Background: an optimization exercise with open tools, aiming at small area. Do not read the settings as production practice. RTL that was checked went through simulation tests only; none was proved equivalent to the original. The series may have gaps, and a smaller design here may also do less where the tests do not look. The RTL of runs 2 to 6 was laid out without a check of its function. No activity file was given, so power comes from the tool's default toggle rates.

[run.sh]
#!/bin/bash
# synth_recipe.tcl (not shown) runs the flow's synth.tcl, then flattens the netlist and writes it again
# the make line also repeats each setting of config.mk as NAME=value (left out here)
make -C /OpenROAD-flow-scripts/flow DESIGN_CONFIG=/design/flow/config.mk WORK_HOME=/design/flow/orfs CLKGATE_MAP_FILE= SYNTH_SCRIPT=/design/flow/synth_recipe.tcl finish
[config.mk]
export PLATFORM = sky130hd
export DESIGN_NAME = pst_brain_v2
export DESIGN_NICKNAME = pst_brain_v2
export VERILOG_FILES = /design/flow/design.v
export SDC_FILE = /design/flow/constraint.sdc
export NUM_CORES = 4
export LEC_CHECK = 0
export CAP_MARGIN = 20
export CORE_MARGIN = 2
export CORE_UTILIZATION = 40
export SLEW_MARGIN = 20
[constraint.sdc]
create_clock -name core_clock -period 40.0 [get_ports {clk}]
set_input_delay 8.0000 -clock core_clock [delete_from_list [all_inputs] [get_ports {clk}]]
set_output_delay 8.0000 -clock core_clock [all_outputs]
set_load 0.01 [all_outputs]
[design.v]
module pst_brain_v2 (
    input  wire        clk,
    input  wire        rst_n,
    input  wire [7:0]  cur0, cur1, cur2, cur3,
    output wire [7:0]  phase0, phase1, phase2, phase3,
    output wire [2:0]  winner,
    output wire [7:0]  winner_score,
    output wire [7:0]  winner_rel,
    output wire [7:0]  w_ab, w_ac, w_ad, w_bc, w_bd, w_cd,
    output wire [7:0]  seq_slot_A, seq_slot_B,
    output wire        seq_force_valid,
    output wire [7:0]  seq_force_pred,
    output wire [7:0]  pred_out,
    output wire [7:0]  pred_err,
    output wire        reward_out,
    output wire [2:0]  gamma_cnt,
    output wire        theta_tick,
    output wire        episode_last,
    output wire [2:0]  ep_winner,
    output wire [3:0]  ep_strength,
    output wire        ep_valid,
    output wire        exploit_mode,
    output wire        explore_mode,
    output wire [1:0]  confidence_level,
    output wire [2:0]  theta_cnt,
    output wire        delta_tick,
    output wire [2:0]  topic_winner,
    output wire [2:0]  topic_strength,
    output wire        topic_valid,
    output wire        err_explore
);
    integer i;
    function [8:0] addc;
        input [7:0] a;
        input [7:0] b;
        input       ci;
        integer k;
        reg c;
        begin
            c = ci;
            for (k = 0; k < 8; k = k + 1) begin
                addc[k] = a[k] ^ b[k] ^ c;
                c = (a[k] & b[k]) | (c & (a[k] ^ b[k]));
            end
            addc[8] = c;
        end
    endfunction
    function gt8;
        input [7:0] a;
        input [7:0] b;
        integer k;
        reg g;
        begin
            g = 1'b0;
            for (k = 0; k < 8; k = k + 1)
                g = a[k] ? (~b[k] | g) : (~b[k] & g);
            gt8 = g;
        end
    endfunction
    function [7:0] decr;
        input [7:0] r;
        input       dec;
        integer k;
        reg b;
        begin
            b = dec;
            for (k = 0; k < 8; k = k + 1) begin
                decr[k] = r[k] ^ b;
                b = b & ~r[k];
            end
        end
    endfunction
    function [7:0] cdist;
        input [7:0] r;
        integer k;
        reg c;
        reg [7:0] x;
        begin
            x = r ^ {8{r[7]}};
            c = r[7];
            for (k = 0; k < 8; k = k + 1) begin
                cdist[k] = x[k] ^ c;
                c = c & x[k];
            end
        end
    endfunction
    function [7:0] crel;
        input [7:0] r;
        begin
            crel = decr(r ^ {8{~r[7]}}, r[7]);
        end
    endfunction
    reg [7:0] gph;
    reg       cs;
    always @(posedge clk or negedge rst_n) begin
        if (!rst_n) begin
            gph <= 8'd0;
            cs  <= 1'b0;
        end else begin
            gph <= gph + 8'd1;
            cs  <= &gph;
        end
    end
    reg [2:0] gcnt;
    reg       tht;
    reg [2:0] tcnt;
    reg       dlt;
    always @(posedge clk or negedge rst_n) begin
        if (!rst_n) begin
            gcnt <= 3'd0;
            tht  <= 1'b0;
            tcnt <= 3'd0;
            dlt  <= 1'b0;
        end else begin
            tht <= cs & (&gcnt);
            if (cs) gcnt <= gcnt + 3'd1;
            dlt <= tht & tcnt[2];
            if (tht) tcnt <= tcnt[2] ? 3'd0 : tcnt + 3'd1;
        end
    end
    assign gamma_cnt    = gcnt;
    assign theta_tick   = tht;
    assign episode_last = &gcnt;
    assign theta_cnt    = tcnt;
    assign delta_tick   = dlt;
    wire [31:0] cur_all = {cur3, cur2, cur1, cur0};
    reg  [31:0] rem;
    reg  [31:0] ph;
    reg  [3:0]  fired;
    reg  [35:0] nd;
    always @(*) begin
        for (i = 0; i < 4; i = i + 1)
            nd[9*i +: 9] = addc(rem[8*i +: 8], ~cur_all[8*i +: 8], 1'b1);
    end
    always @(posedge clk or negedge rst_n) begin
        if (!rst_n) begin
            rem   <= {4{8'd199}};
            ph    <= {32{1'b1}};
            fired <= 4'd0;
        end else begin
            for (i = 0; i < 4; i = i + 1) begin
                rem[8*i +: 8] <= cs ? 8'd199 : nd[9*i +: 8];
                fired[i]      <= ~cs & (fired[i] | ~nd[9*i+8]);
                if (~cs & ~fired[i] & ~nd[9*i+8]) ph[8*i +: 8] <= gph;
            end
        end
    end
    assign phase0 = ph[7:0];
    assign phase1 = ph[15:8];
    assign phase2 = ph[23:16];
    assign phase3 = ph[31:24];
    reg [31:0] sp;
    reg [3:0]  sf;
    always @(posedge clk) begin
        if (cs) sp <= ph;
    end
    always @(posedge clk or negedge rst_n) begin
        if (!rst_n)  sf <= 4'd0;
        else if (cs) sf <= fired;
    end
    reg  [2:0] winner_r;
    reg  [7:0] wscore_r, wrel_r;
    reg        mm20_r, mm40_r, eq_r;
    reg  [3:0] stab;
    reg  [47:0] w;
    reg        dph;
    reg  [7:0] sA, sB, fpred, my_pred, pout, perr;
    reg        lw, fvalid;
    reg  [1:0] ezc;
    reg        reward;
    reg  [2:0] ehc;
    reg        exploit_r;
    reg  [1:0] conf;
    reg  [2:0] epw;
    reg  [3:0] eps;
    reg        epv;
    reg  [2:0] tw, ts;
    reg        tv;
    wire err_forced = (ehc >= 3'd5);
    wire in_mm      = ~(stab >= 4'd10) & mm20_r;
    wire explore    = err_forced | in_mm | (epv & (eps <= 4'd5) & (conf <= 2'd2));
    wire ctx_gate   = fvalid | explore | mm40_r;
    wire [2:0] si    = gph[2:0];
    wire       sact  = (&gph[7:4]) & ~(si[2] & si[1]);
    wire       spass = gph[3];
    reg [7:0] spa, spb;
    reg       sfa, sfb;
    reg [5:0] sw;
    always @(*) begin
        case (si)
            3'd0:    begin spa = sp[7:0];   sfa = sf[0]; spb = sp[15:8];  sfb = sf[1]; sw = w[7:2];   end
            3'd1:    begin spa = sp[7:0];   sfa = sf[0]; spb = sp[23:16]; sfb = sf[2]; sw = w[15:10]; end
            3'd2:    begin spa = sp[7:0];   sfa = sf[0]; spb = sp[31:24]; sfb = sf[3]; sw = w[23:18]; end
            3'd3:    begin spa = sp[15:8];  sfa = sf[1]; spb = sp[23:16]; sfb = sf[2]; sw = w[31:26]; end
            3'd4:    begin spa = sp[15:8];  sfa = sf[1]; spb = sp[31:24]; sfb = sf[3]; sw = w[39:34]; end
            default: begin spa = sp[23:16]; sfa = sf[2]; spb = sp[31:24]; sfb = sf[3]; sw = w[47:42]; end
        endcase
    end
    wire [8:0] sdiff = addc(spa, ~spb, 1'b1);
    wire [7:0] srel  = (sfa & sfb) ? crel(sdiff[7:0]) : 8'd0;
    wire       sb2   = ~explore & epv & (epw == si);
    wire       sb1   = ~explore & tv  & (tw  == si);
    wire [8:0] ssum1 = addc({1'b0, srel[7:1]}, {2'b0, (ctx_gate ? 6'd0 : sw)}, 1'b0);
    wire [8:0] sscore = addc(ssum1[7:0], {5'b0, sb2, sb1, 1'b0}, 1'b0);
    reg  [7:0] bs, brel;
    reg  [2:0] bi;
    reg        a20, a40;
    wire [8:0] brel20 = addc(brel, 8'd20, 1'b0);
    wire [8:0] brel40 = addc(brel, 8'd40, 1'b0);
    wire       sne    = (si != bi);
    wire       h20    = sne & gt8(srel, brel20[7:0]);
    wire       h40    = sne & gt8(srel, brel40[7:0]);
    wire       sfirst = (si == 3'd0);
    always @(posedge clk) begin
        if (sact & ~spass & (sfirst | gt8(sscore[7:0], bs))) begin
            bs   <= sscore[7:0];
            bi   <= si;
            brel <= srel;
        end
        if (sact & spass) begin
            a20 <= (~sfirst & a20) | h20;
            a40 <= (~sfirst & a40) | h40;
        end
    end
    always @(posedge clk or negedge rst_n) begin
        if (!rst_n) begin
            winner_r <= 3'd0;
            wscore_r <= 8'd0;
            wrel_r   <= 8'd0;
            mm20_r   <= 1'b0;
            mm40_r   <= 1'b0;
            eq_r     <= 1'b1;
            stab     <= 4'd0;
        end else if (cs) begin
            winner_r <= bi;
            wscore_r <= bs;
            wrel_r   <= brel;
            mm20_r   <= a20;
            mm40_r   <= a40;
            eq_r     <= (bi == winner_r);
            if (eq_r) stab <= (stab >= 4'd10) ? 4'd10 : stab + 4'd1;
            else      stab <= 4'd0;
        end
    end
    assign winner       = winner_r;
    assign winner_score = wscore_r;
    assign winner_rel   = wrel_r;
    reg [7:0] lpa, lpb, act;
    reg       lfa, lfb;
    reg [7:0] wsel;
    always @(*) begin
        case (winner_r)
            3'd0:    begin lpa = ph[7:0];   lfa = fired[0]; lpb = ph[15:8];  lfb = fired[1]; act = 8'd0;   wsel = w[7:0];   end
            3'd1:    begin lpa = ph[7:0];   lfa = fired[0]; lpb = ph[23:16]; lfb = fired[2]; act = 8'd43;  wsel = w[15:8];  end
            3'd2:    begin lpa = ph[7:0];   lfa = fired[0]; lpb = ph[31:24]; lfb = fired[3]; act = 8'd85;  wsel = w[23:16]; end
            3'd3:    begin lpa = ph[15:8];  lfa = fired[1]; lpb = ph[23:16]; lfb = fired[2]; act = 8'd128; wsel = w[31:24]; end
            3'd4:    begin lpa = ph[15:8];  lfa = fired[1]; lpb = ph[31:24]; lfb = fired[3]; act = 8'd170; wsel = w[39:32]; end
            default: begin lpa = ph[23:16]; lfa = fired[2]; lpb = ph[31:24]; lfb = fired[3]; act = 8'd213; wsel = w[47:40]; end
        endcase
    end
    wire       wf     = lfa | lfb;
    wire [8:0] ldiff  = addc(lpa, ~lpb, 1'b1);
    wire [7:0] lr     = ldiff[7:0];
    wire       lclose = lr[7] ? gt8(lr, 8'd225) : ~gt8(lr, 8'd30);
    wire       prot    = tv & ~explore;
    wire [8:0] ltp     = addc(wsel, {4'b0, reward, ~reward, 2'b0}, 1'b0);
    wire [7:0] ltpc    = gt8(ltp[7:0], 8'd190) ? 8'd190 : ltp[7:0];
    wire [8:0] ltdm    = addc(wsel, 8'hFD, 1'b1);
    wire [7:0] ltd     = gt8(wsel, 8'd82) ? ltdm[7:0] : 8'd80;
    wire       dolearn = lfa & lfb & lclose & (lr[7] | ((|lr) & ~prot));
    wire [7:0] lval    = lr[7] ? ltpc : ltd;
    always @(posedge clk or negedge rst_n) begin
        if (!rst_n) begin
            w   <= {6{8'd128}};
            dph <= 1'b0;
        end else if (cs) begin
            dph <= ~dph;
            for (i = 0; i < 6; i = i + 1) begin
                if (~dph & dolearn & (winner_r == i))
                    w[8*i +: 8] <= lval;
                else
                    w[8*i +: 8] <= decr(w[8*i +: 8], dph & ~prot & gt8(w[8*i +: 8], 8'd80));
            end
        end
    end
    assign w_ab = w[7:0];   assign w_ac = w[15:8];  assign w_ad = w[23:16];
    assign w_bc = w[31:24]; assign w_bd = w[39:32]; assign w_cd = w[47:40];
    wire [8:0] rawA  = addc(act, ~sA, 1'b1);
    wire [8:0] rawB  = addc(act, ~sB, 1'b1);
    wire [7:0] dA    = cdist(rawA[7:0]);
    wire [7:0] dB    = cdist(rawB[7:0]);
    wire       isA   = ~gt8(dA, dB);
    wire [7:0] sd    = isA ? dA : dB;
    wire       sdn   = isA ? rawA[7] : rawB[7];
    wire [7:0] scur  = isA ? sA : sB;
    wire [7:0] sstep = {2'b0, sd[7:3], sd[2] | ~(|sd[7:3])};
    wire [8:0] sres  = addc(scur, sstep ^ {8{sdn}}, sdn);
    wire [7:0] snext = (sdn ^ sres[8]) ? {8{~sdn}} : sres[7:0];
    wire       smove = (|sd[7:2]) | (&sd[1:0]);
    always @(posedge clk or negedge rst_n) begin
        if (!rst_n) begin
            sA     <= 8'd0;
            sB     <= 8'd213;
            lw     <= 1'b0;
            fpred  <= 8'd213;
            fvalid <= 1'b0;
        end else if (cs) begin
            if (wf) begin
                if (smove) begin
                    if (isA) sA <= snext;
                    else     sB <= snext;
                end
                if (lw == isA) fpred <= scur;
                fvalid <= (lw == isA);
                lw     <= ~isA;
            end else begin
                fvalid <= 1'b0;
            end
        end
    end
    assign seq_slot_A      = sA;
    assign seq_slot_B      = sB;
    assign seq_force_valid = fvalid;
    assign seq_force_pred  = fpred;
    wire [8:0] rawP  = addc(act, ~my_pred, 1'b1);
    wire       pdn   = rawP[7];
    wire [7:0] eP    = cdist(rawP[7:0]);
    wire [7:0] pstep = {2'b0, eP[7:3], eP[2] | ~(|eP[7:3])};
    wire [8:0] pres  = addc(my_pred, pstep ^ {8{pdn}}, pdn);
    wire [7:0] pnext = (pdn ^ pres[8]) ? {8{~pdn}} : pres[7:0];
    wire       pmove = (|eP[7:2]) | (&eP[1:0]);
    always @(posedge clk or negedge rst_n) begin
        if (!rst_n) begin
            my_pred <= 8'd128;
            pout    <= 8'd128;
            perr    <= 8'd0;
        end else if (cs & wf) begin
            perr <= eP;
            if (fvalid)     my_pred <= fpred;
            else if (pmove) my_pred <= pnext;
            pout <= fvalid ? fpred : my_pred;
        end
    end
    assign pred_out = pout;
    assign pred_err = perr;
    always @(posedge clk or negedge rst_n) begin
        if (!rst_n) begin
            ezc    <= 2'd0;
            reward <= 1'b0;
            ehc    <= 3'd0;
        end else if (cs) begin
            if (perr < 8'd5) begin
                ezc    <= (ezc == 2'd3) ? 2'd3 : ezc + 2'd1;
                reward <= ezc[1];
            end else begin
                ezc    <= 2'd0;
                reward <= 1'b0;
            end
            if (perr > 8'd50) begin
                if (ehc < 3'd5) ehc <= ehc + 3'd1;
            end else begin
                ehc <= 3'd0;
            end
        end
    end
    assign reward_out  = reward;
    assign err_explore = err_forced;
    always @(posedge clk or negedge rst_n) begin
        if (!rst_n) begin
            exploit_r <= 1'b0;
            conf      <= 2'd0;
        end else if (tht && epv) begin
            if (eps >= 4'd6) begin
                conf      <= 2'd3;
                exploit_r <= 1'b1;
            end else begin
                conf      <= (conf == 2'd3) ? 2'd2 : 2'd1;
                exploit_r <= 1'b0;
            end
        end
    end
    assign exploit_mode     = exploit_r;
    assign explore_mode     = explore;
    assign confidence_level = conf;
    reg [23:0] ev;
    reg [2:0]  emi;
    reg [3:0]  emv;
    always @(*) begin
        emi = 3'd0; emv = ev[3:0];
        for (i = 1; i < 6; i = i + 1)
            if (gt8({4'b0, ev[4*i +: 4]}, {4'b0, emv})) begin emi = i; emv = ev[4*i +: 4]; end
    end
    always @(posedge clk or negedge rst_n) begin
        if (!rst_n) begin
            ev  <= 24'd0;
            epw <= 3'd0;
            eps <= 4'd0;
            epv <= 1'b0;
        end else if (tht) begin
            epw <= emi;
            eps <= emv;
            epv <= 1'b1;
            ev  <= 24'd0;
        end else if (cs) begin
            for (i = 0; i < 6; i = i + 1)
                if (winner_r == i) ev[4*i +: 4] <= ev[4*i +: 4] + 4'd1;
        end
    end
    assign ep_winner   = epw;
    assign ep_strength = eps;
    assign ep_valid    = epv;
    reg [17:0] tvt;
    reg [2:0]  tmi, tmv;
    always @(*) begin
        tmi = 3'd0; tmv = tvt[2:0];
        for (i = 1; i < 6; i = i + 1)
            if (gt8({5'b0, tvt[3*i +: 3]}, {5'b0, tmv})) begin tmi = i; tmv = tvt[3*i +: 3]; end
    end
    always @(posedge clk or negedge rst_n) begin
        if (!rst_n) begin
            tvt <= 18'd0;
            tw  <= 3'd0;
            ts  <= 3'd0;
            tv  <= 1'b0;
        end else if (dlt) begin
            if (tmv >= 3'd3) tw <= tmi;
            ts  <= tmv;
            tv  <= 1'b1;
            tvt <= 18'd0;
        end else if (tht) begin
            for (i = 0; i < 6; i = i + 1)
                if (epw == i) tvt[3*i +: 3] <= tvt[3*i +: 3] + 3'd1;
        end
    end
    assign topic_winner   = tw;
    assign topic_strength = ts;
    assign topic_valid    = tv;
endmodule
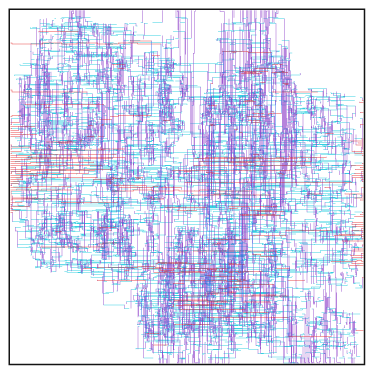
run_1/layers.png
(1.5 px per µm)
[M3] red | wire length: 3970 µm
[M1] cyan | wire length: 26.0 mm
[M2] purple | wire length: 29.7 mm
[M4] blue | wire length: 1650 µm

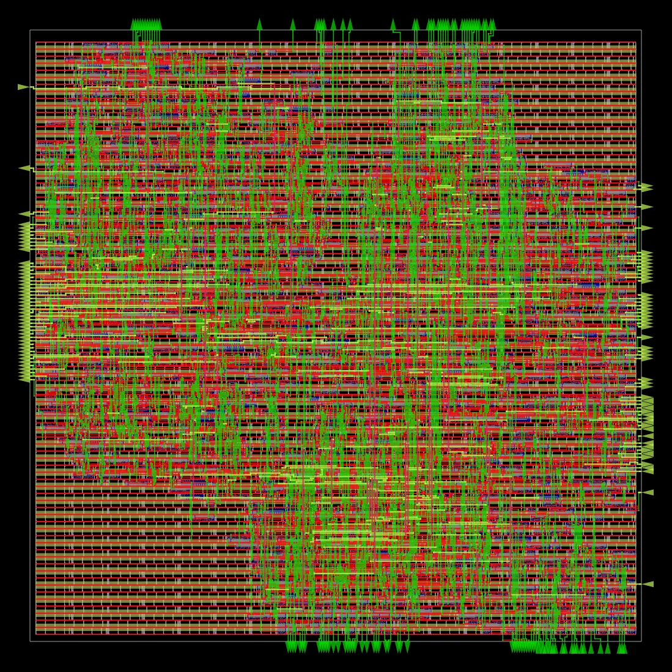
run_1/routed.png
met1 wire length: 26000 µm
total wire length: 61400 µm
Overall Global Routing Usage: 22.2%
max layer used: met4
DR vias: 16500

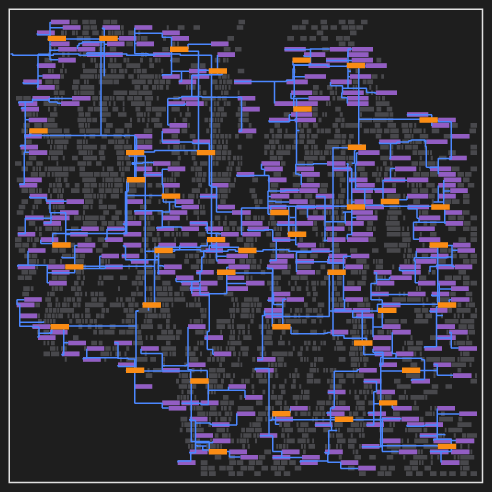
run_1/clock_wires.png
(2 px per µm)
[flip-flops] purple | count: 333
[clock wires] blue | length: 5160 µm
[clock-net drivers] orange | count: 41
routed clock nets: 42
flops lie: widely spread

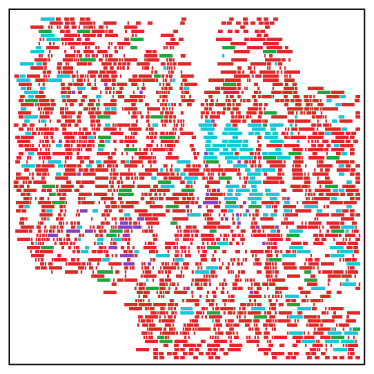
run_1/sizing.png
(1.5 px per µm)
[x6 and larger] green | cells: 58
[x1 and smaller] red | cells: 2026
[x3 and x4] purple | cells: 38
[x2] cyan | cells: 201

==> summary.txt, run 1 <==
Run status
  – Outcome: timing/DRC/antenna clean

Clocking
  – CTS Buf Count: 41
  – Post-CTS Setup Bufs: 0
  – TritonCTS clock tree: done
  – CTS Buffer Depth: 3
  – CTS resizes: 0
  – Clock Latency Late Sink: 0.58 ns
  – Max H-tree Level: 2
  – CTS Hold Bufs: 0
  – Sink Count: 333
  – Clk slew on worst S/H paths: 0.06 ns
  – Clk root buf: clkbuf_16

Timing
  – Final min period: 11.44 ns
  – RSZ-0062 raised after global routing: no
  – Clk_skew: between 0.02 and 0.025 ns
  – Setup violators final: 0
  – Final period utilization: 28.6%
  – Setup WS post-layout: 28.56 ns
  – Worst-margin pin slew: 1.05 ns
  – Max-slew violation count: 0
  – Rel. slew slack: 30.3%
  – Final setup TNS: 0 ns
  – Hold Vio Cnt, Final: 0
  – Hold WS: 0.478 ns
  – FMAX: 87.4 MHz

Critical path
  – Slowest cell on crit path: a2111oi_2
  – Crit path launch type: flip-flop
  – Worst setup path startpoint: gph[1]
  – Setup crit end kind: flip-flop
  – Crit-path max FO: 16
  – Depth of the worst register-to-register path: 38
  – Crit path DAT: between 10 and 15 ns
  – CP Class: flip-flop to flip-flop
  – CP peak stage delay: 0.70 ns
  – Reg2reg start: gph[1]
  – Worst R2R Setup Slack: 28.56 ns
  – FF-to-FF End: brel[0]
  – Most frequent CP cell: fa_1
  – CP required: roughly 40 ns

Pwr
  – P_sw: between 200 and 300 µW
  – Lkg Pwr: roughly 11 nW
  – Max rail drop VDD: 26.0 µV
  – Total power: ~950 µW
  – Ratio of total power to cell area: 37.2 nW/µm²
  – Switching share of power: between 20% and 30%
  – Clock network fraction of total power: 40.3%
  – Sequential power share: 42.2%
  – Combinational share of power: about 18%
  – Pint: 686 µW

Worst hold path
  – Hold_sp: pout[1]
  – Worst hold path depth: 2
  – Hold endpoint: pout[1]
  – Worst Hold Class: flip-flop to flip-flop

Finish
  – Fin cells: 3011
  – Share of layout cells above drive strength 1: 12.8%
  – Nets: 2527
  – Layout area overhead: 19.1%
  – FILL cells: 4852
  – Ant diodes: 0
  – Footprint of the multi-input gates: ~12000 µm²
  – Register Area: 8690 µm²

Drt
  – ANT nets after route: 0
  – Initial DRC count: between 900 and 1000
  – Met2 WL post-DR: 29700 µm
  – Via/cell ratio: 5.49
  – Routed wire per std cell: 20.4 µm
  – Residual DRC: 0
  – Drt first pass iters: 5
  – Met3 wire len: 3970 µm

Placed design
  – Hpwl dp: 45100 µm
  – Gpl congestion: 0.888
  – Post-placement cell count: 2935
  – Dpl ws: 27.86 ns
  – Port Buffers: around 200

Logic synthesis
  – Synth top area share: 24.3%
  – Simple-gate share of the synthesized area: 11.1%
  – Yosys Warn Count: 1
  – Post-Syn Instances: between 2000 and 2500
  – Mux cell area share after synthesis: 7.90%
  – Synthesized Nets: 2352
  – Largest family of logic cells by synthesized area: adder cells
  – Yosys cell types: 100
  – Number of synthesized flops with an enable pin: 53
  – Post-synthesis compound-gate area fraction: 15.5%
  – Avg Inst Size Synth: 10.2 µm²
  – Post-synthesis instance area: between 20000 and 25000 µm²
  – Post-Synth Adder-Cell Area: ~15%
  – Ys async rst share: 84.1%
  – Synth Area in XOR/XNOR: between 4 and 5%
  – Sequential share of the synthesized area: between 40% and 50%
  – Dominant cell type by area after synthesis: dfrtp_1
  – Flops & latches, synth: 333
  – Synth area leaders: dfrtp_1 (24%), dfstp_2 (8.7%), edfxtp_1 (7.4%)
  – Post-synth top flop: dfrtp_1

GRT
  – Largest net degree at the start of global routing: 169
  – Vias in the first global route: 16900
  – First-pass GRT wire length: 97500 µm
  – GRT overflow: 0
  – Initial antenna violation count: 1

Die
  – Die W: 236 µm
  – # rows: 84
  – Area of the core: 52900 µm²
  – I/O pin count: 204
  – Die area: 55600 µm²
  – Die Height: 236 µm
  – Initial Utilization: 40.7%

Flow run
  – Total of max-cap violations: 0
[run 1: cells in the final DEF, fill, tap and decap left out, types with 12 or more instances in the layout]
cell / netlist / layout
dfstp_2: 71 / 71
xor2_1: 50 / 50
o21ai_0: 135 / 134
o22ai_1: 17 / 17
buf_4: 2 / 25
dfrtp_1: 209 / 205
maj3_1: 20 / 20
nand4_1: 15 / 15
fa_1: 77 / 77
nand3_1: 13 / 13
clkbuf_1: 63 / 16
clkbuf_16: 0 / 41
mux2_2: 82 / 82
nor3_1: 20 / 20
a22oi_1: 30 / 30
o211ai_1: 29 / 29
a22o_1: 12 / 12
a31oi_1: 20 / 20
a21oi_1: 88 / 88
and2_1: 12 / 12
edfxtp_1: 53 / 53
nand2_1: 190 / 190
a211oi_1: 15 / 15
nor2_1: 161 / 161
clkdlybuf4s50_1: 0 / 202
or2_2: 15 / 15
mux2i_1: 68 / 68
nand2b_1: 24 / 24
inv_1: 203 / 203
xnor2_1: 51 / 50
nor2b_1: 20 / 20
ha_1: 126 / 126
[run 1: stage by stage]
stage	utilization, %	cell area, µm²
finish	48.4	25600
global route	48.4	25600
CTS	48.4	25600
detailed placement	45.8	24200
global placement	45.8	24200
floorplan	-	21500
[run 1: critical path, delay by kind of cell, from the launching register on]
family                   cells  cell delay, ns
adder cells (fa/ha/maj)     17            5.69
AND/OR/NAND/NOR              5            1.48
AO/OA/AOI/OAI                5            1.25
buffers and inverters        8            1.08
XOR/XNOR                     3            0.95
flip-flops                   1            0.63
[run 1: layout make-up]
cell class	count	area share (%)
well taps	688	3.36
clock inverters	11	0.694
repair buffers	229	8.76
flip-flops and latches	333	34.0
inverters	205	3.00
clock buffers	65	4.67
multi-input cells	1480	45.6
[run 1: how the worst max path moves through the flow]
stage          slack, ns      end  depth (start not counted)
2_1_floorplan      27.38    bi[0]                         39
3_3_place_gp       27.78   ph[27]                         13
3_5_place_dp       27.86   ph[22]                         13
4_1_cts            28.49   ph[21]                         13
5_1_grt            27.87    sA[1]                         40
6_report           28.56  brel[0]                         38
[run 1: flip-flops by register name, indices dropped and copies added, names as in the netlist, 8 cells and up]
name	cells
pout	8
sA	8
ph	32
rem	32
wrel_r	8
sp	32
fpred	8
w	48
brel	8
wscore_r	8
ev	24
bs	8
sB	8
my_pred	8
tvt	18
gph	8
perr	8
[run 1: cell families after synthesis]
kind of cell / after synthesis
xor+xnor: 101
flops: 333
simple gates: 518
compound gates: 482
buf+inv: 302
fa+ha+maj: 224
mux: 155
[run 1: power groups by stage]
stage / clock [mW] / sequential (mW) / combinational, mW
after floorplan: 0 / 0.402 / 0.0974
after global placement: 0 / 0.407 / 0.160
after detailed placement: 0 / 0.408 / 0.167
after CTS: 0.394 / 0.403 / 0.169
after global routing: 0.409 / 0.405 / 0.189
final: 0.384 / 0.402 / 0.167
[run 1: cells in the mapped netlist (5+ instances only)]
cell type and count:
a221oi_1 10, mux2_2 82, dfstp_2 71, o41ai_1 6, fa_1 77, edfxtp_1 53
xnor2_1 51, nand3b_1 11, a222oi_1 6, a21o_1 11, ha_1 126, xor2_1 50
nor4_1 5, nor2b_1 20, a31oi_1 20, buf_1 18, buf_2 11, maj3_1 20
clkbuf_1 63, o221ai_1 10, o21ai_0 135, or2_2 15, nand2b_1 24, o211ai_1 29
inv_1 203, nor2_1 161, o22ai_1 17, and2_1 12, nor3_1 20, nand4_1 15
a21oi_1 88, o211a_1 10, nand2_1 190, a22oi_1 30, mux2i_1 68, o21a_1 5
nand3_1 13, dfrtp_1 209, nor3b_1 10, o22a_1 8, a211oi_1 15, a22o_1 12
o311a_1 5
[run 1: metal layers]
layer,vias up,track usage [%]
li1,7754,-
met5,-,0
met2,436,37.5
met3,104,5.15
met4,0,6.81
met1,8225,28.2
--- run 2 (diff from run 1) ---
--- a/design.v
+++ b/design.v
@@ -165,2 +165,6 @@
     reg  [47:0] w;
+    reg  [23:0] ev;
+    reg  [17:0] tvt;
+    reg  [53:0] evn;
+    reg  [53:0] tvn;
     reg        dph;
@@ -182,5 +186,8 @@
     wire ctx_gate   = fvalid | explore | mm40_r;
-    wire [2:0] si    = gph[2:0];
-    wire       sact  = (&gph[7:4]) & ~(si[2] & si[1]);
+    reg  [7:0] bs, wa;
+    reg  [2:0] bi;
+    wire       sact  = (&gph[7:4]) & ~(gph[2] & gph[1]);
     wire       spass = gph[3];
+    wire [2:0] si    = sact ? gph[2:0] : bi;
+    wire       sfirst = (gph[2:0] == 3'd0);
     reg [7:0] spa, spb;
@@ -188,2 +195,4 @@
     reg [5:0] sw;
+    reg [3:0] sev;
+    reg [2:0] stv;
     always @(*) begin
@@ -197,2 +206,10 @@
         endcase
+        case (gph[2:0])
+            3'd0:    begin sev = ev[3:0];   stv = tvt[2:0];   end
+            3'd1:    begin sev = ev[7:4];   stv = tvt[5:3];   end
+            3'd2:    begin sev = ev[11:8];  stv = tvt[8:6];   end
+            3'd3:    begin sev = ev[15:12]; stv = tvt[11:9];  end
+            3'd4:    begin sev = ev[19:16]; stv = tvt[14:12]; end
+            default: begin sev = ev[23:20]; stv = tvt[17:15]; end
+        endcase
     end
@@ -204,22 +221,29 @@
     wire [8:0] sscore = addc(ssum1[7:0], {5'b0, sb2, sb1, 1'b0}, 1'b0);
-    reg  [7:0] bs, brel;
-    reg  [2:0] bi;
-    reg        a20, a40;
-    wire [8:0] brel20 = addc(brel, 8'd20, 1'b0);
-    wire [8:0] brel40 = addc(brel, 8'd40, 1'b0);
-    wire       sne    = (si != bi);
-    wire       h20    = sne & gt8(srel, brel20[7:0]);
-    wire       h40    = sne & gt8(srel, brel40[7:0]);
-    wire       sfirst = (si == 3'd0);
+    wire       sne   = (gph[2:0] != bi);
+    wire [8:0] sevp  = addc({4'b0, sev}, 8'd0, (winner_r == gph[2:0]));
+    wire [8:0] stvp  = addc({5'b0, stv}, 8'd0, (epw == gph[2:0]));
+    reg  [3:0] emv;
+    reg  [2:0] emi, tmi, tmv;
     always @(posedge clk) begin
-        if (sact & ~spass & (sfirst | gt8(sscore[7:0], bs))) begin
-            bs   <= sscore[7:0];
-            bi   <= si;
-            brel <= srel;
+        if (sact & ~spass) begin
+            if (sfirst | gt8(sscore[7:0], bs)) begin
+                bs <= sscore[7:0];
+                bi <= si;
+            end
+            if (sfirst | gt8({4'b0, sevp[3:0]}, {4'b0, emv})) begin
+                emv <= sevp[3:0];
+                emi <= gph[2:0];
+            end
+            if (sfirst | gt8({5'b0, stvp[2:0]}, {5'b0, tmv})) begin
+                tmv <= stvp[2:0];
+                tmi <= gph[2:0];
+            end
         end
         if (sact & spass) begin
-            a20 <= (~sfirst & a20) | h20;
-            a40 <= (~sfirst & a40) | h40;
+            if (sne & (sfirst | gt8(srel, wa))) wa <= srel;
+            else if (sfirst)                    wa <= 8'd0;
         end
     end
+    wire [8:0] srel20 = addc(srel, 8'd20, 1'b0);
+    wire [8:0] srel40 = addc(srel, 8'd40, 1'b0);
     always @(posedge clk or negedge rst_n) begin
@@ -235,6 +259,6 @@
             winner_r <= bi;
-            wscore_r <= bs;
-            wrel_r   <= brel;
-            mm20_r   <= a20;
-            mm40_r   <= a40;
+            wscore_r <= sscore[7:0];
+            wrel_r   <= srel;
+            mm20_r   <= gt8(wa, srel20[7:0]);
+            mm40_r   <= gt8(wa, srel40[7:0]);
             eq_r     <= (bi == winner_r);
@@ -275,9 +299,9 @@
             dph <= 1'b0;
-        end else if (cs) begin
-            dph <= ~dph;
+        end else begin
+            dph <= dph ^ cs;
             for (i = 0; i < 6; i = i + 1) begin
-                if (~dph & dolearn & (winner_r == i))
+                if (cs & ~dph & dolearn & (winner_r == i))
                     w[8*i +: 8] <= lval;
                 else
-                    w[8*i +: 8] <= decr(w[8*i +: 8], dph & ~prot & gt8(w[8*i +: 8], 8'd80));
+                    w[8*i +: 8] <= decr(w[8*i +: 8], cs & dph & ~prot & gt8(w[8*i +: 8], 8'd80));
             end
@@ -384,9 +408,7 @@
     assign confidence_level = conf;
-    reg [23:0] ev;
-    reg [2:0]  emi;
-    reg [3:0]  emv;
     always @(*) begin
-        emi = 3'd0; emv = ev[3:0];
-        for (i = 1; i < 6; i = i + 1)
-            if (gt8({4'b0, ev[4*i +: 4]}, {4'b0, emv})) begin emi = i; emv = ev[4*i +: 4]; end
+        for (i = 0; i < 6; i = i + 1) begin
+            evn[9*i +: 9] = addc({4'b0, ev[4*i +: 4]}, 8'd0, cs & (winner_r == i));
+            tvn[9*i +: 9] = addc({5'b0, tvt[3*i +: 3]}, 8'd0, tht & (epw == i));
+        end
     end
@@ -398,10 +420,10 @@
             epv <= 1'b0;
-        end else if (tht) begin
-            epw <= emi;
-            eps <= emv;
-            epv <= 1'b1;
-            ev  <= 24'd0;
-        end else if (cs) begin
+        end else begin
+            if (tht) begin
+                epw <= emi;
+                eps <= emv;
+                epv <= 1'b1;
+            end
             for (i = 0; i < 6; i = i + 1)
-                if (winner_r == i) ev[4*i +: 4] <= ev[4*i +: 4] + 4'd1;
+                ev[4*i +: 4] <= evn[9*i +: 4] & {4{~tht}};
         end
@@ -411,9 +433,2 @@
     assign ep_valid    = epv;
-    reg [17:0] tvt;
-    reg [2:0]  tmi, tmv;
-    always @(*) begin
-        tmi = 3'd0; tmv = tvt[2:0];
-        for (i = 1; i < 6; i = i + 1)
-            if (gt8({5'b0, tvt[3*i +: 3]}, {5'b0, tmv})) begin tmi = i; tmv = tvt[3*i +: 3]; end
-    end
     always @(posedge clk or negedge rst_n) begin
@@ -424,10 +439,10 @@
             tv  <= 1'b0;
-        end else if (dlt) begin
-            if (tmv >= 3'd3) tw <= tmi;
-            ts  <= tmv;
-            tv  <= 1'b1;
-            tvt <= 18'd0;
-        end else if (tht) begin
+        end else begin
+            if (dlt) begin
+                if (tmv >= 3'd3) tw <= tmi;
+                ts  <= tmv;
+                tv  <= 1'b1;
+            end
             for (i = 0; i < 6; i = i + 1)
-                if (epw == i) tvt[3*i +: 3] <= tvt[3*i +: 3] + 3'd1;
+                tvt[3*i +: 3] <= tvn[9*i +: 3] & {3{~dlt}};
         end
--- a/config.mk
+++ b/config.mk
@@ -7,2 +7,3 @@
 export LEC_CHECK = 0
+export ABC_AREA = 1
 export CAP_MARGIN = 20
@@ -10,2 +11,3 @@
 export CORE_UTILIZATION = 40
+export CTS_BUF_LIST = sky130_fd_sc_hd__clkbuf_2
 export SLEW_MARGIN = 20
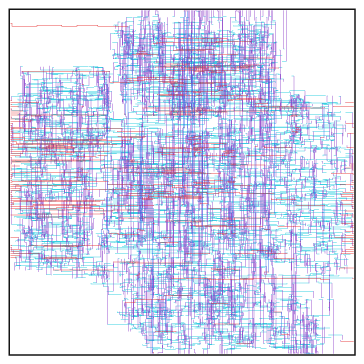
run_2/layers.png
(1.5 px per µm)
[M1] cyan | wire length: 26.2 mm
[M4] blue | wire length: 2050 µm
[M2] purple | wire length: 26.8 mm
[M3] red | wire length: 4910 µm

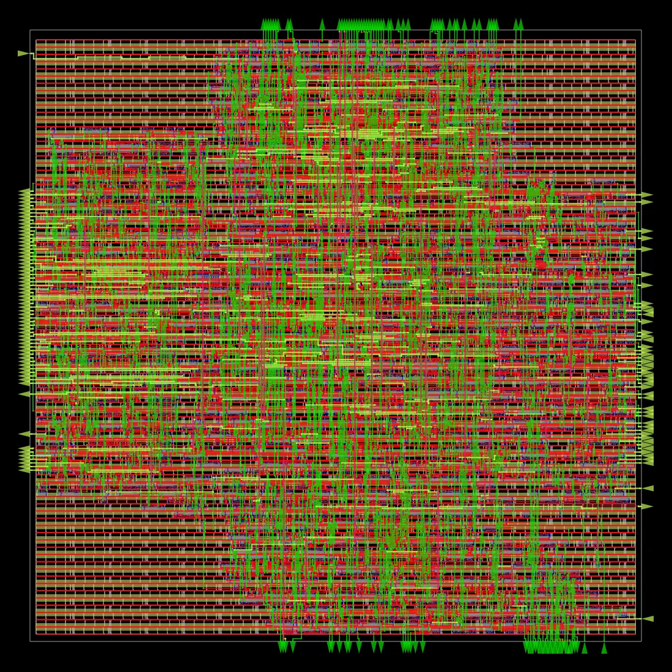
run_2/routed.png
Routed wire per std cell: 18.6 µm
met3 wire len: 4910 µm
total wire length: 59900 µm
met1 wire length: 26200 µm
Overall Global Routing Usage: 23.1%

==> summary.txt, run 2 <==
Critical path
  – Crit path launch type: flip-flop (unchanged)
  – CP Class: flip-flop to primary output (was flip-flop to flip-flop)
  – Worst R2R Setup Slack: 28.86 ns (was 28.56 ns)
  – FF-to-FF End: sA[6] (was brel[0])
  – CP required: 32.00 ns (was 40.25 ns)
  – Crit-path max FO: 4 (was 16)
  – Reg2reg start: winner_r[1] (was gph[1])
  – Depth of the worst register-to-register path: 53 (was 38)
  – Crit path DAT: 3.27 ns (was 11.70 ns)
  – Setup crit end kind: primary output (was flip-flop)

Logic synthesis
  – Ys async rst share: 81.4% (was 84.1%)
  – Post-synth top flop: dfrtp_1 (unchanged)
  – Top-count cell post-synth: nand2_1 (was dfrtp_1)
  – Post-Syn Instances: 2210 (was 2115)
  – Sequential share of the synthesized area: 44.3% (was 40.4%)
  – Dominant cell type by area after synthesis: dfrtp_1 (unchanged)
  – Flops & latches, synth: 344 (was 333)
  – Synth area leaders: dfrtp_1 (26%), edfxtp_1 (9.5%), ha_1 (9.3%) (was dfrtp_1 (24%), dfstp_2 (8.7%), edfxtp_1 (7.4%))
  – Avg Inst Size Synth: 9.20 µm² (was 10.2 µm²)
  – Yosys cell types: 69 (was 100)
  – Number of synthesized flops with an enable pin: 64 (was 53)
  – Synth top area share: 25.7% (was 24.3%)
  – Synthesized Nets: 2472 (was 2352)
  – Yosys Warn Count: 1 (unchanged)
  – Post-synthesis instance area: 20300 µm² (was 21500 µm²)
  – Synth top cells by count: nand2_1 (454), inv_1 (341), dfrtp_1 (209) (was dfrtp_1 (209), inv_1 (203), nand2_1 (190))

Drt
  – ANT nets after route: 0 (unchanged)
  – Initial DRC count: 1127 (was 963)
  – DR vias: 16300 (was 16500)
  – Drt first pass iters: 6 (was 5)
  – Residual DRC: 0 (unchanged)
  – Via/cell ratio: 5.06 (was 5.49)

Placed design
  – Gpl congestion: 0.919 (was 0.888)
  – Port Buffers: 203 (unchanged)
  – DP Area: 23000 µm² (was 24200 µm²)
  – Hpwl dp: 44600 µm (was 45100 µm)
  – Post-placement cell count: 3040 (was 2935)

GRT
  – Initial antenna violation count: 1 (unchanged)
  – Largest net degree at the start of global routing: 94 (was 169)
  – Vias in the first global route: 16500 (was 16900)
  – First-pass GRT wire length: 93900 µm (was 97500 µm)
  – GRT overflow: 0 (unchanged)

Finish
  – Nets: 2728 (was 2527)
  – Fin cells: 3222 (was 3011)
  – Share of layout cells above drive strength 1: 12.3% (was 12.8%)
  – FILL cells: 4867 (was 4852)
  – Fin util: 47.7% (was 48.4%)
  – Layout area overhead: 17.6% (was 19.1%)
  – Commonest cells after routing, fill and taps aside: nand2_1 (454), inv_1 (341), dfrtp_1 (208) (was dfrtp_1 (205), inv_1 (203), clkdlybuf4s50_1 (202))
  – Biggest register: w (unchanged)
  – Max reg flops: 48 (unchanged)
  – Most common cell after layout, fill and taps aside: nand2_1 (was dfrtp_1)
  – Post-route cell area: 23900 µm² (was 25600 µm²)

Worst hold path
  – Hold endpoint: epw[0] (was pout[1])
  – Worst Hold Class: flip-flop to flip-flop (unchanged)
  – Worst hold path depth: 2 (unchanged)
  – Hold_sp: emi[0] (was pout[1])

Pwr
  – Max rail drop VDD: 17.5 µV (was 26.0 µV)
  – Lkg Pwr: 11.3 nW (was 10.8 nW)
  – Ratio of total power to cell area: 34.5 nW/µm² (was 37.2 nW/µm²)

Clocking
  – Post-CTS Setup Bufs: 0 (unchanged)
  – Clock Latency Late Sink: 1.12 ns (was 0.58 ns)
  – Sink Count: 344 (was 333)
  – Clk slew on worst S/H paths: 0.10 ns (was 0.06 ns)
  – TritonCTS clock tree: done (unchanged)
  – CTS resizes: 0 (unchanged)
  – Max H-tree Level: 3 (was 2)
  – CTS Buf Count: 96 (was 41)
  – Clk root buf: clkbuf_2 (was clkbuf_16)
  – CTS Buffer Depth: 3 (unchanged)
  – CTS Hold Bufs: 0 (unchanged)

Timing
  – RSZ-0062 raised after global routing: no (unchanged)
  – Final period utilization: 28.2% (was 28.6%)
  – Max-slew violation count: 0 (unchanged)
  – FMAX: 88.7 MHz (was 87.4 MHz)
  – Rel. slew slack: 29.8% (was 30.3%)
  – Hold WS: 0.459 ns (was 0.478 ns)
  – Final setup TNS: 0 ns (unchanged)
  – Clk_skew: 0.124 ns (was 0.0221 ns)
  – Hold Vio Cnt, Final: 0 (unchanged)
  – Final min period: 11.27 ns (was 11.44 ns)
  – Setup violators final: 0 (unchanged)
  – Worst-margin pin slew: 1.05 ns (about the same)

Die
  – Die area: 52700 µm² (was 55600 µm²)
  – Area of the core: 50200 µm² (was 52900 µm²)
  – Die W: 229 µm (was 236 µm)
  – I/O pin count: 204 (unchanged)
  – Die Height: 229 µm (was 236 µm)
  – Initial Utilization: 40.5% (was 40.7%)
  – # rows: 82 (was 84)

Run status
  – Outcome: timing/DRC/antenna clean (unchanged)

Flow run
  – Total of max-cap violations: 0 (unchanged)
## run 2: kinds of logic after synthesis
kind of cell	synth area share (%)
compound gates	11.9
xor+xnor	3.44
fa+ha+maj	16.9
buf+inv	8.04
flops	44.3
mux	0.215
simple gates	15.2
## run 2: worst max path at each step
stage	from	end	cells after the start
global route	winner_r[2]	sA[6]	52
CTS	stab[0]	explore_mode	7
global placement	cur0[0]	ph[6]	14
finish	stab[0]	explore_mode	7
detailed placement	cur1[0]	ph[8]	14
floorplan	cur1[0]	ph[13]	14
## run 2: final cells by class
type	count	area, µm²	share of cell area [%]
well taps	672	841	3.51
flip-flops and latches	344	9020	37.7
inverters	357	1340	5.62
diodes	2	5.00	0.0209
repair buffers	215	2130	8.89
clock buffers	136	681	2.85
multi-input cells	1452	9690	40.5
clock inverters	44	215	0.900
## run 2: worst max-delay path, cell delays in order, from the launching register on
cell	delay (ns)
dfrtp_1	0.38
inv_1	0.08
ha_1	0.20
o31ai_1	0.40
nand2_1	0.18
o311ai_1	0.13
buf_4	0.22
clkdlybuf4s50_1	0.57
## run 2: routing by layer
metal | GRT usage [%] | up-vias | part of all wire, %
met5 | 0 | - | 0
met4 | 9.86 | 0 | 3.4
met3 | 6.21 | 119 | 8.2
met2 | 35.6 | 564 | 45
met1 | 30.6 | 7830 | 44
li1 | - | 7783 | -
## run 2: power breakdown
group          total (mW)  internal, mW  switching (mW)
combinational       0.150        0.0607          0.0897
sequential          0.411         0.393          0.0182
clock               0.263         0.101           0.163
## run 2: per-stage QoR
stage | power (mW) | worst slack (ns)
3_3_place_gp | 0.562 | 28.52
6_report | 0.825 | 28.73
2_1_floorplan | 0.502 | 29.11
5_1_grt | 0.877 | 28.07
3_5_place_dp | 0.568 | 28.38
4_1_cts | 0.837 | 28.58
--- run 3 (diff from run 2) ---
--- a/config.mk
+++ b/config.mk
@@ -11,3 +11,4 @@
 export CORE_UTILIZATION = 40
-export CTS_BUF_LIST = sky130_fd_sc_hd__clkbuf_2
+export CTS_BUF_LIST = sky130_fd_sc_hd__clkbuf_4
+export CTS_CLUSTER_SIZE = 30
 export SLEW_MARGIN = 20
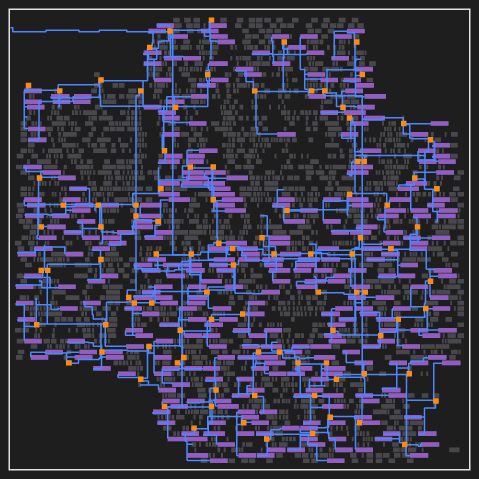
run_3/clock_wires.png
(2 px per µm)
[clock wires] blue | length: 5740 µm
[flip-flops] purple | count: 344
[clock-net drivers] orange | count: 97
flops lie: widely spread

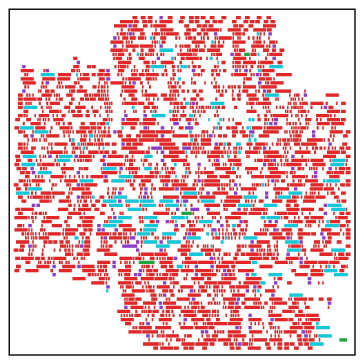
run_3/sizing.png
(1.5 px per µm)
[x2] cyan | cells: 149
[x3 and x4] purple | cells: 181
[x6 and larger] green | cells: 4
[x1 and smaller] red | cells: 2216

==> summary.txt, run 3 <==
Critical path
  – FF-to-FF End: sA[6] (unchanged)
  – CP Class: flip-flop to flip-flop (was flip-flop to primary output)
  – CP peak stage delay: 0.57 ns (about the same)
  – Crit-path max FO: 21 (was 4)
  – Setup crit end kind: flip-flop (was primary output)
  – Most frequent CP cell: inv_1
  – Crit path launch type: flip-flop (unchanged)
  – Depth of the worst register-to-register path: 52 (was 53)
  – Worst R2R Setup Slack: 28.84 ns (was 28.86 ns)
  – CP required: 40.71 ns (was 32.00 ns)
  – Reg2reg start: winner_r[2] (was winner_r[1])
  – Slowest cell on crit path: dfrtp_1 (was clkdlybuf4s50_1)
  – Crit path DAT: 11.88 ns (was 3.27 ns)

Drt
  – Residual DRC: 0 (unchanged)
  – Routed wire per std cell: 18.6 µm (about the same)
  – Initial DRC count: 1057 (was 1127)
  – Total wire length: 59900 µm (about the same)
  – Drt first pass iters: 5 (was 6)
  – DR vias: 16300 (about the same)
  – Via/cell ratio: 5.07 (was 5.06)
  – ANT nets after route: 0 (unchanged)

Finish
  – Nets: 2729 (was 2728)
  – Footprint of the multi-input gates: 9690 µm² (unchanged)
  – Share of layout cells above drive strength 1: 13.1% (was 12.3%)
  – Most common cell after layout, fill and taps aside: nand2_1 (unchanged)
  – Layout area overhead: 19.7% (was 17.6%)
  – Max reg flops: 48 (unchanged)
  – Register Area: 9020 µm² (unchanged)
  – Fin cells: 3223 (was 3222)
  – FILL cells: 4805 (was 4867)
  – Biggest register: w (unchanged)
  – Commonest cells after routing, fill and taps aside: nand2_1 (454), inv_1 (341), dfrtp_1 (208) (unchanged)

Clocking
  – Clk root buf: clkbuf_4 (was clkbuf_2)
  – TritonCTS clock tree: done (unchanged)
  – Max H-tree Level: 3 (unchanged)
  – Clk slew on worst S/H paths: 0.07 ns (was 0.10 ns)
  – CTS Buffer Depth: 3 (unchanged)
  – Post-CTS Setup Bufs: 0 (unchanged)
  – CTS Hold Bufs: 0 (unchanged)
  – CTS Buf Count: 97 (was 96)
  – Clock Latency Late Sink: 0.87 ns (was 1.12 ns)
  – Sink Count: 344 (unchanged)
  – CTS resizes: 0 (unchanged)

GRT
  – Initial antenna violation count: 1 (unchanged)
  – M2 GR Usage: 35.8% (was 35.6%)
  – Overall Global Routing Usage: 23.1% (about the same)
  – GRT overflow: 0 (unchanged)
  – Vias in the first global route: 16500 (about the same)
  – GR Util met3: 6.31% (was 6.21%)
  – GR Util met1: 30.6% (about the same)
  – First-pass GRT wire length: 93700 µm (was 93900 µm)
  – Grt peak-use layer: met2 (unchanged)
  – Largest net degree at the start of global routing: 94 (unchanged)

Logic synthesis
  – Synth top area share: 25.7% (unchanged)
  – Synth top cells by count: nand2_1 (454), inv_1 (341), dfrtp_1 (209) (unchanged)
  – Avg Inst Size Synth: 9.20 µm² (unchanged)
  – Post-synthesis instance area: 20300 µm² (unchanged)
  – Post-Syn Instances: 2210 (unchanged)
  – Post-synth top flop: dfrtp_1 (unchanged)
  – Synth area leaders: dfrtp_1 (26%), edfxtp_1 (9.5%), ha_1 (9.3%) (unchanged)
  – Flops & latches, synth: 344 (unchanged)
  – Yosys cell types: 69 (unchanged)
  – Sequential share of the synthesized area: 44.3% (unchanged)
  – Ys async rst share: 81.4% (unchanged)
  – Yosys Warn Count: 1 (unchanged)
  – Number of synthesized flops with an enable pin: 64 (unchanged)
  – Dominant cell type by area after synthesis: dfrtp_1 (unchanged)
  – Synthesized Nets: 2472 (unchanged)
  – Top-count cell post-synth: nand2_1 (unchanged)

Die
  – # rows: 82 (unchanged)
  – I/O pin count: 204 (unchanged)
  – Die Height: 229 µm (unchanged)
  – Die area: 52700 µm² (unchanged)
  – Die W: 229 µm (unchanged)
  – Area of the core: 50200 µm² (unchanged)
  – Initial Utilization: 40.5% (unchanged)

Pwr
  – Switching share of power: 29.6% (was 32.8%)
  – Combinational share of power: 16.6% (was 18.2%)
  – Ratio of total power to cell area: 37.2 nW/µm² (was 34.5 nW/µm²)
  – Clock network fraction of total power: 38.0% (was 31.9%)
  – P_sw: 268 µW (was 271 µW)
  – Total power: 906 µW (was 825 µW)
  – Lkg Pwr: 11.4 nW (was 11.3 nW)
  – Max rail drop VDD: 19.1 µV (was 17.5 µV)
  – Sequential power share: 45.4% (was 49.8%)
  – Pint: 638 µW (was 554 µW)

Timing
  – Hold Vio Cnt, Final: 0 (unchanged)
  – Clk_skew: 0.0823 ns (was 0.124 ns)
  – Setup WS post-layout: 28.84 ns (was 28.73 ns)
  – Final min period: 11.16 ns (was 11.27 ns)
  – Setup violators final: 0 (unchanged)
  – Final period utilization: 27.9% (was 28.2%)
  – Rel. slew slack: 27.2% (was 29.8%)
  – Worst-margin pin slew: 1.09 ns (was 1.05 ns)
  – Max-slew violation count: 0 (unchanged)
  – Final setup TNS: 0 ns (unchanged)
  – RSZ-0062 raised after global routing: no (unchanged)
  – FMAX: 89.6 MHz (was 88.7 MHz)

Worst hold path
  – Hold endpoint: epw[0] (unchanged)
  – Worst hold path depth: 2 (unchanged)
  – Hold_sp: emi[0] (unchanged)
  – Worst Hold Class: flip-flop to flip-flop (unchanged)

Placed design
  – Gpl congestion: 0.919 (unchanged)
  – Hpwl dp: 44600 µm (unchanged)
  – Post-placement cell count: 3040 (unchanged)
  – Port Buffers: 203 (unchanged)
  – Dpl ws: 28.38 ns (unchanged)

Flow run
  – Total of max-cap violations: 0 (unchanged)

Run status
  – Outcome: timing/DRC/antenna clean (unchanged)
## run 3: per-stage QoR
stage                     util (%)  cell area, µm²  hold WS [ns]
after floorplan                  -           20300         0.430
final                         48.5           24300         0.470
after detailed placement      45.9           23000         0.443
after global placement        45.9           23000         0.438
after global routing          48.5           24300         0.495
after CTS                     48.5           24300         0.464
## run 3: cell type report
| type | count | share of cell area [%] |
|---|---|---|
| multi-input combinational | 1452 | 39.8 |
| sequential | 344 | 37.1 |
| timing repair buffer | 215 | 8.74 |
| inverter | 357 | 5.52 |
| clock buffer | 156 | 4.81 |
| tap | 672 | 3.45 |
| clock inverter | 26 | 0.606 |
| antenna | 1 | 0.0103 |
## run 3: power by group through the flow
stage                     Clock [mW]  Combinational, mW  Sequential (mW)
after global routing           0.374              0.171            0.414
after detailed placement           0              0.151            0.418
after CTS                      0.356              0.152            0.412
final                          0.344              0.150            0.412
after global placement             0              0.145            0.417
after floorplan                    0             0.0900            0.412
## run 3: cell families after synthesis
family / after synthesis / share of synthesized area, %
flip-flops: 344 / 44.3
AND/OR/NAND/NOR: 728 / 15.2
AO/OA/AOI/OAI: 413 / 11.9
adder cells (fa/ha/maj): 228 / 16.9
multiplexers: 4 / 0.215
buffers and inverters: 414 / 8.04
XOR/XNOR: 79 / 3.44
## run 3: worst max-delay path, delay by kind of cell (launching register included)
family / cells / cell delay, ns
and+or+nand+nor: 10 / 2.22
DFF: 1 / 0.57
adders and majority gates: 20 / 5.23
buffers and inverters: 13 / 1.17
xor gates and xnor gates: 2 / 0.31
AOI/OAI and AO/OA: 7 / 1.46
## run 3: worst max-delay path by stage
stage	from	endpoint	slack (ns)	depth (start not counted)
floorplan	cur1[0]	ph[13]	29.11	14
global placement	cur0[0]	ph[6]	28.52	14
detailed placement	cur1[0]	ph[8]	28.38	14
CTS	winner_r[2]	sA[6]	28.84	52
global route	winner_r[2]	sA[6]	28.08	52
finish	winner_r[2]	sA[6]	28.84	52
## run 3: routing by layer
layer  routed length (µm)  vias up
met3                 4990      108
li1                     -     7776
met1                26100     7864
met4                 1780        0
met5                    0        -
met2                27000      592
--- run 4 (diff from run 3) ---
--- a/config.mk
+++ b/config.mk
@@ -11,4 +11,5 @@
 export CORE_UTILIZATION = 40
-export CTS_BUF_LIST = sky130_fd_sc_hd__clkbuf_4
-export CTS_CLUSTER_SIZE = 30
+export CTS_BUF_LIST = sky130_fd_sc_hd__clkbuf_8
+export CTS_CLUSTER_DIAMETER = 80
+export CTS_CLUSTER_SIZE = 16
 export SLEW_MARGIN = 20
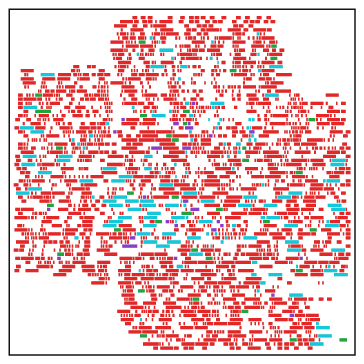
run_4/sizing.png
(1.5 px per µm)
[x3 and x4] purple | cells: 26
[x1 and smaller] red | cells: 2213
[x6 and larger] green | cells: 35
[x2] cyan | cells: 146

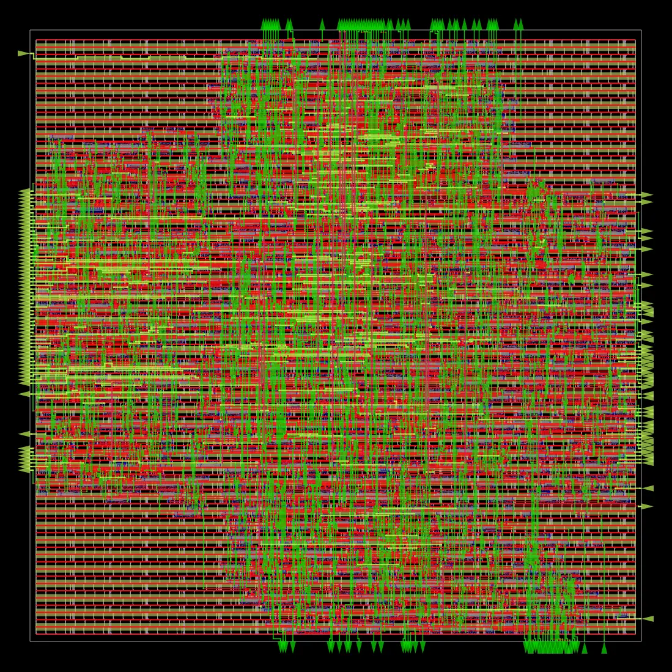
run_4/routed.png
met3 wire len: 4330 µm
Overall Global Routing Usage: 22.5%
Routed wire per std cell: 19.1 µm
met2 WL post-DR: 26800 µm
DR vias: 15900

==> summary.txt, run 4 <==
Run status
  – Outcome: timing/DRC/antenna clean (unchanged)

Clocking
  – CTS Hold Bufs: 0 (unchanged)
  – Clock Latency Late Sink: 0.65 ns (was 0.87 ns)
  – Sink Count: 344 (unchanged)
  – Clk slew on worst S/H paths: 0.11 ns (was 0.07 ns)
  – CTS Buffer Depth: 3 (unchanged)
  – Post-CTS Setup Bufs: 0 (unchanged)
  – Max H-tree Level: 1 (was 3)

Logic synthesis
  – Post-synth top flop: dfrtp_1 (unchanged)
  – Yosys Warn Count: 1 (unchanged)
  – Ys async rst share: 81.4% (unchanged)
  – Synth top area share: 25.7% (unchanged)
  – Top-count cell post-synth: nand2_1 (unchanged)
  – Post-synthesis instance area: 20300 µm² (unchanged)
  – Synthesized Nets: 2472 (unchanged)
  – Dominant cell type by area after synthesis: dfrtp_1 (unchanged)
  – Sequential share of the synthesized area: 44.3% (unchanged)
  – Synth top cells by count: nand2_1 (454), inv_1 (341), dfrtp_1 (209) (unchanged)
  – Synth area leaders: dfrtp_1 (26%), edfxtp_1 (9.5%), ha_1 (9.3%) (unchanged)

Finish
  – Register Area: 9020 µm² (unchanged)
  – Most common cell after layout, fill and taps aside: nand2_1 (unchanged)
  – Fin util: 47.0% (was 48.5%)
  – FILL cells: 4795 (was 4805)
  – Footprint of the multi-input gates: 9690 µm² (unchanged)
  – Nets: 2660 (was 2729)

Critical path
  – Setup crit end kind: flip-flop (unchanged)
  – Crit path launch type: flip-flop (unchanged)
  – CP Class: flip-flop to flip-flop (unchanged)
  – CP peak stage delay: 0.73 ns (was 0.57 ns)
  – CP top delay family: adder cells (unchanged)
  – Number of cells on the critical path: 53 (was 52)
  – CP required: 40.55 ns (was 40.71 ns)
  – Depth of the worst register-to-register path: 53 (was 52)
  – Reg2reg start: winner_r[1] (was winner_r[2])

GRT
  – First-pass GRT wire length: 92300 µm (was 93700 µm)
  – GRT overflow: 0 (unchanged)
  – Largest net degree at the start of global routing: 94 (unchanged)
  – Vias in the first global route: 15800 (was 16500)

Timing
  – Rel. slew slack: 28.6% (was 27.2%)
  – Final min period: 11.19 ns (was 11.16 ns)
  – Hold WS: 0.467 ns (was 0.470 ns)
  – Final period utilization: 28.0% (was 27.9%)
  – Clk_skew: 0.0287 ns (was 0.0823 ns)
  – Max-slew violation count: 0 (unchanged)

Pwr
  – Total power: 767 µW (was 906 µW)
  – Switching share of power: 31.0% (was 29.6%)
  – Sequential power share: 53.6% (was 45.4%)
  – P_sw: 238 µW (was 268 µW)
  – Pint: 529 µW (was 638 µW)
  – Lkg Pwr: 11.0 nW (was 11.4 nW)
  – Combinational share of power: 19.6% (was 16.6%)

Placed design
  – Hpwl dp: 44600 µm (unchanged)
  – Gpl congestion: 0.919 (unchanged)
  – Port Buffers: 203 (unchanged)

Die
  – Die Height: 229 µm (unchanged)
  – Initial Utilization: 40.5% (unchanged)
  – Die area: 52700 µm² (unchanged)
  – I/O pin count: 204 (unchanged)

Drt
  – Total wire length: 59000 µm (was 59900 µm)
  – Initial DRC count: 1190 (was 1057)
  – Via/cell ratio: 5.13 (was 5.07)
  – Drt first pass iters: 7 (was 5)

Worst hold path
  – Hold_sp: emi[0] (unchanged)
==> run 4: cell counts after synthesis <==
Identical to the previous run, type by type.
==> run 4: worst register-to-register path: cells and delay by family, from the launching register on <==
| family | cells | cell delay [ns] |
|---|---|---|
| buffers and inverters | 14 | 1.41 |
| AOI/OAI and AO/OA | 8 | 1.57 |
| DFF | 1 | 0.73 |
| xor gates and xnor gates | 2 | 0.31 |
| and+or+nand+nor | 10 | 1.93 |
| adders and majority gates | 19 | 5.15 |
==> run 4: stage by stage <==
| stage | setup WS [ns] | instances | cell area (µm²) |
|---|---|---|---|
| global placement | 28.52 | 3040 | 23000 |
| floorplan | 29.11 | 2210 | 20300 |
| CTS | 28.81 | 3092 | 23600 |
| detailed placement | 28.38 | 3040 | 23000 |
| finish | 28.81 | 3093 | 23600 |
| global route | 28.00 | 3093 | 23600 |
==> run 4: area by class of cell <==
| type | instances | area share [%] |
|---|---|---|
| multi-input cells | 1452 | 41.1 |
| clock buffers | 28 | 1.64 |
| repair buffers | 215 | 9.02 |
| diodes | 1 | 0.0106 |
| inverters | 357 | 5.70 |
| clock inverters | 24 | 0.669 |
| flip-flops and latches | 344 | 38.3 |
| well taps | 672 | 3.57 |
==> run 4: cell families after synthesis <==
family                   count (synthesis)  share of synthesized area, %
AND/OR/NAND/NOR                        728                          15.2
buffers and inverters                  414                          8.04
multiplexers                             4                         0.215
XOR/XNOR                                79                          3.44
flip-flops                             344                          44.3
adder cells (fa/ha/maj)                228                          16.9
AO/OA/AOI/OAI                          413                          11.9
==> run 4: path summary, 6_finish.rpt <==
kind,end,slack [ns]
max,sA[6],28.81
min,epw[0],0.47
max reg2reg,sA[6],28.81
min reg2reg,epw[0],0.47
max in group asynchronous,w[37],30.39
min in group asynchronous,rem[4],7.37
==> run 4: layer usage <==
layer / share of wire (%) / global-route usage (%) / vias to the layer above
met5: 0 / 0 / -
met4: 2.6 / 6.17 / 0
met3: 7.3 / 4.96 / 75
met2: 45 / 35.9 / 514
met1: 45 / 30.7 / 7725
li1: - / - / 7551
==> run 4: power groups by stage <==
stage               clock network (mW)  registers, mW  logic (mW)
floorplan                            0          0.412      0.0900
global placement                     0          0.417       0.145
detailed placement                   0          0.418       0.151
CTS                              0.212          0.411       0.153
global route                     0.225          0.414       0.172
finish                           0.205          0.411       0.151
--- run 5 (diff from run 4) ---
--- a/design.v
+++ b/design.v
@@ -92,2 +92,24 @@
     endfunction
+    function [3:0] pop8;
+        input [7:0] b;
+        reg sa, ca, sb, cb, sc, cc, cd, se, ce, cf;
+        begin
+            {ca, sa} = b[0] + b[1] + b[2];
+            {cb, sb} = b[3] + b[4] + b[5];
+            {cc, sc} = b[6] + b[7] + sa;
+            {cd, pop8[0]} = sb + sc;
+            {ce, se} = ca + cb + cc;
+            {cf, pop8[1]} = se + cd;
+            {pop8[3], pop8[2]} = ce + cf;
+        end
+    endfunction
+    function [2:0] pop5;
+        input [4:0] b;
+        reg sa, ca, cb;
+        begin
+            {ca, sa} = b[0] + b[1] + b[2];
+            {cb, pop5[0]} = b[3] + b[4] + sa;
+            {pop5[2], pop5[1]} = ca + cb;
+        end
+    endfunction
     reg [7:0] gph;
@@ -165,6 +187,4 @@
     reg  [47:0] w;
-    reg  [23:0] ev;
-    reg  [17:0] tvt;
-    reg  [53:0] evn;
-    reg  [53:0] tvn;
+    reg  [20:0] ews;
+    reg  [11:0] tws;
     reg        dph;
@@ -195,4 +215,2 @@
     reg [5:0] sw;
-    reg [3:0] sev;
-    reg [2:0] stv;
     always @(*) begin
@@ -206,10 +224,2 @@
         endcase
-        case (gph[2:0])
-            3'd0:    begin sev = ev[3:0];   stv = tvt[2:0];   end
-            3'd1:    begin sev = ev[7:4];   stv = tvt[5:3];   end
-            3'd2:    begin sev = ev[11:8];  stv = tvt[8:6];   end
-            3'd3:    begin sev = ev[15:12]; stv = tvt[11:9];  end
-            3'd4:    begin sev = ev[19:16]; stv = tvt[14:12]; end
-            default: begin sev = ev[23:20]; stv = tvt[17:15]; end
-        endcase
     end
@@ -222,4 +232,8 @@
     wire       sne   = (gph[2:0] != bi);
-    wire [8:0] sevp  = addc({4'b0, sev}, 8'd0, (winner_r == gph[2:0]));
-    wire [8:0] stvp  = addc({5'b0, stv}, 8'd0, (epw == gph[2:0]));
+    wire [2:0] vc = gph[2:0];
+    wire [7:0] em = {winner_r == vc, ews[20:18] == vc, ews[17:15] == vc, ews[14:12] == vc,
+                     ews[11:9] == vc, ews[8:6] == vc, ews[5:3] == vc, ews[2:0] == vc};
+    wire [4:0] tm = {epw == vc, tws[11:9] == vc, tws[8:6] == vc, tws[5:3] == vc, tws[2:0] == vc};
+    wire [3:0] sevp = pop8(em);
+    wire [2:0] stvp = pop5(tm);
     reg  [3:0] emv;
@@ -232,8 +246,8 @@
             end
-            if (sfirst | gt8({4'b0, sevp[3:0]}, {4'b0, emv})) begin
-                emv <= sevp[3:0];
+            if (sfirst | gt8({4'b0, sevp}, {4'b0, emv})) begin
+                emv <= sevp;
                 emi <= gph[2:0];
             end
-            if (sfirst | gt8({5'b0, stvp[2:0]}, {5'b0, tmv})) begin
-                tmv <= stvp[2:0];
+            if (sfirst | gt8({5'b0, stvp}, {5'b0, tmv})) begin
+                tmv <= stvp;
                 tmi <= gph[2:0];
@@ -408,7 +422,4 @@
     assign confidence_level = conf;
-    always @(*) begin
-        for (i = 0; i < 6; i = i + 1) begin
-            evn[9*i +: 9] = addc({4'b0, ev[4*i +: 4]}, 8'd0, cs & (winner_r == i));
-            tvn[9*i +: 9] = addc({5'b0, tvt[3*i +: 3]}, 8'd0, tht & (epw == i));
-        end
+    always @(posedge clk) begin
+        if (cs) ews <= {ews[17:0], winner_r};
     end
@@ -416,3 +427,2 @@
         if (!rst_n) begin
-            ev  <= 24'd0;
             epw <= 3'd0;
@@ -420,10 +430,6 @@
             epv <= 1'b0;
-        end else begin
-            if (tht) begin
-                epw <= emi;
-                eps <= emv;
-                epv <= 1'b1;
-            end
-            for (i = 0; i < 6; i = i + 1)
-                ev[4*i +: 4] <= evn[9*i +: 4] & {4{~tht}};
+        end else if (tht) begin
+            epw <= emi;
+            eps <= emv;
+            epv <= 1'b1;
         end
@@ -433,5 +439,7 @@
     assign ep_valid    = epv;
+    always @(posedge clk) begin
+        if (tht) tws <= {tws[8:0], epw};
+    end
     always @(posedge clk or negedge rst_n) begin
         if (!rst_n) begin
-            tvt <= 18'd0;
             tw  <= 3'd0;
@@ -439,10 +447,6 @@
             tv  <= 1'b0;
-        end else begin
-            if (dlt) begin
-                if (tmv >= 3'd3) tw <= tmi;
-                ts  <= tmv;
-                tv  <= 1'b1;
-            end
-            for (i = 0; i < 6; i = i + 1)
-                tvt[3*i +: 3] <= tvn[9*i +: 3] & {3{~dlt}};
+        end else if (dlt) begin
+            if (tmv >= 3'd3) tw <= tmi;
+            ts  <= tmv;
+            tv  <= 1'b1;
         end
==> flow/run.sh (new file) <==
#!/bin/bash
# Own layout flow: the standard layout (standard.sh, unchanged synthesis),
# with two layout choices changed:
#  - the port buffers that buffer_ports inserts use the smallest buffer cell
#  - the clock tree is built from clkbuf_4 clusters without dummy loads
# Each tool's output is kept in a log file in the work folder.
set -euo pipefail
export BUFFER_PORTS_ARGS="-buffer_cell sky130_fd_sc_hd__buf_1"
export CTS_ARGS="-sink_clustering_enable -repair_clock_nets -sink_clustering_size 12 -sink_clustering_max_diameter 60 -buf_list \"sky130_fd_sc_hd__clkbuf_4 sky130_fd_sc_hd__clkbuf_8\" -root_buf sky130_fd_sc_hd__clkbuf_16 -tree_buf sky130_fd_sc_hd__clkbuf_8 -dont_use_dummy_load"
bash standard.sh synth > synth.log 2>&1
bash standard.sh > layout.log 2>&1
==> standard.sh (new file) <==
#!/bin/bash
# synth_recipe.tcl (not shown) runs the flow's synth.tcl, then flattens the netlist and writes it again
# the make line also repeats each setting of config.mk as NAME=value (left out here)
make -C /OpenROAD-flow-scripts/flow DESIGN_CONFIG=/design/flow/config.mk WORK_HOME=/design/flow/orfs CLKGATE_MAP_FILE= SYNTH_SCRIPT=/design/flow/synth_recipe.tcl "${@:-finish}"
--- a/config.mk
+++ b/config.mk
@@ -11,5 +11,2 @@
 export CORE_UTILIZATION = 40
-export CTS_BUF_LIST = sky130_fd_sc_hd__clkbuf_8
-export CTS_CLUSTER_DIAMETER = 80
-export CTS_CLUSTER_SIZE = 16
 export SLEW_MARGIN = 20
removed: run.sh
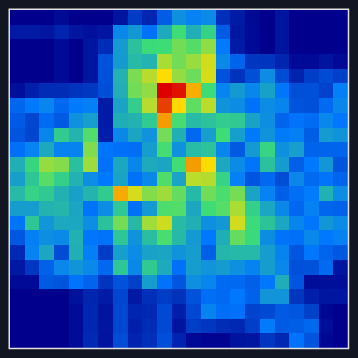
run_5/route_heat.png
(1.5 px per µm) 23 x 23 tiles, from dark blue (low) to red (high), scaled to the fullest tile. Values are wire area over tile area, all layers added.
emptiest ninth of the die: upper left
nearly empty tiles: 11%
mean over tiles: 0.18
tiles over half the peak: 12%

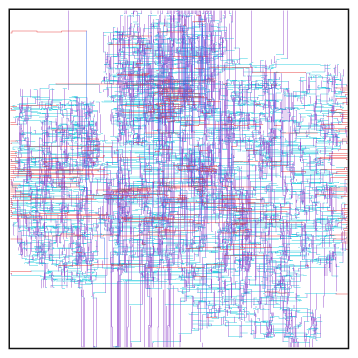
run_5/layers.png
(1.5 px per µm)
[M1] cyan | wire length: 22.8 mm
[M3] red | wire length: 3820 µm
[M4] blue | wire length: 1820 µm
[M2] purple | wire length: 26.2 mm

==> summary.txt, run 5 <==
GRT
  – GR Util met3: 4.65% (was 4.96%)
  – GRT overflow: 0 (unchanged)
  – Largest net degree at the start of global routing: 80 (was 94)
  – Initial antenna violation count: 0 (was 1)
  – GR Util met1: 28.2% (was 30.7%)
  – First-pass GRT wire length: 86200 µm (was 92300 µm)
  – Grt peak-use layer: met2 (unchanged)
  – Vias in the first global route: 15000 (was 15800)
  – Overall Global Routing Usage: 22.0% (was 22.5%)
  – M2 GR Usage: 37.0% (was 35.9%)

Logic synthesis
  – Post-synth top flop: dfrtp_1 (unchanged)
  – Top-count cell post-synth: nand2_1 (unchanged)
  – Flops & latches, synth: 335 (was 344)
  – Ys async rst share: 71.0% (was 81.4%)
  – Synthesized Nets: 2292 (was 2472)
  – Yosys cell types: 60 (was 69)
  – Synth top cells by count: nand2_1 (431), inv_1 (298), o21ai_0 (204) (was nand2_1 (454), inv_1 (341), dfrtp_1 (209))
  – Post-Syn Instances: 2058 (was 2210)
  – Sequential share of the synthesized area: 45.8% (was 44.3%)
  – Synth area leaders: dfrtp_1 (21%), edfxtp_1 (15%), dfstp_2 (9.5%) (was dfrtp_1 (26%), edfxtp_1 (9.5%), ha_1 (9.3%))
  – Post-synthesis instance area: 19600 µm² (was 20300 µm²)
  – Synth top area share: 21.4% (was 25.7%)
  – Avg Inst Size Synth: 9.50 µm² (was 9.20 µm²)
  – Number of synthesized flops with an enable pin: 97 (was 64)
  – Dominant cell type by area after synthesis: dfrtp_1 (unchanged)
  – Yosys Warn Count: 1 (unchanged)

Finish
  – Footprint of the multi-input gates: 9200 µm² (was 9690 µm²)
  – Most common cell after layout, fill and taps aside: nand2_1 (unchanged)
  – Commonest cells after routing, fill and taps aside: nand2_1 (431), inv_1 (298), o21ai_0 (204) (was nand2_1 (454), inv_1 (354), dfrtp_1 (208))
  – Ant diodes: 0 (was 1)
  – Register Area: 8960 µm² (was 9020 µm²)
  – Biggest register: w (unchanged)
  – Share of layout cells above drive strength 1: 8.75% (was 8.55%)
  – Max reg flops: 48 (unchanged)
  – FILL cells: 4679 (was 4795)
  – Nets: 2499 (was 2660)
  – Layout area overhead: 10.3% (was 15.9%)

Critical path
  – CP Class: flip-flop to flip-flop (unchanged)
  – Crit path DAT: 11.97 ns (was 11.74 ns)
  – Setup crit end kind: flip-flop (unchanged)
  – Crit path launch type: flip-flop (unchanged)
  – Crit-path max FO: 20 (was 21)
  – CP required: 40.14 ns (was 40.55 ns)
  – Crit path buffers/inverters: 8 (was 14)
  – Slowest cell on crit path: dfrtp_1 (unchanged)
  – Most frequent CP cell: fa_1 (was inv_1)
  – CP peak stage delay: 0.97 ns (was 0.73 ns)
  – CP top delay family: adder cells (unchanged)

Timing
  – Setup violators final: 0 (unchanged)
  – Clk_skew: 0.0753 ns (was 0.0287 ns)
  – Final period utilization: 29.6% (was 28.0%)
  – Final min period: 11.82 ns (was 11.19 ns)
  – Worst-margin pin slew: 1.06 ns (was 1.07 ns)
  – Max-slew violation count: 0 (unchanged)
  – FMAX: 84.6 MHz (was 89.4 MHz)
  – Final setup TNS: 0 ns (unchanged)
  – Setup WS post-layout: 28.18 ns (was 28.81 ns)
  – Rel. slew slack: 29.1% (was 28.6%)
  – Hold Vio Cnt, Final: 0 (unchanged)
  – RSZ-0062 raised after global routing: no (unchanged)

Clocking
  – Post-CTS Setup Bufs: 0 (unchanged)
  – CTS Buffer Depth: 3 (unchanged)
  – Max H-tree Level: 2 (was 1)
  – CTS Hold Bufs: 0 (unchanged)
  – CTS Buf Count: 38 (was 28)
  – TritonCTS clock tree: done (unchanged)
  – Sink Count: 335 (was 344)
  – Clk slew on worst S/H paths: 0.08 ns (was 0.11 ns)
  – CTS resizes: 0 (unchanged)
  – Clk root buf: clkbuf_16 (was clkbuf_8)
  – Clock Latency Late Sink: 0.55 ns (was 0.65 ns)

Drt
  – Via/cell ratio: 5.19 (was 5.13)
  – ANT nets after route: 0 (unchanged)
  – Initial DRC count: 1135 (was 1190)
  – Routed wire per std cell: 18.9 µm (was 19.1 µm)
  – Total wire length: 54600 µm (was 59000 µm)
  – DR vias: 15000 (was 15900)
  – Residual DRC: 0 (unchanged)
  – Drt first pass iters: 5 (was 7)

Die
  – Die area: 50700 µm² (was 52700 µm²)
  – Die W: 225 µm (was 229 µm)
  – # rows: 81 (was 82)
  – Die Height: 225 µm (was 229 µm)
  – Initial Utilization: 40.2% (was 40.5%)
  – Area of the core: 48600 µm² (was 50200 µm²)
  – I/O pin count: 204 (unchanged)

Placed design
  – Dpl ws: 28.21 ns (was 28.38 ns)
  – Hpwl dp: 41500 µm (was 44600 µm)
  – Port Buffers: 203 (unchanged)
  – Gpl congestion: 0.962 (was 0.919)

Pwr
  – Total power: 759 µW (was 767 µW)
  – Ratio of total power to cell area: 35.2 nW/µm² (was 32.5 nW/µm²)
  – Max rail drop VDD: 20.4 µV (was 22.8 µV)
  – Lkg Pwr: 9.62 nW (was 11.0 nW)

Flow run
  – Total of max-cap violations: 0 (unchanged)

Worst hold path
  – Worst Hold Class: flip-flop to flip-flop (unchanged)

Run status
  – Outcome: timing/DRC/antenna clean (unchanged)
-- run 5: cell count changes in the layout (fill, tap and decap cells not counted), sizes merged, moves of 8 or more --
cell	before	now
o211ai	19	9
a21oi	65	46
nor2	151	119
xor2	56	75
or2	20	12
buf	13	216
clkbuf	28	40
dfrtp	209	167
inv	371	310
edfxtp	64	97
clkdlybuf4s50	202	0
nand2	479	447
ha	151	117
xnor2	23	32
-- run 5: cell type report --
class	instances	share of cell area, %
multi-input combinational	1358	42.6
timing repair buffer	218	4.07
tap	622	3.61
sequential	335	41.5
clock buffer	38	2.69
inverter	314	5.46
-- run 5: path summary, 6_finish.rpt --
kind | slack, ns | startpoint | to | cells past startpoint
setup / recovery | 28.18 | gph[2] | bs[2] | 41
hold / removal | 0.46 | emi[0] | epw[0] | 2
setup reg to reg | 28.18 | gph[2] | bs[2] | 41
hold reg to reg | 0.46 | emi[0] | epw[0] | 2
max in group asynchronous | 30.26 | rst_n | my_pred[1] | 3
min in group asynchronous | 7.47 | rst_n | epw[0] | 1
-- run 5: cells by family after synthesis --
group	after synthesis	share of synthesized area [%]
and+or+nand+nor	665	14.4
muxes	10	0.531
AOI/OAI and AO/OA	376	11.2
buffers and inverters	365	7.16
adders and majority gates	200	16.0
xor gates and xnor gates	107	4.91
DFF	335	45.8
-- run 5: through the flow --
stage | std cells | hold WS, ns | util, % | instance area (µm²)
final | 2885 | 0.455 | 44.3 | 21600
after floorplan | 2058 | 0.426 | - | 19600
after CTS | 2884 | 0.458 | 44.3 | 21600
after global routing | 2885 | 0.475 | 44.3 | 21600
after global placement | 2846 | 0.430 | 43.1 | 21000
after detailed placement | 2846 | 0.438 | 43.1 | 21000
-- run 5: layer usage --
layer,share of wire [%],vias to the layer above,wire (µm)
met5,0,-,0
met4,3.3,0,1810
met3,7.0,111,3820
met2,48,501,26200
met1,42,7264,22800
li1,-,7097,-
-- run 5: tightest hold or removal path, delay by kind of cell (launching register included) --
family	cells	cell delay (ns)
DFF	1	0.32
and+or+nand+nor	2	0.10
-- run 5: where the power goes --
part / internal, mW / switching (mW)
Clock: 0.0962 / 0.119
Sequential: 0.388 / 0.0166
Combinational: 0.0535 / 0.0854
Total: 0.538 / 0.221
--- run 6 (diff from run 5) ---
--- a/flow/run.sh
+++ b/flow/run.sh
@@ -8,3 +8,3 @@
 export BUFFER_PORTS_ARGS="-buffer_cell sky130_fd_sc_hd__buf_1"
-export CTS_ARGS="-sink_clustering_enable -repair_clock_nets -sink_clustering_size 12 -sink_clustering_max_diameter 60 -buf_list \"sky130_fd_sc_hd__clkbuf_4 sky130_fd_sc_hd__clkbuf_8\" -root_buf sky130_fd_sc_hd__clkbuf_16 -tree_buf sky130_fd_sc_hd__clkbuf_8 -dont_use_dummy_load"
+export CTS_ARGS="-sink_clustering_enable -repair_clock_nets -sink_clustering_size 12 -sink_clustering_max_diameter 60 -buf_list sky130_fd_sc_hd__clkbuf_8 -dont_use_dummy_load"
 bash standard.sh synth > synth.log 2>&1
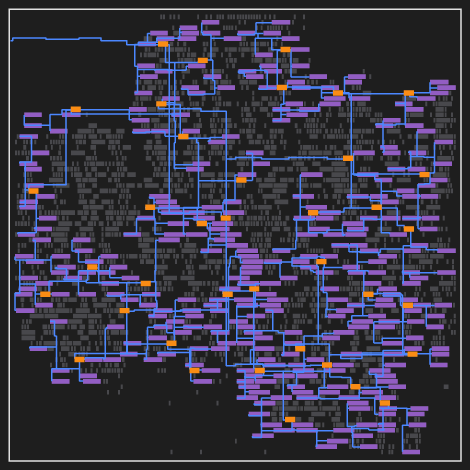
run_6/clock_wires.png
(2 px per µm)
[clock-net drivers] orange | count: 38
[clock wires] blue | length: 4640 µm
[flip-flops] purple | count: 335
routed clock nets: 39

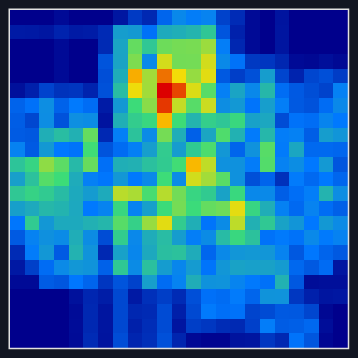
run_6/route_heat.png
(1.5 px per µm) 23 x 23 tiles, from dark blue (low) to red (high), scaled to the fullest tile. Values are wire area over tile area, all layers added.
emptiest ninth of the die: upper left
tiles over half the peak: 12%
mean over tiles: 0.18
fullest tile: 0.67

==> summary.txt, run 6 <==
Timing
  – RSZ-0062 raised after global routing: no (unchanged)
  – Setup violators final: 0 (unchanged)
  – Worst-margin pin slew: 1.07 ns (was 1.06 ns)
  – FMAX: 84.1 MHz (was 84.6 MHz)
  – Hold WS: 0.456 ns (was 0.455 ns)
  – Hold Vio Cnt, Final: 0 (unchanged)
  – Final period utilization: 29.7% (was 29.6%)
  – Rel. slew slack: 28.5% (was 29.1%)
  – Clk_skew: 0.107 ns (was 0.0753 ns)
  – Final min period: 11.89 ns (was 11.82 ns)
  – Max-slew violation count: 0 (unchanged)
  – Final setup TNS: 0 ns (unchanged)

Finish
  – Biggest register: w (unchanged)
  – Commonest cells after routing, fill and taps aside: nand2_1 (431), inv_1 (298), o21ai_0 (204) (unchanged)
  – Max reg flops: 48 (unchanged)
  – FILL cells: 4690 (was 4679)
  – Nets: 2499 (unchanged)
  – Most common cell after layout, fill and taps aside: nand2_1 (unchanged)
  – Layout area overhead: 10.0% (was 10.3%)
  – Ant diodes: 0 (unchanged)
  – Register Area: 8960 µm² (unchanged)
  – Footprint of the multi-input gates: 9200 µm² (unchanged)
  – Share of layout cells above drive strength 1: 8.75% (unchanged)

Flow run
  – Total of max-cap violations: 0 (unchanged)

Logic synthesis
  – Flops & latches, synth: 335 (unchanged)
  – Synth area leaders: dfrtp_1 (21%), edfxtp_1 (15%), dfstp_2 (9.5%) (unchanged)
  – Synth top cells by count: nand2_1 (431), inv_1 (298), o21ai_0 (204) (unchanged)
  – Top-count cell post-synth: nand2_1 (unchanged)
  – Avg Inst Size Synth: 9.50 µm² (unchanged)
  – Yosys cell types: 60 (unchanged)
  – Post-synth top flop: dfrtp_1 (unchanged)
  – Synthesized Nets: 2292 (unchanged)
  – Dominant cell type by area after synthesis: dfrtp_1 (unchanged)
  – Post-Syn Instances: 2058 (unchanged)
  – Synth top area share: 21.4% (unchanged)
  – Sequential share of the synthesized area: 45.8% (unchanged)
  – Number of synthesized flops with an enable pin: 97 (unchanged)
  – Yosys Warn Count: 1 (unchanged)
  – Post-synthesis instance area: 19600 µm² (unchanged)
  – Ys async rst share: 71.0% (unchanged)

Clocking
  – TritonCTS clock tree: done (unchanged)
  – CTS Buf Count: 38 (unchanged)
  – Clock Latency Late Sink: 0.65 ns (was 0.55 ns)
  – Max H-tree Level: 2 (unchanged)
  – Clk root buf: clkbuf_8 (was clkbuf_16)
  – Post-CTS Setup Bufs: 0 (unchanged)
  – Clk slew on worst S/H paths: 0.09 ns (was 0.08 ns)
  – CTS resizes: 0 (unchanged)
  – CTS Buffer Depth: 3 (unchanged)
  – Sink Count: 335 (unchanged)
  – CTS Hold Bufs: 0 (unchanged)

Drt
  – Residual DRC: 0 (unchanged)
  – Via/cell ratio: 5.20 (was 5.19)
  – Total wire length: 54700 µm (was 54600 µm)
  – DR vias: 15000 (about the same)
  – Initial DRC count: 1131 (was 1135)
  – ANT nets after route: 0 (unchanged)
  – Drt first pass iters: 5 (unchanged)
  – Routed wire per std cell: 19.0 µm (was 18.9 µm)

Die
  – Die area: 50700 µm² (unchanged)
  – Die W: 225 µm (unchanged)
  – I/O pin count: 204 (unchanged)
  – Initial Utilization: 40.2% (unchanged)
  – Area of the core: 48600 µm² (unchanged)
  – Die Height: 225 µm (unchanged)
  – # rows: 81 (unchanged)

Critical path
  – Slowest cell on crit path: dfrtp_1 (unchanged)
  – CP Class: flip-flop to flip-flop (unchanged)
  – CP required: 40.22 ns (was 40.14 ns)
  – Crit path DAT: 12.11 ns (was 11.97 ns)
  – Crit-path max FO: 20 (unchanged)
  – Most frequent CP cell: fa_1 (unchanged)
  – Crit path launch type: flip-flop (unchanged)
  – Setup crit end kind: flip-flop (unchanged)
  – CP peak stage delay: 0.97 ns (about the same)

Pwr
  – Ratio of total power to cell area: 34.7 nW/µm² (was 35.2 nW/µm²)
  – Max rail drop VDD: 20.4 µV (about the same)
  – Switching share of power: 29.6% (was 29.2%)
  – Pint: 526 µW (was 538 µW)
  – Combinational share of power: 18.6% (was 18.3%)
  – Lkg Pwr: 9.59 nW (was 9.62 nW)
  – P_sw: 221 µW (about the same)
  – Clock network fraction of total power: 27.2% (was 28.4%)
  – Sequential power share: 54.2% (was 53.3%)

GRT
  – Overall Global Routing Usage: 22.1% (was 22.0%)
  – Largest net degree at the start of global routing: 80 (unchanged)
  – First-pass GRT wire length: 86300 µm (was 86200 µm)
  – Vias in the first global route: 15000 (about the same)
  – Initial antenna violation count: 0 (unchanged)
  – GRT overflow: 0 (unchanged)

Placed design
  – Gpl congestion: 0.962 (unchanged)
  – Port Buffers: 203 (unchanged)
  – Hpwl dp: 41500 µm (unchanged)

Run status
  – Outcome: timing/DRC/antenna clean (unchanged)

Worst hold path
  – Worst Hold Class: flip-flop to flip-flop (unchanged)
-- run 6: cell types whose count changed in the layout (fill, tap and decap cells not counted) --
cell       previous run  this run
clkbuf_8             33        38
clkbuf_16             5         0
-- run 6: path summary, 6_finish.rpt --
path | from | to | slack [ns] | cells after the start
max | gph[2] | bs[2] | 28.11 | 41
min in group asynchronous | rst_n | epw[0] | 7.37 | 1
min | emi[0] | epw[0] | 0.46 | 2
max reg2reg | gph[2] | bs[2] | 28.11 | 41
min reg2reg | emi[0] | epw[0] | 0.46 | 2
max in group asynchronous | rst_n | my_pred[1] | 30.32 | 3
-- run 6: stage by stage --
step | std cells | util (%) | power, mW | setup slack, ns | area [µm²]
after floorplan | 2058 | - | 0.497 | 29.11 | 19600
after global placement | 2846 | 43.1 | 0.548 | 28.66 | 21000
after detailed placement | 2846 | 43.1 | 0.553 | 28.21 | 21000
after CTS | 2884 | 44.2 | 0.758 | 28.15 | 21500
after global routing | 2885 | 44.2 | 0.793 | 27.32 | 21500
final | 2885 | 44.2 | 0.748 | 28.11 | 21500
-- run 6: final cells by class --
cell class                      instances  share of cell area [%]
Tap cell                              622                    3.62
Multi-Input combinational cell       1358                    42.7
Clock buffer                           38                    2.43
Sequential cell                       335                    41.6
Timing Repair Buffer                  218                    4.08
Inverter                              314                    5.48
-- run 6: cell families (layout without fill, tap and decap cells) --
| logic type | after synthesis | count (layout) | synth area share [%] |
|---|---|---|---|
| buffers and inverters | 365 | 570 | 7.16 |
| muxes | 10 | 10 | 0.531 |
| xor gates and xnor gates | 107 | 107 | 4.91 |
| DFF | 335 | 335 | 45.8 |
| and+or+nand+nor | 665 | 665 | 14.4 |
| AOI/OAI and AO/OA | 376 | 376 | 11.2 |
| adders and majority gates | 200 | 200 | 16.0 |
-- run 6: layer usage --
| layer | up-vias | wire length, µm | GRT usage [%] | share of wire, % |
|---|---|---|---|---|
| met5 | - | 0 | 0 | 0 |
| met4 | 0 | 1700 | 7.14 | 3.1 |
| met3 | 107 | 3680 | 4.80 | 6.7 |
| met2 | 487 | 26300 | 37.2 | 48 |
| met1 | 7299 | 23000 | 28.2 | 42 |
| li1 | 7099 | - | - | - |
-- run 6: power by group through the flow --
stage / clock network [mW] / logic [mW] / registers (mW)
6_report: 0.204 / 0.139 / 0.405
5_1_grt: 0.223 / 0.162 / 0.408
2_1_floorplan: 0 / 0.0902 / 0.407
4_1_cts: 0.210 / 0.142 / 0.405
3_5_place_dp: 0 / 0.141 / 0.412
3_3_place_gp: 0 / 0.137 / 0.411
-- run 6: critical path: cells and delay by family (launching register included) --
kind	cells	cell delay [ns]
buffers and inverters	8	0.98
and+or+nand+nor	10	2.21
adders and majority gates	16	5.32
AOI/OAI and AO/OA	4	1.15
DFF	1	0.97
xor gates and xnor gates	3	0.77
--- run 7 (diff from run 6) ---
--- a/design.v
+++ b/design.v
@@ -260,4 +260,7 @@
     end
-    wire [8:0] srel20 = addc(srel, 8'd20, 1'b0);
-    wire [8:0] srel40 = addc(srel, 8'd40, 1'b0);
+    wire [8:0] wad    = addc(wa, ~srel, 1'b1);
+    wire       d20    = gt8(wad[7:0], 8'd20);
+    wire       d40    = gt8(wad[7:0], 8'd40);
+    wire       mm20   = gt8(srel, 8'd235) ? (wad[8] | d20) : (wad[8] & d20);
+    wire       mm40   = gt8(srel, 8'd215) ? (wad[8] | d40) : (wad[8] & d40);
     always @(posedge clk or negedge rst_n) begin
@@ -275,4 +278,4 @@
             wrel_r   <= srel;
-            mm20_r   <= gt8(wa, srel20[7:0]);
-            mm40_r   <= gt8(wa, srel40[7:0]);
+            mm20_r   <= mm20;
+            mm40_r   <= mm40;
             eq_r     <= (bi == winner_r);
@@ -423,3 +426,3 @@
     always @(posedge clk) begin
-        if (cs) ews <= {ews[17:0], winner_r};
+        ews <= {ews[17:0], (cs ? winner_r : ews[20:18])};
     end
--- a/flow/run.sh
+++ b/flow/run.sh
@@ -4,3 +4,3 @@
 #  - the port buffers that buffer_ports inserts use the smallest buffer cell
-#  - the clock tree is built from clkbuf_4 clusters without dummy loads
+#  - the clock tree is built from clkbuf_8 clusters without dummy loads
 # Each tool's output is kept in a log file in the work folder.
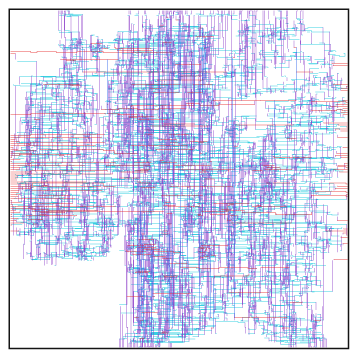
run_7/layers.png
(1.5 px per µm)
[M3] red | wire length: 3870 µm
[M1] cyan | wire length: 23.3 mm
[M4] blue | wire length: 2190 µm
[M2] purple | wire length: 26.4 mm

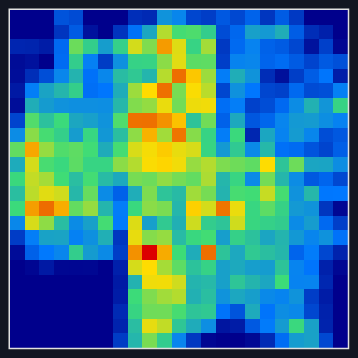
run_7/route_heat.png
(1.5 px per µm) 23 x 23 tiles, from dark blue (low) to red (high), scaled to the fullest tile. Values are wire area over tile area, all layers added.
densest ninth of the die: center
mean over tiles: 0.18
emptiest ninth of the die: lower left

==> summary.txt, run 7 <==
Placed design
  – Port Buffers: 203 (unchanged)
  – Post-placement cell count: 2845 (was 2846)
  – Hpwl dp: 42800 µm (was 41500 µm)
  – Gpl congestion: 0.913 (was 0.962)

Critical path
  – Crit path buffers/inverters: 6 (was 8)
  – CP peak stage delay: 0.87 ns (was 0.97 ns)
  – Setup crit end kind: flip-flop (unchanged)
  – FF-to-FF End: my_pred[5] (was bs[2])
  – CP required: 40.48 ns (was 40.22 ns)
  – Crit path DAT: 12.29 ns (was 12.11 ns)
  – Depth of the worst register-to-register path: 41 (unchanged)
  – Worst R2R Setup Slack: 28.19 ns (was 28.11 ns)
  – CP top delay family: adder cells (unchanged)
  – Slowest cell on crit path: a21oi_1 (was dfrtp_1)
  – Most frequent CP cell: fa_1 (unchanged)
  – Crit path launch type: flip-flop (unchanged)
  – Reg2reg start: winner_r[0] (was gph[2])
  – CP Class: flip-flop to flip-flop (unchanged)
  – Crit-path max FO: 16 (was 20)

Clocking
  – Sink Count: 335 (unchanged)
  – Post-CTS Setup Bufs: 0 (unchanged)
  – Max H-tree Level: 2 (unchanged)
  – TritonCTS clock tree: done (unchanged)
  – CTS resizes: 0 (unchanged)
  – Clk slew on worst S/H paths: 0.08 ns (was 0.09 ns)
  – CTS Hold Bufs: 0 (unchanged)
  – CTS Buf Count: 39 (was 38)
  – Clock Latency Late Sink: 0.62 ns (was 0.65 ns)
  – CTS Buffer Depth: 3 (unchanged)
  – Clk root buf: clkbuf_8 (unchanged)

Logic synthesis
  – Number of synthesized flops with an enable pin: 76 (was 97)
  – Post-synthesis compound-gate area fraction: 10.9% (was 11.2%)
  – Simple-gate share of the synthesized area: 15.7% (was 14.4%)
  – Synthesized Nets: 2298 (was 2292)
  – Flops & latches, synth: 335 (unchanged)
  – Post-synth top flop: dfrtp_1 (unchanged)
  – Avg Inst Size Synth: 9.49 µm² (was 9.50 µm²)
  – Top-count cell post-synth: nand2_1 (unchanged)
  – Post-Synth Adder-Cell Area: 16.3% (was 16.0%)
  – Post-Syn Instances: 2063 (was 2058)
  – Sequential share of the synthesized area: 44.7% (was 45.8%)
  – Yosys Warn Count: 1 (unchanged)
  – Post-synthesis instance area: 19600 µm² (about the same)
  – Dominant cell type by area after synthesis: dfrtp_1 (unchanged)
  – Synth area leaders: dfrtp_1 (21%), edfxtp_1 (12%), dfstp_2 (9.5%) (was dfrtp_1 (21%), edfxtp_1 (15%), dfstp_2 (9.5%))
  – Largest family of logic cells by synthesized area: adder cells (unchanged)
  – Synth top area share: 21.3% (was 21.4%)
  – Mux cell area share after synthesis: 0.173% (was 0.531%)
  – Synth top cells by count: nand2_1 (418), inv_1 (292), o21ai_0 (177) (was nand2_1 (431), inv_1 (298), o21ai_0 (204))
  – Synth Area in XOR/XNOR: 4.96% (was 4.91%)
  – Yosys cell types: 59 (was 60)
  – Ys async rst share: 71.0% (unchanged)

GRT
  – First-pass GRT wire length: 86600 µm (was 86300 µm)
  – Vias in the first global route: 15000 (about the same)
  – Overall Global Routing Usage: 22.4% (was 22.1%)
  – Initial antenna violation count: 0 (unchanged)
  – Largest net degree at the start of global routing: 78 (was 80)
  – GRT overflow: 0 (unchanged)

Timing
  – Hold Vio Cnt, Final: 0 (unchanged)
  – Final period utilization: 29.5% (was 29.7%)
  – Final min period: 11.81 ns (was 11.89 ns)
  – RSZ-0062 raised after global routing: no (unchanged)
  – FMAX: 84.7 MHz (was 84.1 MHz)
  – Worst-margin pin slew: 1.04 ns (was 1.07 ns)
  – Max-slew violation count: 0 (unchanged)
  – Final setup TNS: 0 ns (unchanged)
  – Rel. slew slack: 30.4% (was 28.5%)
  – Setup violators final: 0 (unchanged)
  – Clk_skew: 0.0780 ns (was 0.107 ns)

Worst hold path
  – Worst Hold Class: flip-flop to flip-flop (unchanged)
  – Hold_sp: ews[7] (was emi[0])
  – Hold endpoint: ews[10] (was epw[0])
  – Worst hold path depth: 0 (was 2)

Pwr
  – Max rail drop VDD: 23.7 µV (was 20.4 µV)
  – Lkg Pwr: 9.56 nW (was 9.59 nW)
  – Ratio of total power to cell area: 34.4 nW/µm² (was 34.7 nW/µm²)

Drt
  – Via/cell ratio: 5.14 (was 5.20)
  – Initial DRC count: 985 (was 1131)
  – ANT nets after route: 0 (unchanged)
  – DR vias: 14800 (was 15000)
  – Drt first pass iters: 5 (unchanged)
  – Total wire length: 55800 µm (was 54700 µm)
  – Residual DRC: 0 (unchanged)
  – Routed wire per std cell: 19.3 µm (was 19.0 µm)

Die
  – # rows: 81 (unchanged)
  – I/O pin count: 204 (unchanged)
  – Area of the core: 48600 µm² (unchanged)
  – Initial Utilization: 40.2% (about the same)
  – Die area: 50700 µm² (about the same)
  – Die Height: 225 µm (about the same)
  – Die W: 225 µm (about the same)

Finish
  – Ant diodes: 0 (unchanged)
  – Max reg flops: 48 (unchanged)
  – Layout area overhead: 9.68% (was 10.0%)
  – Most common cell after layout, fill and taps aside: nand2_1 (unchanged)
  – Biggest register: w (unchanged)
  – Nets: 2499 (unchanged)
  – Commonest cells after routing, fill and taps aside: nand2_1 (418), inv_1 (291), buf_1 (202) (was nand2_1 (431), inv_1 (298), o21ai_0 (204))
  – Share of layout cells above drive strength 1: 9.11% (was 8.75%)
  – Fin cells: 2884 (was 2885)

Flow run
  – Total of max-cap violations: 0 (unchanged)

Run status
  – Outcome: timing/DRC/antenna clean (unchanged)
-- run 7: worst max path at each step --
stage / startpoint / endpoint / slack (ns) / cells after the start
5_1_grt: winner_r[0] / my_pred[4] / 27.35 / 41
3_5_place_dp: winner_r[0] / my_pred[1] / 28.10 / 41
3_3_place_gp: winner_r[0] / my_pred[6] / 28.34 / 41
2_1_floorplan: cur1[0] / ph[13] / 29.11 / 14
4_1_cts: winner_r[0] / my_pred[2] / 28.07 / 41
6_report: winner_r[0] / my_pred[5] / 28.19 / 41
-- run 7: layer usage --
layer / global-route usage [%] / part of all wire (%) / vias up / wire, µm
li1: - / - / 7075 / -
met1: 28.6 / 42 / 7204 / 23300
met2: 36.8 / 47 / 422 / 26400
met3: 5.40 / 6.9 / 124 / 3870
met4: 8.91 / 3.9 / 0 / 2190
met5: 0 / 0 / - / 0
-- run 7: cell families (layout without fill, tap and decap cells) --
family          after synthesis  in the layout
compound gates              366            366
xor+xnor                    107            107
fa+ha+maj                   201            201
buf+inv                     356            555
flops                       335            335
mux                           3              3
simple gates                695            695
-- run 7: power breakdown --
part	internal, mW	switching [mW]	total (mW)
Sequential	0.385	0.0177	0.403
Combinational	0.0514	0.0792	0.131
Clock	0.0868	0.118	0.205
Total	0.523	0.215	0.738
-- run 7: worst reg2reg max path: cells and delay by family (launching register included) --
| kind | cells | cell delay, ns |
|---|---|---|
| compound gates | 5 | 1.41 |
| xor+xnor | 2 | 0.34 |
| buf+inv | 6 | 0.96 |
| fa+ha+maj | 19 | 6.29 |
| simple gates | 9 | 1.87 |
| flops | 1 | 0.84 |
-- run 7: layout make-up --
type | instances | area, µm²
Clock buffer | 39 | 537
Fill cell | 4782 | 27200
Inverter | 301 | 1130
Multi-Input combinational cell | 1372 | 9410
Sequential cell | 335 | 8750
Tap cell | 622 | 778
Timing Repair Buffer | 215 | 860
-- run 7: stage by stage --
stage / setup slack, ns / utilization [%] / power, mW / hold slack, ns / area (µm²)
global placement: 28.34 / 43.0 / 0.536 / 0.352 / 20900
global route: 27.35 / 44.1 / 0.784 / 0.342 / 21500
detailed placement: 28.10 / 43.0 / 0.543 / 0.355 / 20900
floorplan: 29.11 / - / 0.491 / 0.349 / 19600
CTS: 28.07 / 44.1 / 0.752 / 0.344 / 21500
finish: 28.19 / 44.1 / 0.738 / 0.343 / 21500
--- run 8 (diff from run 7) ---
--- a/flow/run.sh
+++ b/flow/run.sh
@@ -8,3 +8,3 @@
 export BUFFER_PORTS_ARGS="-buffer_cell sky130_fd_sc_hd__buf_1"
-export CTS_ARGS="-sink_clustering_enable -repair_clock_nets -sink_clustering_size 12 -sink_clustering_max_diameter 60 -buf_list sky130_fd_sc_hd__clkbuf_8 -dont_use_dummy_load"
+export CTS_ARGS="-sink_clustering_enable -repair_clock_nets -sink_clustering_size 16 -sink_clustering_max_diameter 70 -buf_list sky130_fd_sc_hd__clkbuf_8 -dont_use_dummy_load"
 bash standard.sh synth > synth.log 2>&1
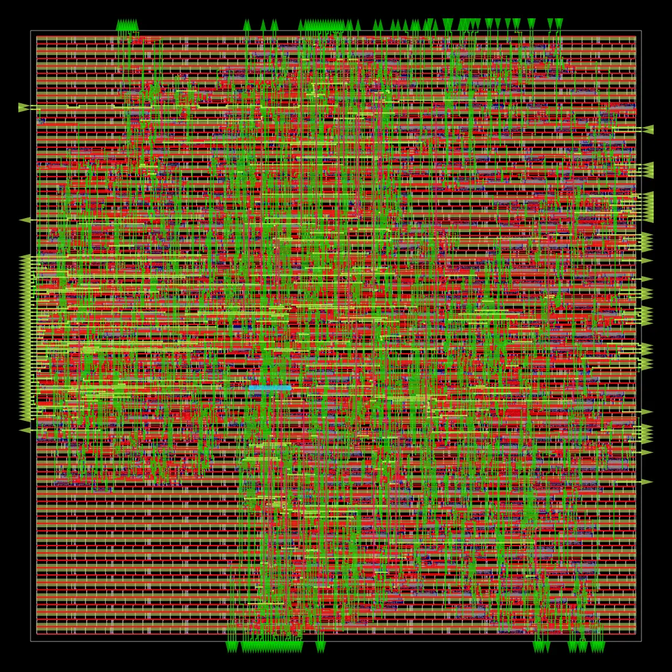
run_8/routed.png
met1 wire length: 23400 µm
met3 wire len: 3730 µm
DR vias: 14800
max layer used: met5

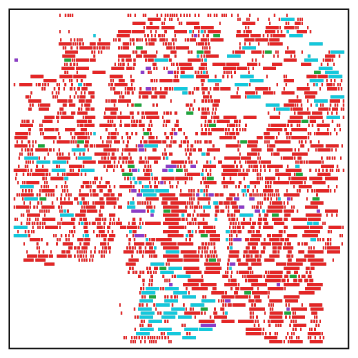
run_8/sizing.png
(1.5 px per µm)
[x2] cyan | cells: 131
[x3 and x4] purple | cells: 34
[x1 and smaller] red | cells: 2056
[x6 and larger] green | cells: 31

==> summary.txt, run 8 <==
Clocking
  – CTS Hold Bufs: 0 (unchanged)
  – Clk slew on worst S/H paths: 0.10 ns (was 0.08 ns)
  – Clk root buf: clkbuf_8 (unchanged)
  – CTS Buf Count: 29 (was 39)
  – Post-CTS Setup Bufs: 0 (unchanged)
  – Sink Count: 335 (unchanged)
  – Clock Latency Late Sink: 0.65 ns (was 0.62 ns)
  – CTS Buffer Depth: 3 (unchanged)
  – TritonCTS clock tree: done (unchanged)
  – Max H-tree Level: 1 (was 2)
  – CTS resizes: 0 (unchanged)

Timing
  – Hold Vio Cnt, Final: 0 (unchanged)
  – Max-slew violation count: 0 (unchanged)
  – RSZ-0062 raised after global routing: no (unchanged)
  – Rel. slew slack: 30.9% (was 30.4%)
  – Final setup TNS: 0 ns (unchanged)
  – Final period utilization: 29.4% (was 29.5%)
  – Setup WS post-layout: 28.25 ns (was 28.19 ns)
  – Clk_skew: 0.0680 ns (was 0.0780 ns)
  – Setup violators final: 0 (unchanged)
  – FMAX: 85.1 MHz (was 84.7 MHz)
  – Worst-margin pin slew: 1.04 ns (about the same)
  – Final min period: 11.75 ns (was 11.81 ns)

Logic synthesis
  – Synth top area share: 21.3% (unchanged)
  – Post-synth top flop: dfrtp_1 (unchanged)
  – Flops & latches, synth: 335 (unchanged)
  – Ys async rst share: 71.0% (unchanged)
  – Yosys Warn Count: 1 (unchanged)
  – Avg Inst Size Synth: 9.49 µm² (unchanged)
  – Yosys cell types: 59 (unchanged)
  – Post-synthesis instance area: 19600 µm² (unchanged)
  – Post-Syn Instances: 2063 (unchanged)
  – Synth area leaders: dfrtp_1 (21%), edfxtp_1 (12%), dfstp_2 (9.5%) (unchanged)
  – Sequential share of the synthesized area: 44.7% (unchanged)
  – Synth top cells by count: nand2_1 (418), inv_1 (292), o21ai_0 (177) (unchanged)
  – Dominant cell type by area after synthesis: dfrtp_1 (unchanged)
  – Synthesized Nets: 2298 (unchanged)
  – Number of synthesized flops with an enable pin: 76 (unchanged)
  – Top-count cell post-synth: nand2_1 (unchanged)

GRT
  – Largest net degree at the start of global routing: 78 (unchanged)
  – GRT overflow: 0 (unchanged)
  – Vias in the first global route: 14800 (was 15000)
  – Overall Global Routing Usage: 22.1% (was 22.4%)
  – First-pass GRT wire length: 86200 µm (was 86600 µm)
  – Initial antenna violation count: 1 (was 0)

Die
  – I/O pin count: 204 (unchanged)
  – Die W: 225 µm (unchanged)
  – Die Height: 225 µm (unchanged)
  – Initial Utilization: 40.2% (unchanged)
  – # rows: 81 (unchanged)
  – Area of the core: 48600 µm² (unchanged)
  – Die area: 50700 µm² (unchanged)

Finish
  – Biggest register: w (unchanged)
  – Layout area overhead: 8.97% (was 9.68%)
  – Commonest cells after routing, fill and taps aside: nand2_1 (418), inv_1 (291), buf_1 (202) (unchanged)
  – Fin cells: 2874 (was 2884)
  – Share of layout cells above drive strength 1: 8.70% (was 9.11%)
  – Max reg flops: 48 (unchanged)
  – Nets: 2489 (was 2499)
  – Post-route cell area: 21300 µm² (was 21500 µm²)
  – Most common cell after layout, fill and taps aside: nand2_1 (unchanged)
  – FILL cells: 4765 (was 4782)
  – Ant diodes: 0 (unchanged)
  – Footprint of the multi-input gates: 9410 µm² (unchanged)
  – Register Area: 8750 µm² (unchanged)

Critical path
  – Depth of the worst register-to-register path: 41 (unchanged)
  – Crit path launch type: flip-flop (unchanged)
  – CP required: 40.56 ns (was 40.48 ns)
  – Most frequent CP cell: fa_1 (unchanged)
  – Worst R2R Setup Slack: 28.25 ns (was 28.19 ns)
  – CP Class: flip-flop to flip-flop (unchanged)
  – Crit path DAT: 12.31 ns (was 12.29 ns)
  – Crit-path max FO: 16 (unchanged)
  – Setup crit end kind: flip-flop (unchanged)
  – Reg2reg start: winner_r[0] (unchanged)
  – CP peak stage delay: 0.86 ns (was 0.87 ns)
  – Slowest cell on crit path: a21oi_1 (unchanged)
  – FF-to-FF End: my_pred[6] (was my_pred[5])

Placed design
  – Dpl ws: 28.10 ns (unchanged)
  – Port Buffers: 203 (unchanged)
  – Post-placement cell count: 2845 (unchanged)
  – Gpl congestion: 0.913 (unchanged)
  – Hpwl dp: 42800 µm (unchanged)
  – DP Area: 20900 µm² (unchanged)

Pwr
  – Total power: 710 µW (was 738 µW)
  – Lkg Pwr: 9.49 nW (was 9.56 nW)
  – Ratio of total power to cell area: 33.3 nW/µm² (was 34.4 nW/µm²)
  – Max rail drop VDD: 24.2 µV (was 23.7 µV)

Drt
  – Drt first pass iters: 5 (unchanged)
  – Initial DRC count: 1040 (was 985)
  – Met2 WL post-DR: 26700 µm (was 26400 µm)
  – Via/cell ratio: 5.15 (was 5.14)
  – Routed wire per std cell: 19.3 µm (about the same)
  – ANT nets after route: 0 (unchanged)
  – Total wire length: 55500 µm (was 55800 µm)
  – Residual DRC: 0 (unchanged)

Worst hold path
  – Worst Hold Class: flip-flop to flip-flop (unchanged)
  – Hold endpoint: ews[9] (was ews[10])
  – Worst hold path depth: 0 (unchanged)
  – Hold_sp: ews[6] (was ews[7])

Run status
  – Outcome: timing/DRC/antenna clean (unchanged)

Flow run
  – Total of max-cap violations: 0 (unchanged)
[run 8: metrics by stage]
| step | utilization (%) | hold WS, ns |
|---|---|---|
| after CTS | 43.8 | 0.365 |
| after floorplan | - | 0.349 |
| after global routing | 43.9 | 0.377 |
| after global placement | 43.0 | 0.352 |
| after detailed placement | 43.0 | 0.355 |
| final | 43.9 | 0.364 |
[run 8: worst max-delay path by stage]
stage	from	to	slack, ns
final	winner_r[0]	my_pred[6]	28.25
after global routing	winner_r[0]	my_pred[1]	27.42
after CTS	winner_r[0]	my_pred[6]	28.11
after detailed placement	winner_r[0]	my_pred[1]	28.10
after global placement	winner_r[0]	my_pred[6]	28.34
after floorplan	cur1[0]	ph[13]	29.11
[run 8: worst max-delay path, delay by kind of cell (launching register included)]
kind,cells,cell delay [ns]
simple gates,9,1.96
xor+xnor,2,0.34
fa+ha+maj,19,6.29
buf+inv,6,0.95
compound gates,5,1.30
flops,1,0.84
[run 8: area by class of cell]
| type | count | area share, % |
|---|---|---|
| Sequential cell | 335 | 41.0 |
| Inverter | 301 | 5.30 |
| Multi-Input combinational cell | 1372 | 44.1 |
| Timing Repair Buffer | 215 | 4.03 |
| Tap cell | 622 | 3.65 |
| Clock buffer | 29 | 1.87 |
[run 8: cells by family (layout without fill, tap and decap cells)]
| kind of cell | count (synthesis) | count (layout) | synth area share, % |
|---|---|---|---|
| simple gates | 695 | 695 | 15.7 |
| compound gates | 366 | 366 | 10.9 |
| buf+inv | 356 | 545 | 7.26 |
| flops | 335 | 335 | 44.7 |
| fa+ha+maj | 201 | 201 | 16.3 |
| xor+xnor | 107 | 107 | 4.96 |
| mux | 3 | 3 | 0.173 |
[run 8: layer usage]
layer / vias to the layer above / GRT usage [%]
li1: 7054 / -
met1: 7238 / 28.6
met2: 402 / 37.3
met3: 111 / 4.51
met4: 2 / 6.86
met5: - / 0
[run 8: power by group]
part | switching [mW] | internal, mW | total (mW)
Clock | 0.112 | 0.0643 | 0.176
Combinational | 0.0795 | 0.0514 | 0.131
Sequential | 0.0175 | 0.385 | 0.402
Total | 0.209 | 0.501 | 0.710
--- run 9 (diff from run 8) ---
--- a/flow/run.sh
+++ b/flow/run.sh
@@ -8,3 +8,3 @@
 export BUFFER_PORTS_ARGS="-buffer_cell sky130_fd_sc_hd__buf_1"
-export CTS_ARGS="-sink_clustering_enable -repair_clock_nets -sink_clustering_size 16 -sink_clustering_max_diameter 70 -buf_list sky130_fd_sc_hd__clkbuf_8 -dont_use_dummy_load"
+export CTS_ARGS="-sink_clustering_enable -repair_clock_nets -sink_clustering_size 30 -sink_clustering_max_diameter 100 -buf_list sky130_fd_sc_hd__clkbuf_16 -dont_use_dummy_load"
 bash standard.sh synth > synth.log 2>&1
--- a/config.mk
+++ b/config.mk
@@ -10,3 +10,3 @@
 export CORE_MARGIN = 2
-export CORE_UTILIZATION = 40
+export CORE_UTILIZATION = 60
 export SLEW_MARGIN = 20
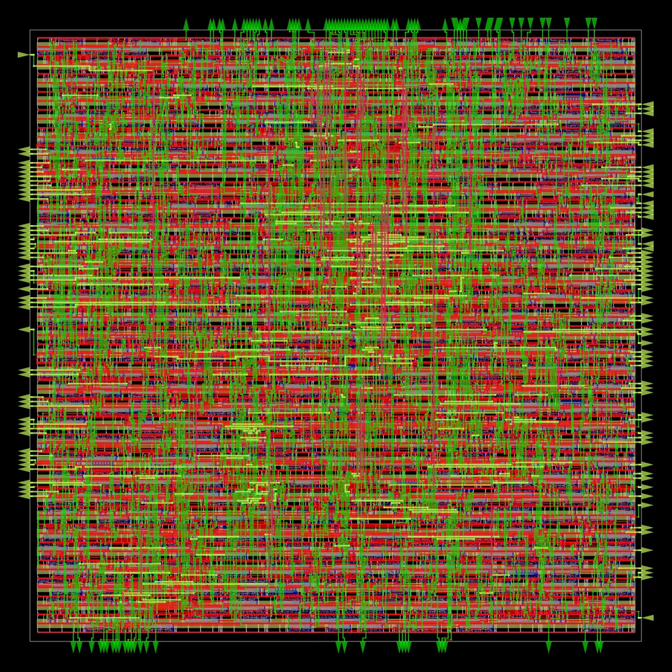
run_9/routed.png
DR vias: 14900
met1 wire length: 23200 µm

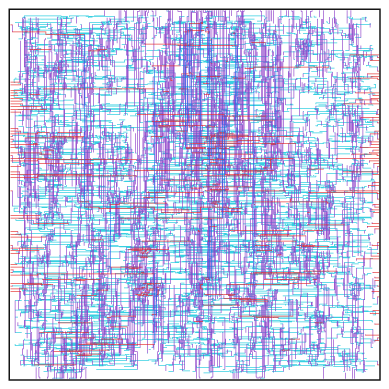
run_9/layers.png
(2 px per µm)
[M3] red | wire length: 3180 µm
[M4] blue | wire length: 1220 µm
[M1] cyan | wire length: 23.2 mm
[M2] purple | wire length: 23.8 mm

==> summary.txt, run 9 <==
Critical path
  – Setup crit end kind: flip-flop (unchanged)
  – Crit-path max FO: 16 (unchanged)
  – Slowest cell on crit path: dfrtp_1 (was a21oi_1)
  – Crit path DAT: 11.87 ns (was 12.31 ns)
  – CP peak stage delay: 0.84 ns (was 0.86 ns)
  – CP required: 40.45 ns (was 40.56 ns)
  – CP Class: flip-flop to flip-flop (unchanged)
  – Crit path launch type: flip-flop (unchanged)
  – Most frequent CP cell: fa_1 (unchanged)

Logic synthesis
  – Dominant cell type by area after synthesis: dfrtp_1 (unchanged)
  – Synth top cells by count: nand2_1 (418), inv_1 (292), o21ai_0 (177) (unchanged)
  – Yosys Warn Count: 1 (unchanged)
  – Post-synth top flop: dfrtp_1 (unchanged)
  – Avg Inst Size Synth: 9.49 µm² (unchanged)
  – Top-count cell post-synth: nand2_1 (unchanged)
  – Synth top area share: 21.3% (unchanged)
  – Synthesized Nets: 2298 (unchanged)
  – Synth area leaders: dfrtp_1 (21%), edfxtp_1 (12%), dfstp_2 (9.5%) (unchanged)
  – Flops & latches, synth: 335 (unchanged)
  – Yosys cell types: 59 (unchanged)
  – Post-synthesis instance area: 19600 µm² (unchanged)
  – Sequential share of the synthesized area: 44.7% (unchanged)
  – Post-Syn Instances: 2063 (unchanged)
  – Ys async rst share: 71.0% (unchanged)
  – Number of synthesized flops with an enable pin: 76 (unchanged)

Die
  – I/O pin count: 204 (unchanged)
  – Area of the core: 32400 µm² (was 48600 µm²)
  – Initial Utilization: 60.5% (was 40.2%)
  – Die Height: 185 µm (was 225 µm)
  – Die area: 34100 µm² (was 50700 µm²)
  – # rows: 66 (was 81)
  – Die W: 185 µm (was 225 µm)

GRT
  – GRT overflow: 0 (unchanged)
  – GR Util met3: 4.05% (was 4.51%)
  – First-pass GRT wire length: 80600 µm (was 86200 µm)
  – Overall Global Routing Usage: 30.5% (was 22.1%)
  – Initial antenna violation count: 0 (was 1)
  – Grt peak-use layer: met2 (unchanged)
  – Largest net degree at the start of global routing: 80 (was 78)
  – M2 GR Usage: 48.9% (was 37.3%)
  – GR Util met1: 44.3% (was 28.6%)
  – Vias in the first global route: 14500 (was 14800)

Pwr
  – Max rail drop VDD: 32.9 µV (was 24.2 µV)
  – P_sw: 205 µW (was 209 µW)
  – Lkg Pwr: 9.47 nW (was 9.49 nW)
  – Ratio of total power to cell area: 33.7 nW/µm² (was 33.3 nW/µm²)
  – Switching share of power: 28.8% (was 29.5%)
  – Combinational share of power: 19.0% (was 18.4%)
  – Sequential power share: 56.4% (was 56.7%)
  – Pint: 505 µW (was 501 µW)
  – Clock network fraction of total power: 24.6% (was 24.9%)

Finish
  – Max reg flops: 48 (unchanged)
  – Commonest cells after routing, fill and taps aside: nand2_1 (418), inv_1 (291), buf_1 (202) (unchanged)
  – Most common cell after layout, fill and taps aside: nand2_1 (unchanged)
  – Biggest register: w (unchanged)
  – FILL cells: 2758 (was 4765)
  – Fin cells: 2680 (was 2874)
  – Ant diodes: 0 (unchanged)
  – Fin util: 65.1% (was 43.9%)
  – Nets: 2475 (was 2489)
  – Share of layout cells above drive strength 1: 8.09% (was 8.70%)
  – Layout area overhead: 7.68% (was 8.97%)

Timing
  – Final min period: 11.42 ns (was 11.75 ns)
  – Setup violators final: 0 (unchanged)
  – Clk_skew: 0.0406 ns (was 0.0680 ns)
  – Final period utilization: 28.5% (was 29.4%)
  – Max-slew violation count: 0 (unchanged)
  – RSZ-0062 raised after global routing: no (unchanged)
  – FMAX: 87.6 MHz (was 85.1 MHz)
  – Hold Vio Cnt, Final: 0 (unchanged)
  – Final setup TNS: 0 ns (unchanged)
  – Rel. slew slack: 30.8% (was 30.9%)
  – Worst-margin pin slew: 1.04 ns (about the same)

Drt
  – Drt first pass iters: 5 (unchanged)
  – Routed wire per std cell: 19.2 µm (was 19.3 µm)
  – Via/cell ratio: 5.55 (was 5.15)
  – Residual DRC: 0 (unchanged)
  – ANT nets after route: 0 (unchanged)
  – Total wire length: 51400 µm (was 55500 µm)
  – Initial DRC count: 1130 (was 1040)

Clocking
  – Post-CTS Setup Bufs: 0 (unchanged)
  – Clk root buf: clkbuf_16 (was clkbuf_8)
  – CTS Buffer Depth: 3 (unchanged)
  – CTS Hold Bufs: 0 (unchanged)
  – TritonCTS clock tree: done (unchanged)
  – Max H-tree Level: 1 (unchanged)
  – CTS resizes: 0 (unchanged)
  – CTS Buf Count: 15 (was 29)
  – Clock Latency Late Sink: 0.53 ns (was 0.65 ns)
  – Clk slew on worst S/H paths: 0.12 ns (was 0.10 ns)
  – Sink Count: 335 (unchanged)

Run status
  – Outcome: timing/DRC/antenna clean (unchanged)

Worst hold path
  – Worst Hold Class: flip-flop to flip-flop (unchanged)

Placed design
  – Port Buffers: 203 (unchanged)
  – Hpwl dp: 39200 µm (was 42800 µm)
  – Gpl congestion: 0.945 (was 0.913)
  – Post-placement cell count: 2664 (was 2845)

Flow run
  – Total of max-cap violations: 0 (unchanged)
[run 9: changes by cell type in the layout (fill, tap and decap cells not counted), sizes merged]
cell and change:
clkbuf -14
[run 9: power by group through the flow]
stage	Combinational [mW]	Clock, mW	Sequential [mW]
2_1_floorplan	0.0874	0	0.404
3_3_place_gp	0.130	0	0.406
3_5_place_dp	0.136	0	0.407
4_1_cts	0.137	0.179	0.400
5_1_grt	0.157	0.189	0.403
6_report	0.135	0.175	0.400
[run 9: area by class of cell]
cell class | instances | area, µm² | area share [%]
Clock buffer | 15 | 375 | 1.78
Multi-Input combinational cell | 1372 | 9410 | 44.6
Inverter | 301 | 1130 | 5.36
Sequential cell | 335 | 8750 | 41.5
Tap cell | 442 | 553 | 2.62
Timing Repair Buffer | 215 | 860 | 4.08
[run 9: worst paths after layout]
path,from,endpoint,slack [ns],cells past startpoint
setup / recovery,winner_r[0],my_pred[2],28.58,42
hold reg to reg,ews[16],ews[19],0.35,0
hold / removal,ews[16],ews[19],0.35,0
min in group asynchronous,rst_n,wrel_r[2],7.39,1
setup reg to reg,winner_r[0],my_pred[2],28.58,42
max in group asynchronous,rst_n,rem[11],30.84,3
[run 9: stage by stage]
stage	power, mW	hold WS, ns	worst slack [ns]	area [µm²]
5_1_grt	0.749	0.362	27.86	21100
3_3_place_gp	0.536	0.352	28.28	20700
4_1_cts	0.716	0.356	28.62	21100
6_report	0.710	0.353	28.58	21100
2_1_floorplan	0.491	0.349	29.11	19600
3_5_place_dp	0.542	0.354	28.54	20700
[run 9: kinds of logic (layout without fill, tap and decap cells)]
group | Yosys count | after routing | share of synthesized area (%)
AOI/OAI and AO/OA | 366 | 366 | 10.9
muxes | 3 | 3 | 0.173
DFF | 335 | 335 | 44.7
and+or+nand+nor | 695 | 695 | 15.7
buffers and inverters | 356 | 531 | 7.26
adders and majority gates | 201 | 201 | 16.3
xor gates and xnor gates | 107 | 107 | 4.96
[run 9: per-layer routing]
metal	up-vias	part of all wire, %
met3	76	6.2
met5	-	0
met4	0	2.4
li1	7040	-
met2	492	46
met1	7272	45
[run 9: critical path: cells and delay by family (launching register included)]
family	cells	cell delay, ns
AO/OA/AOI/OAI	5	0.99
XOR/XNOR	2	0.31
adder cells (fa/ha/maj)	19	6.22
buffers and inverters	7	1.00
flip-flops	1	0.84
AND/OR/NAND/NOR	9	1.99
--- run 10 (diff from run 9) ---
--- a/design.v
+++ b/design.v
@@ -189,3 +189,3 @@
     reg  [11:0] tws;
-    reg        dph;
+    wire       dph = gcnt[0];           
     reg  [7:0] sA, sB, fpred, my_pred, pout, perr;
@@ -193,5 +193,3 @@
     reg  [1:0] ezc;
-    reg        reward;
     reg  [2:0] ehc;
-    reg        exploit_r;
     reg  [1:0] conf;
@@ -199,5 +197,5 @@
     reg  [3:0] eps;
-    reg        epv;
     reg  [2:0] tw, ts;
-    reg        tv;
+    wire epv = |eps;
+    wire tv  = |ts;
     wire err_forced = (ehc >= 3'd5);
@@ -306,3 +304,3 @@
     wire       prot    = tv & ~explore;
-    wire [8:0] ltp     = addc(wsel, {4'b0, reward, ~reward, 2'b0}, 1'b0);
+    wire [8:0] ltp     = addc(wsel, {4'b0, reward_out, ~reward_out, 2'b0}, 1'b0);
     wire [7:0] ltpc    = gt8(ltp[7:0], 8'd190) ? 8'd190 : ltp[7:0];
@@ -315,5 +313,3 @@
             w   <= {6{8'd128}};
-            dph <= 1'b0;
         end else begin
-            dph <= dph ^ cs;
             for (i = 0; i < 6; i = i + 1) begin
@@ -389,3 +385,2 @@
             ezc    <= 2'd0;
-            reward <= 1'b0;
             ehc    <= 3'd0;
@@ -394,6 +389,4 @@
                 ezc    <= (ezc == 2'd3) ? 2'd3 : ezc + 2'd1;
-                reward <= ezc[1];
             end else begin
                 ezc    <= 2'd0;
-                reward <= 1'b0;
             end
@@ -406,3 +399,3 @@
     end
-    assign reward_out  = reward;
+    assign reward_out  = &ezc;
     assign err_explore = err_forced;
@@ -410,3 +403,2 @@
         if (!rst_n) begin
-            exploit_r <= 1'b0;
             conf      <= 2'd0;
@@ -415,6 +407,4 @@
                 conf      <= 2'd3;
-                exploit_r <= 1'b1;
             end else begin
                 conf      <= (conf == 2'd3) ? 2'd2 : 2'd1;
-                exploit_r <= 1'b0;
             end
@@ -422,3 +412,3 @@
     end
-    assign exploit_mode     = exploit_r;
+    assign exploit_mode     = &conf;
     assign explore_mode     = explore;
@@ -432,3 +422,2 @@
             eps <= 4'd0;
-            epv <= 1'b0;
         end else if (tht) begin
@@ -436,3 +425,2 @@
             eps <= emv;
-            epv <= 1'b1;
         end
@@ -449,3 +437,2 @@
             ts  <= 3'd0;
-            tv  <= 1'b0;
         end else if (dlt) begin
@@ -453,3 +440,2 @@
             ts  <= tmv;
-            tv  <= 1'b1;
         end
--- a/flow/run.sh
+++ b/flow/run.sh
@@ -8,3 +8,3 @@
 export BUFFER_PORTS_ARGS="-buffer_cell sky130_fd_sc_hd__buf_1"
-export CTS_ARGS="-sink_clustering_enable -repair_clock_nets -sink_clustering_size 30 -sink_clustering_max_diameter 100 -buf_list sky130_fd_sc_hd__clkbuf_16 -dont_use_dummy_load"
+export CTS_ARGS="-sink_clustering_enable -repair_clock_nets -sink_clustering_size 16 -sink_clustering_max_diameter 70 -buf_list sky130_fd_sc_hd__clkbuf_8 -dont_use_dummy_load"
 bash standard.sh synth > synth.log 2>&1
--- a/config.mk
+++ b/config.mk
@@ -10,3 +10,3 @@
 export CORE_MARGIN = 2
-export CORE_UTILIZATION = 60
+export CORE_UTILIZATION = 40
 export SLEW_MARGIN = 20
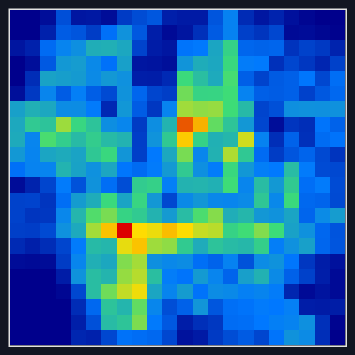
run_10/route_heat.png
(1.5 px per µm) 22 x 22 tiles, from dark blue (low) to red (high), scaled to the fullest tile. Values are wire area over tile area, all layers added.
densest ninth of the die: center
fullest tile: 0.66
mean over tiles: 0.17

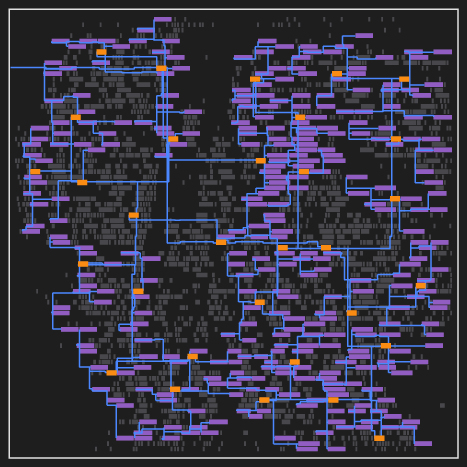
run_10/clock_wires.png
(2 px per µm)
[clock wires] blue | length: 4300 µm
[clock-net drivers] orange | count: 31
[flip-flops] purple | count: 330
routed clock nets: 32

==> summary.txt, run 10 <==
Critical path
  – Slowest cell on crit path: dfrtp_1 (unchanged)

Logic synthesis
  – Mux cell area share after synthesis: 0.486% (was 0.173%)
  – Synthesized Nets: 2252 (was 2298)
  – Simple-gate share of the synthesized area: 14.2% (was 15.7%)
  – Synth top cells by count: nand2_1 (370), inv_1 (311), o21ai_0 (201) (was nand2_1 (418), inv_1 (292), o21ai_0 (177))
  – Flops & latches, synth: 330 (was 335)

Worst hold path
  – Worst Hold Class: flip-flop to flip-flop (unchanged)

Pwr
  – Total power: 712 µW (was 710 µW)
  – Max rail drop VDD: 24.4 µV (was 32.9 µV)
  – Ratio of total power to cell area: 33.7 nW/µm² (about the same)

Drt
  – Total wire length: 53900 µm (was 51400 µm)
  – ANT nets after route: 0 (unchanged)

Clocking
  – Sink Count: 330 (was 335)
  – CTS resizes: 0 (unchanged)

Finish
  – Share of layout cells above drive strength 1: 9.86% (was 8.09%)
  – Max reg flops: 48 (unchanged)
  – Fin cells: 2826 (was 2680)
  – Biggest register: w (unchanged)

Die
  – Area of the core: 47600 µm² (was 32400 µm²)
  – Die W: 224 µm (was 185 µm)
  – Die Height: 224 µm (was 185 µm)

Placed design
  – Port Buffers: 203 (unchanged)
  – Dpl ws: 28.86 ns (was 28.54 ns)
  – DP Area: 20700 µm² (about the same)

Run status
  – Outcome: timing/DRC/antenna clean (unchanged)
-- run 10: cell types whose count changed after synthesis, moves of 10 or more --
cell,previous run,this run
inv_1,292,311
nand2_1,418,370
nand3_1,45,33
nor2_1,112,94
nor2_2,0,15
o21ai_0,177,201
o22ai_1,37,27
or2_1,22,0
-- run 10: how the worst min path moves through the flow --
stage | endpoint | slack (ns) | cells past startpoint
after floorplan | ews[10] | 0.35 | 0
after global placement | ews[11] | 0.35 | 0
after global routing | ews[7] | 0.30 | 0
after detailed placement | ews[9] | 0.35 | 0
final | ews[5] | 0.30 | 0
after CTS | ews[5] | 0.29 | 0
-- run 10: worst register-to-register path: cells and delay by family, from the launching register on --
family                     cells  cell delay, ns
adders and majority gates     18            4.84
AOI/OAI and AO/OA             10            1.76
buffers and inverters         12            1.18
and+or+nand+nor               10            2.11
xor gates and xnor gates       2            0.30
DFF                            1            0.73
-- run 10: area by class of cell --
type	count	share of cell area, %
Multi-Input combinational cell	1313	43.7
Inverter	324	5.77
Clock buffer	31	2.02
Timing Repair Buffer	213	3.97
Sequential cell	330	40.9
Tap cell	615	3.65
-- run 10: per-layer routing --
layer / GRT usage, % / share of wire, % / vias to the layer above
met5: 0 / 0 / -
met4: 6.99 / 3.5 / 0
met3: 4.17 / 6.4 / 97
met2: 36.3 / 47 / 416
met1: 28.5 / 43 / 7150
li1: - / - / 6938
-- run 10: kinds of logic (layout without fill, tap and decap cells) --
| logic type | after synthesis | in the layout |
|---|---|---|
| AO/OA/AOI/OAI | 391 | 391 |
| buffers and inverters | 376 | 568 |
| XOR/XNOR | 105 | 105 |
| AND/OR/NAND/NOR | 609 | 609 |
| flip-flops | 330 | 330 |
| adder cells (fa/ha/maj) | 199 | 199 |
| multiplexers | 9 | 9 |
-- run 10: power breakdown --
part	switching, mW	internal [mW]	leakage [nW]
sequential	0.0174	0.380	3.68
clock	0.111	0.0684	0.223
combinational	0.0829	0.0520	5.40

==> screenshots <==
Wiring heat map.
shot_01.png
(1.5 px per µm) 23 x 23 tiles, from dark blue (low) to red (high), scaled to the fullest tile. Values are wire area over tile area, all layers added.
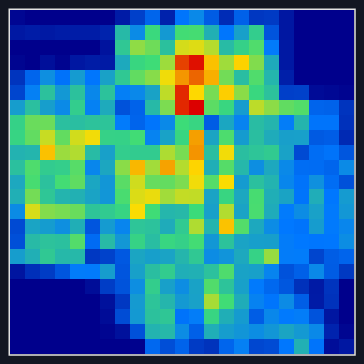
shot_02.png
(1.5 px per µm) 24 x 24 tiles, from dark blue (low) to red (high), scaled to the fullest tile. Values are wire area over tile area, all layers added.
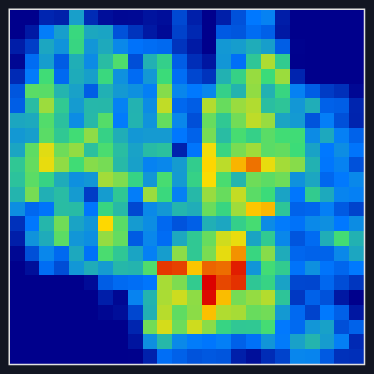
shot_03.png
(2 px per µm) 37 x 37 tiles, from dark blue (low) to red (high), scaled to the fullest tile. Values are wire area over tile area, all layers added.
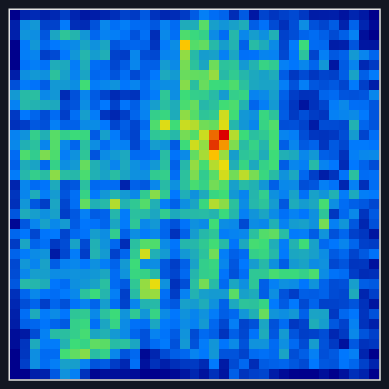
shot_04.png
(1.5 px per µm) 23 x 23 tiles, from dark blue (low) to red (high), scaled to the fullest tile. Values are wire area over tile area, all layers added.
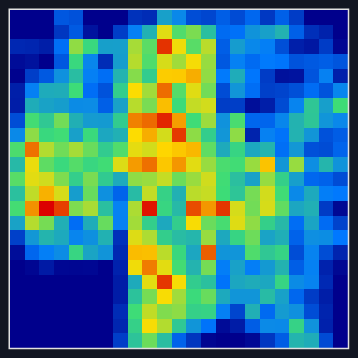
The one with the smallest die is shot_03.png.
| picture | from |
|---|---|
| shot_01.png | run 2 |
| shot_03.png | run 9 |
| shot_02.png | run 1 |
| shot_04.png | run 8 |

Key to shot_01.png:
mean over tiles: 0.19
nearly empty tiles: 14%
tiles over half the peak: 19%
fullest tile: 0.59
emptiest ninth of the die: lower left


## Gallery

The routed nets.
image #1
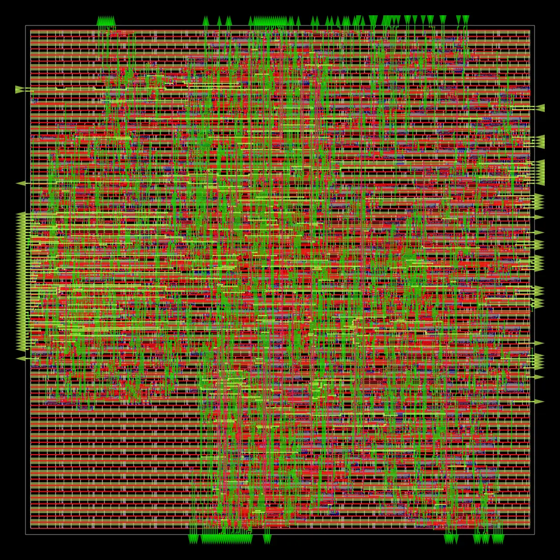
image #2
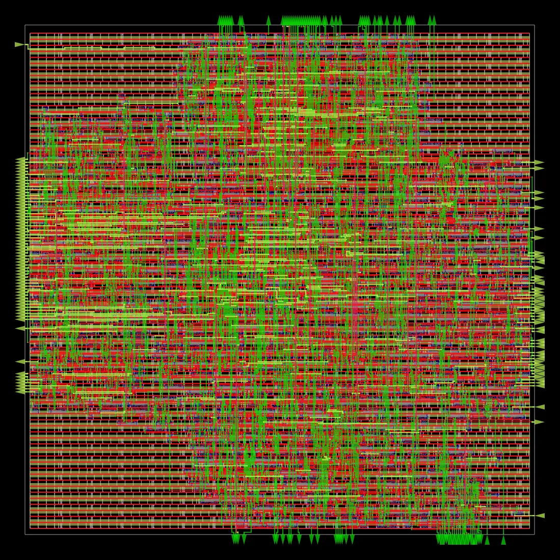
image #3
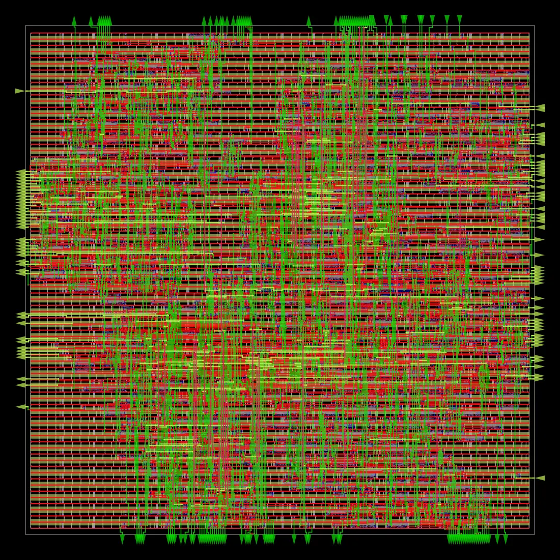
image #4
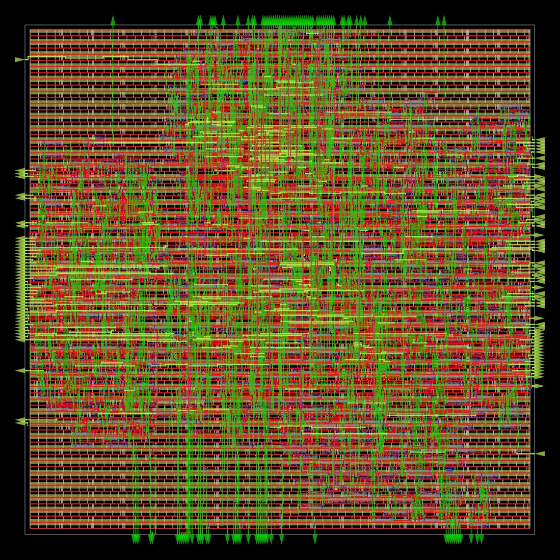
Run 3 is image #2.
Run 10 is image #3.
Run 6 is image #4.
Run 7 is image #1.

==> port drivers added, routing unchanged <==
How much do the figures lean on ideal ports? The routed layouts below were timed once more, with nothing changed but the port constraints. Step 1 assumes that a clkbuf_16 drives the clock port and a buf_2 every other input. Step 2 adds t to the input delays and takes it off the output delays; t is the mean of the earliest and latest rising clock arrival at the registers after step 1. Input paths then give back, and output paths get back, about the clock's delay inside the block. a / b / c = ideal / step 1 / step 2; a / b = the first two.
run	t (ns)	setup slack, ns	worst setup path after step 2	slew at the worst register clock pin (ns)
run 1	0.628	28.557 / 28.557 / 28.216	input to register	0.06 / 0.06
run 2	1.115	28.729 / 28.675 / 28.465	input to register	0.12 / 0.12
run 3	0.891	28.836 / 28.836 / 28.426	input to register	0.08 / 0.08
run 4	0.696	28.809 / 28.809 / 28.426	input to register	0.12 / 0.12
run 5	0.571	28.177 / 28.177 / 28.177	register to register	0.09 / 0.09
run 6	0.644	28.112 / 28.112 / 28.112	register to register	0.09 / 0.09
run 7	0.632	28.187 / 28.187 / 28.187	register to register	0.08 / 0.08
run 8	0.673	28.249 / 28.249 / 28.249	register to register	0.10 / 0.10
run 9	0.569	28.583 / 28.583 / 28.557	input to register	0.12 / 0.12
run 10	0.672	28.924 / 28.924 / 28.883	input to register	0.11 / 0.11
After both steps setup and hold are still met in every run listed. For run 3, which loses most, drivers alone change the setup slack by 0.000 ns; drivers and shift together by -0.410 ns.
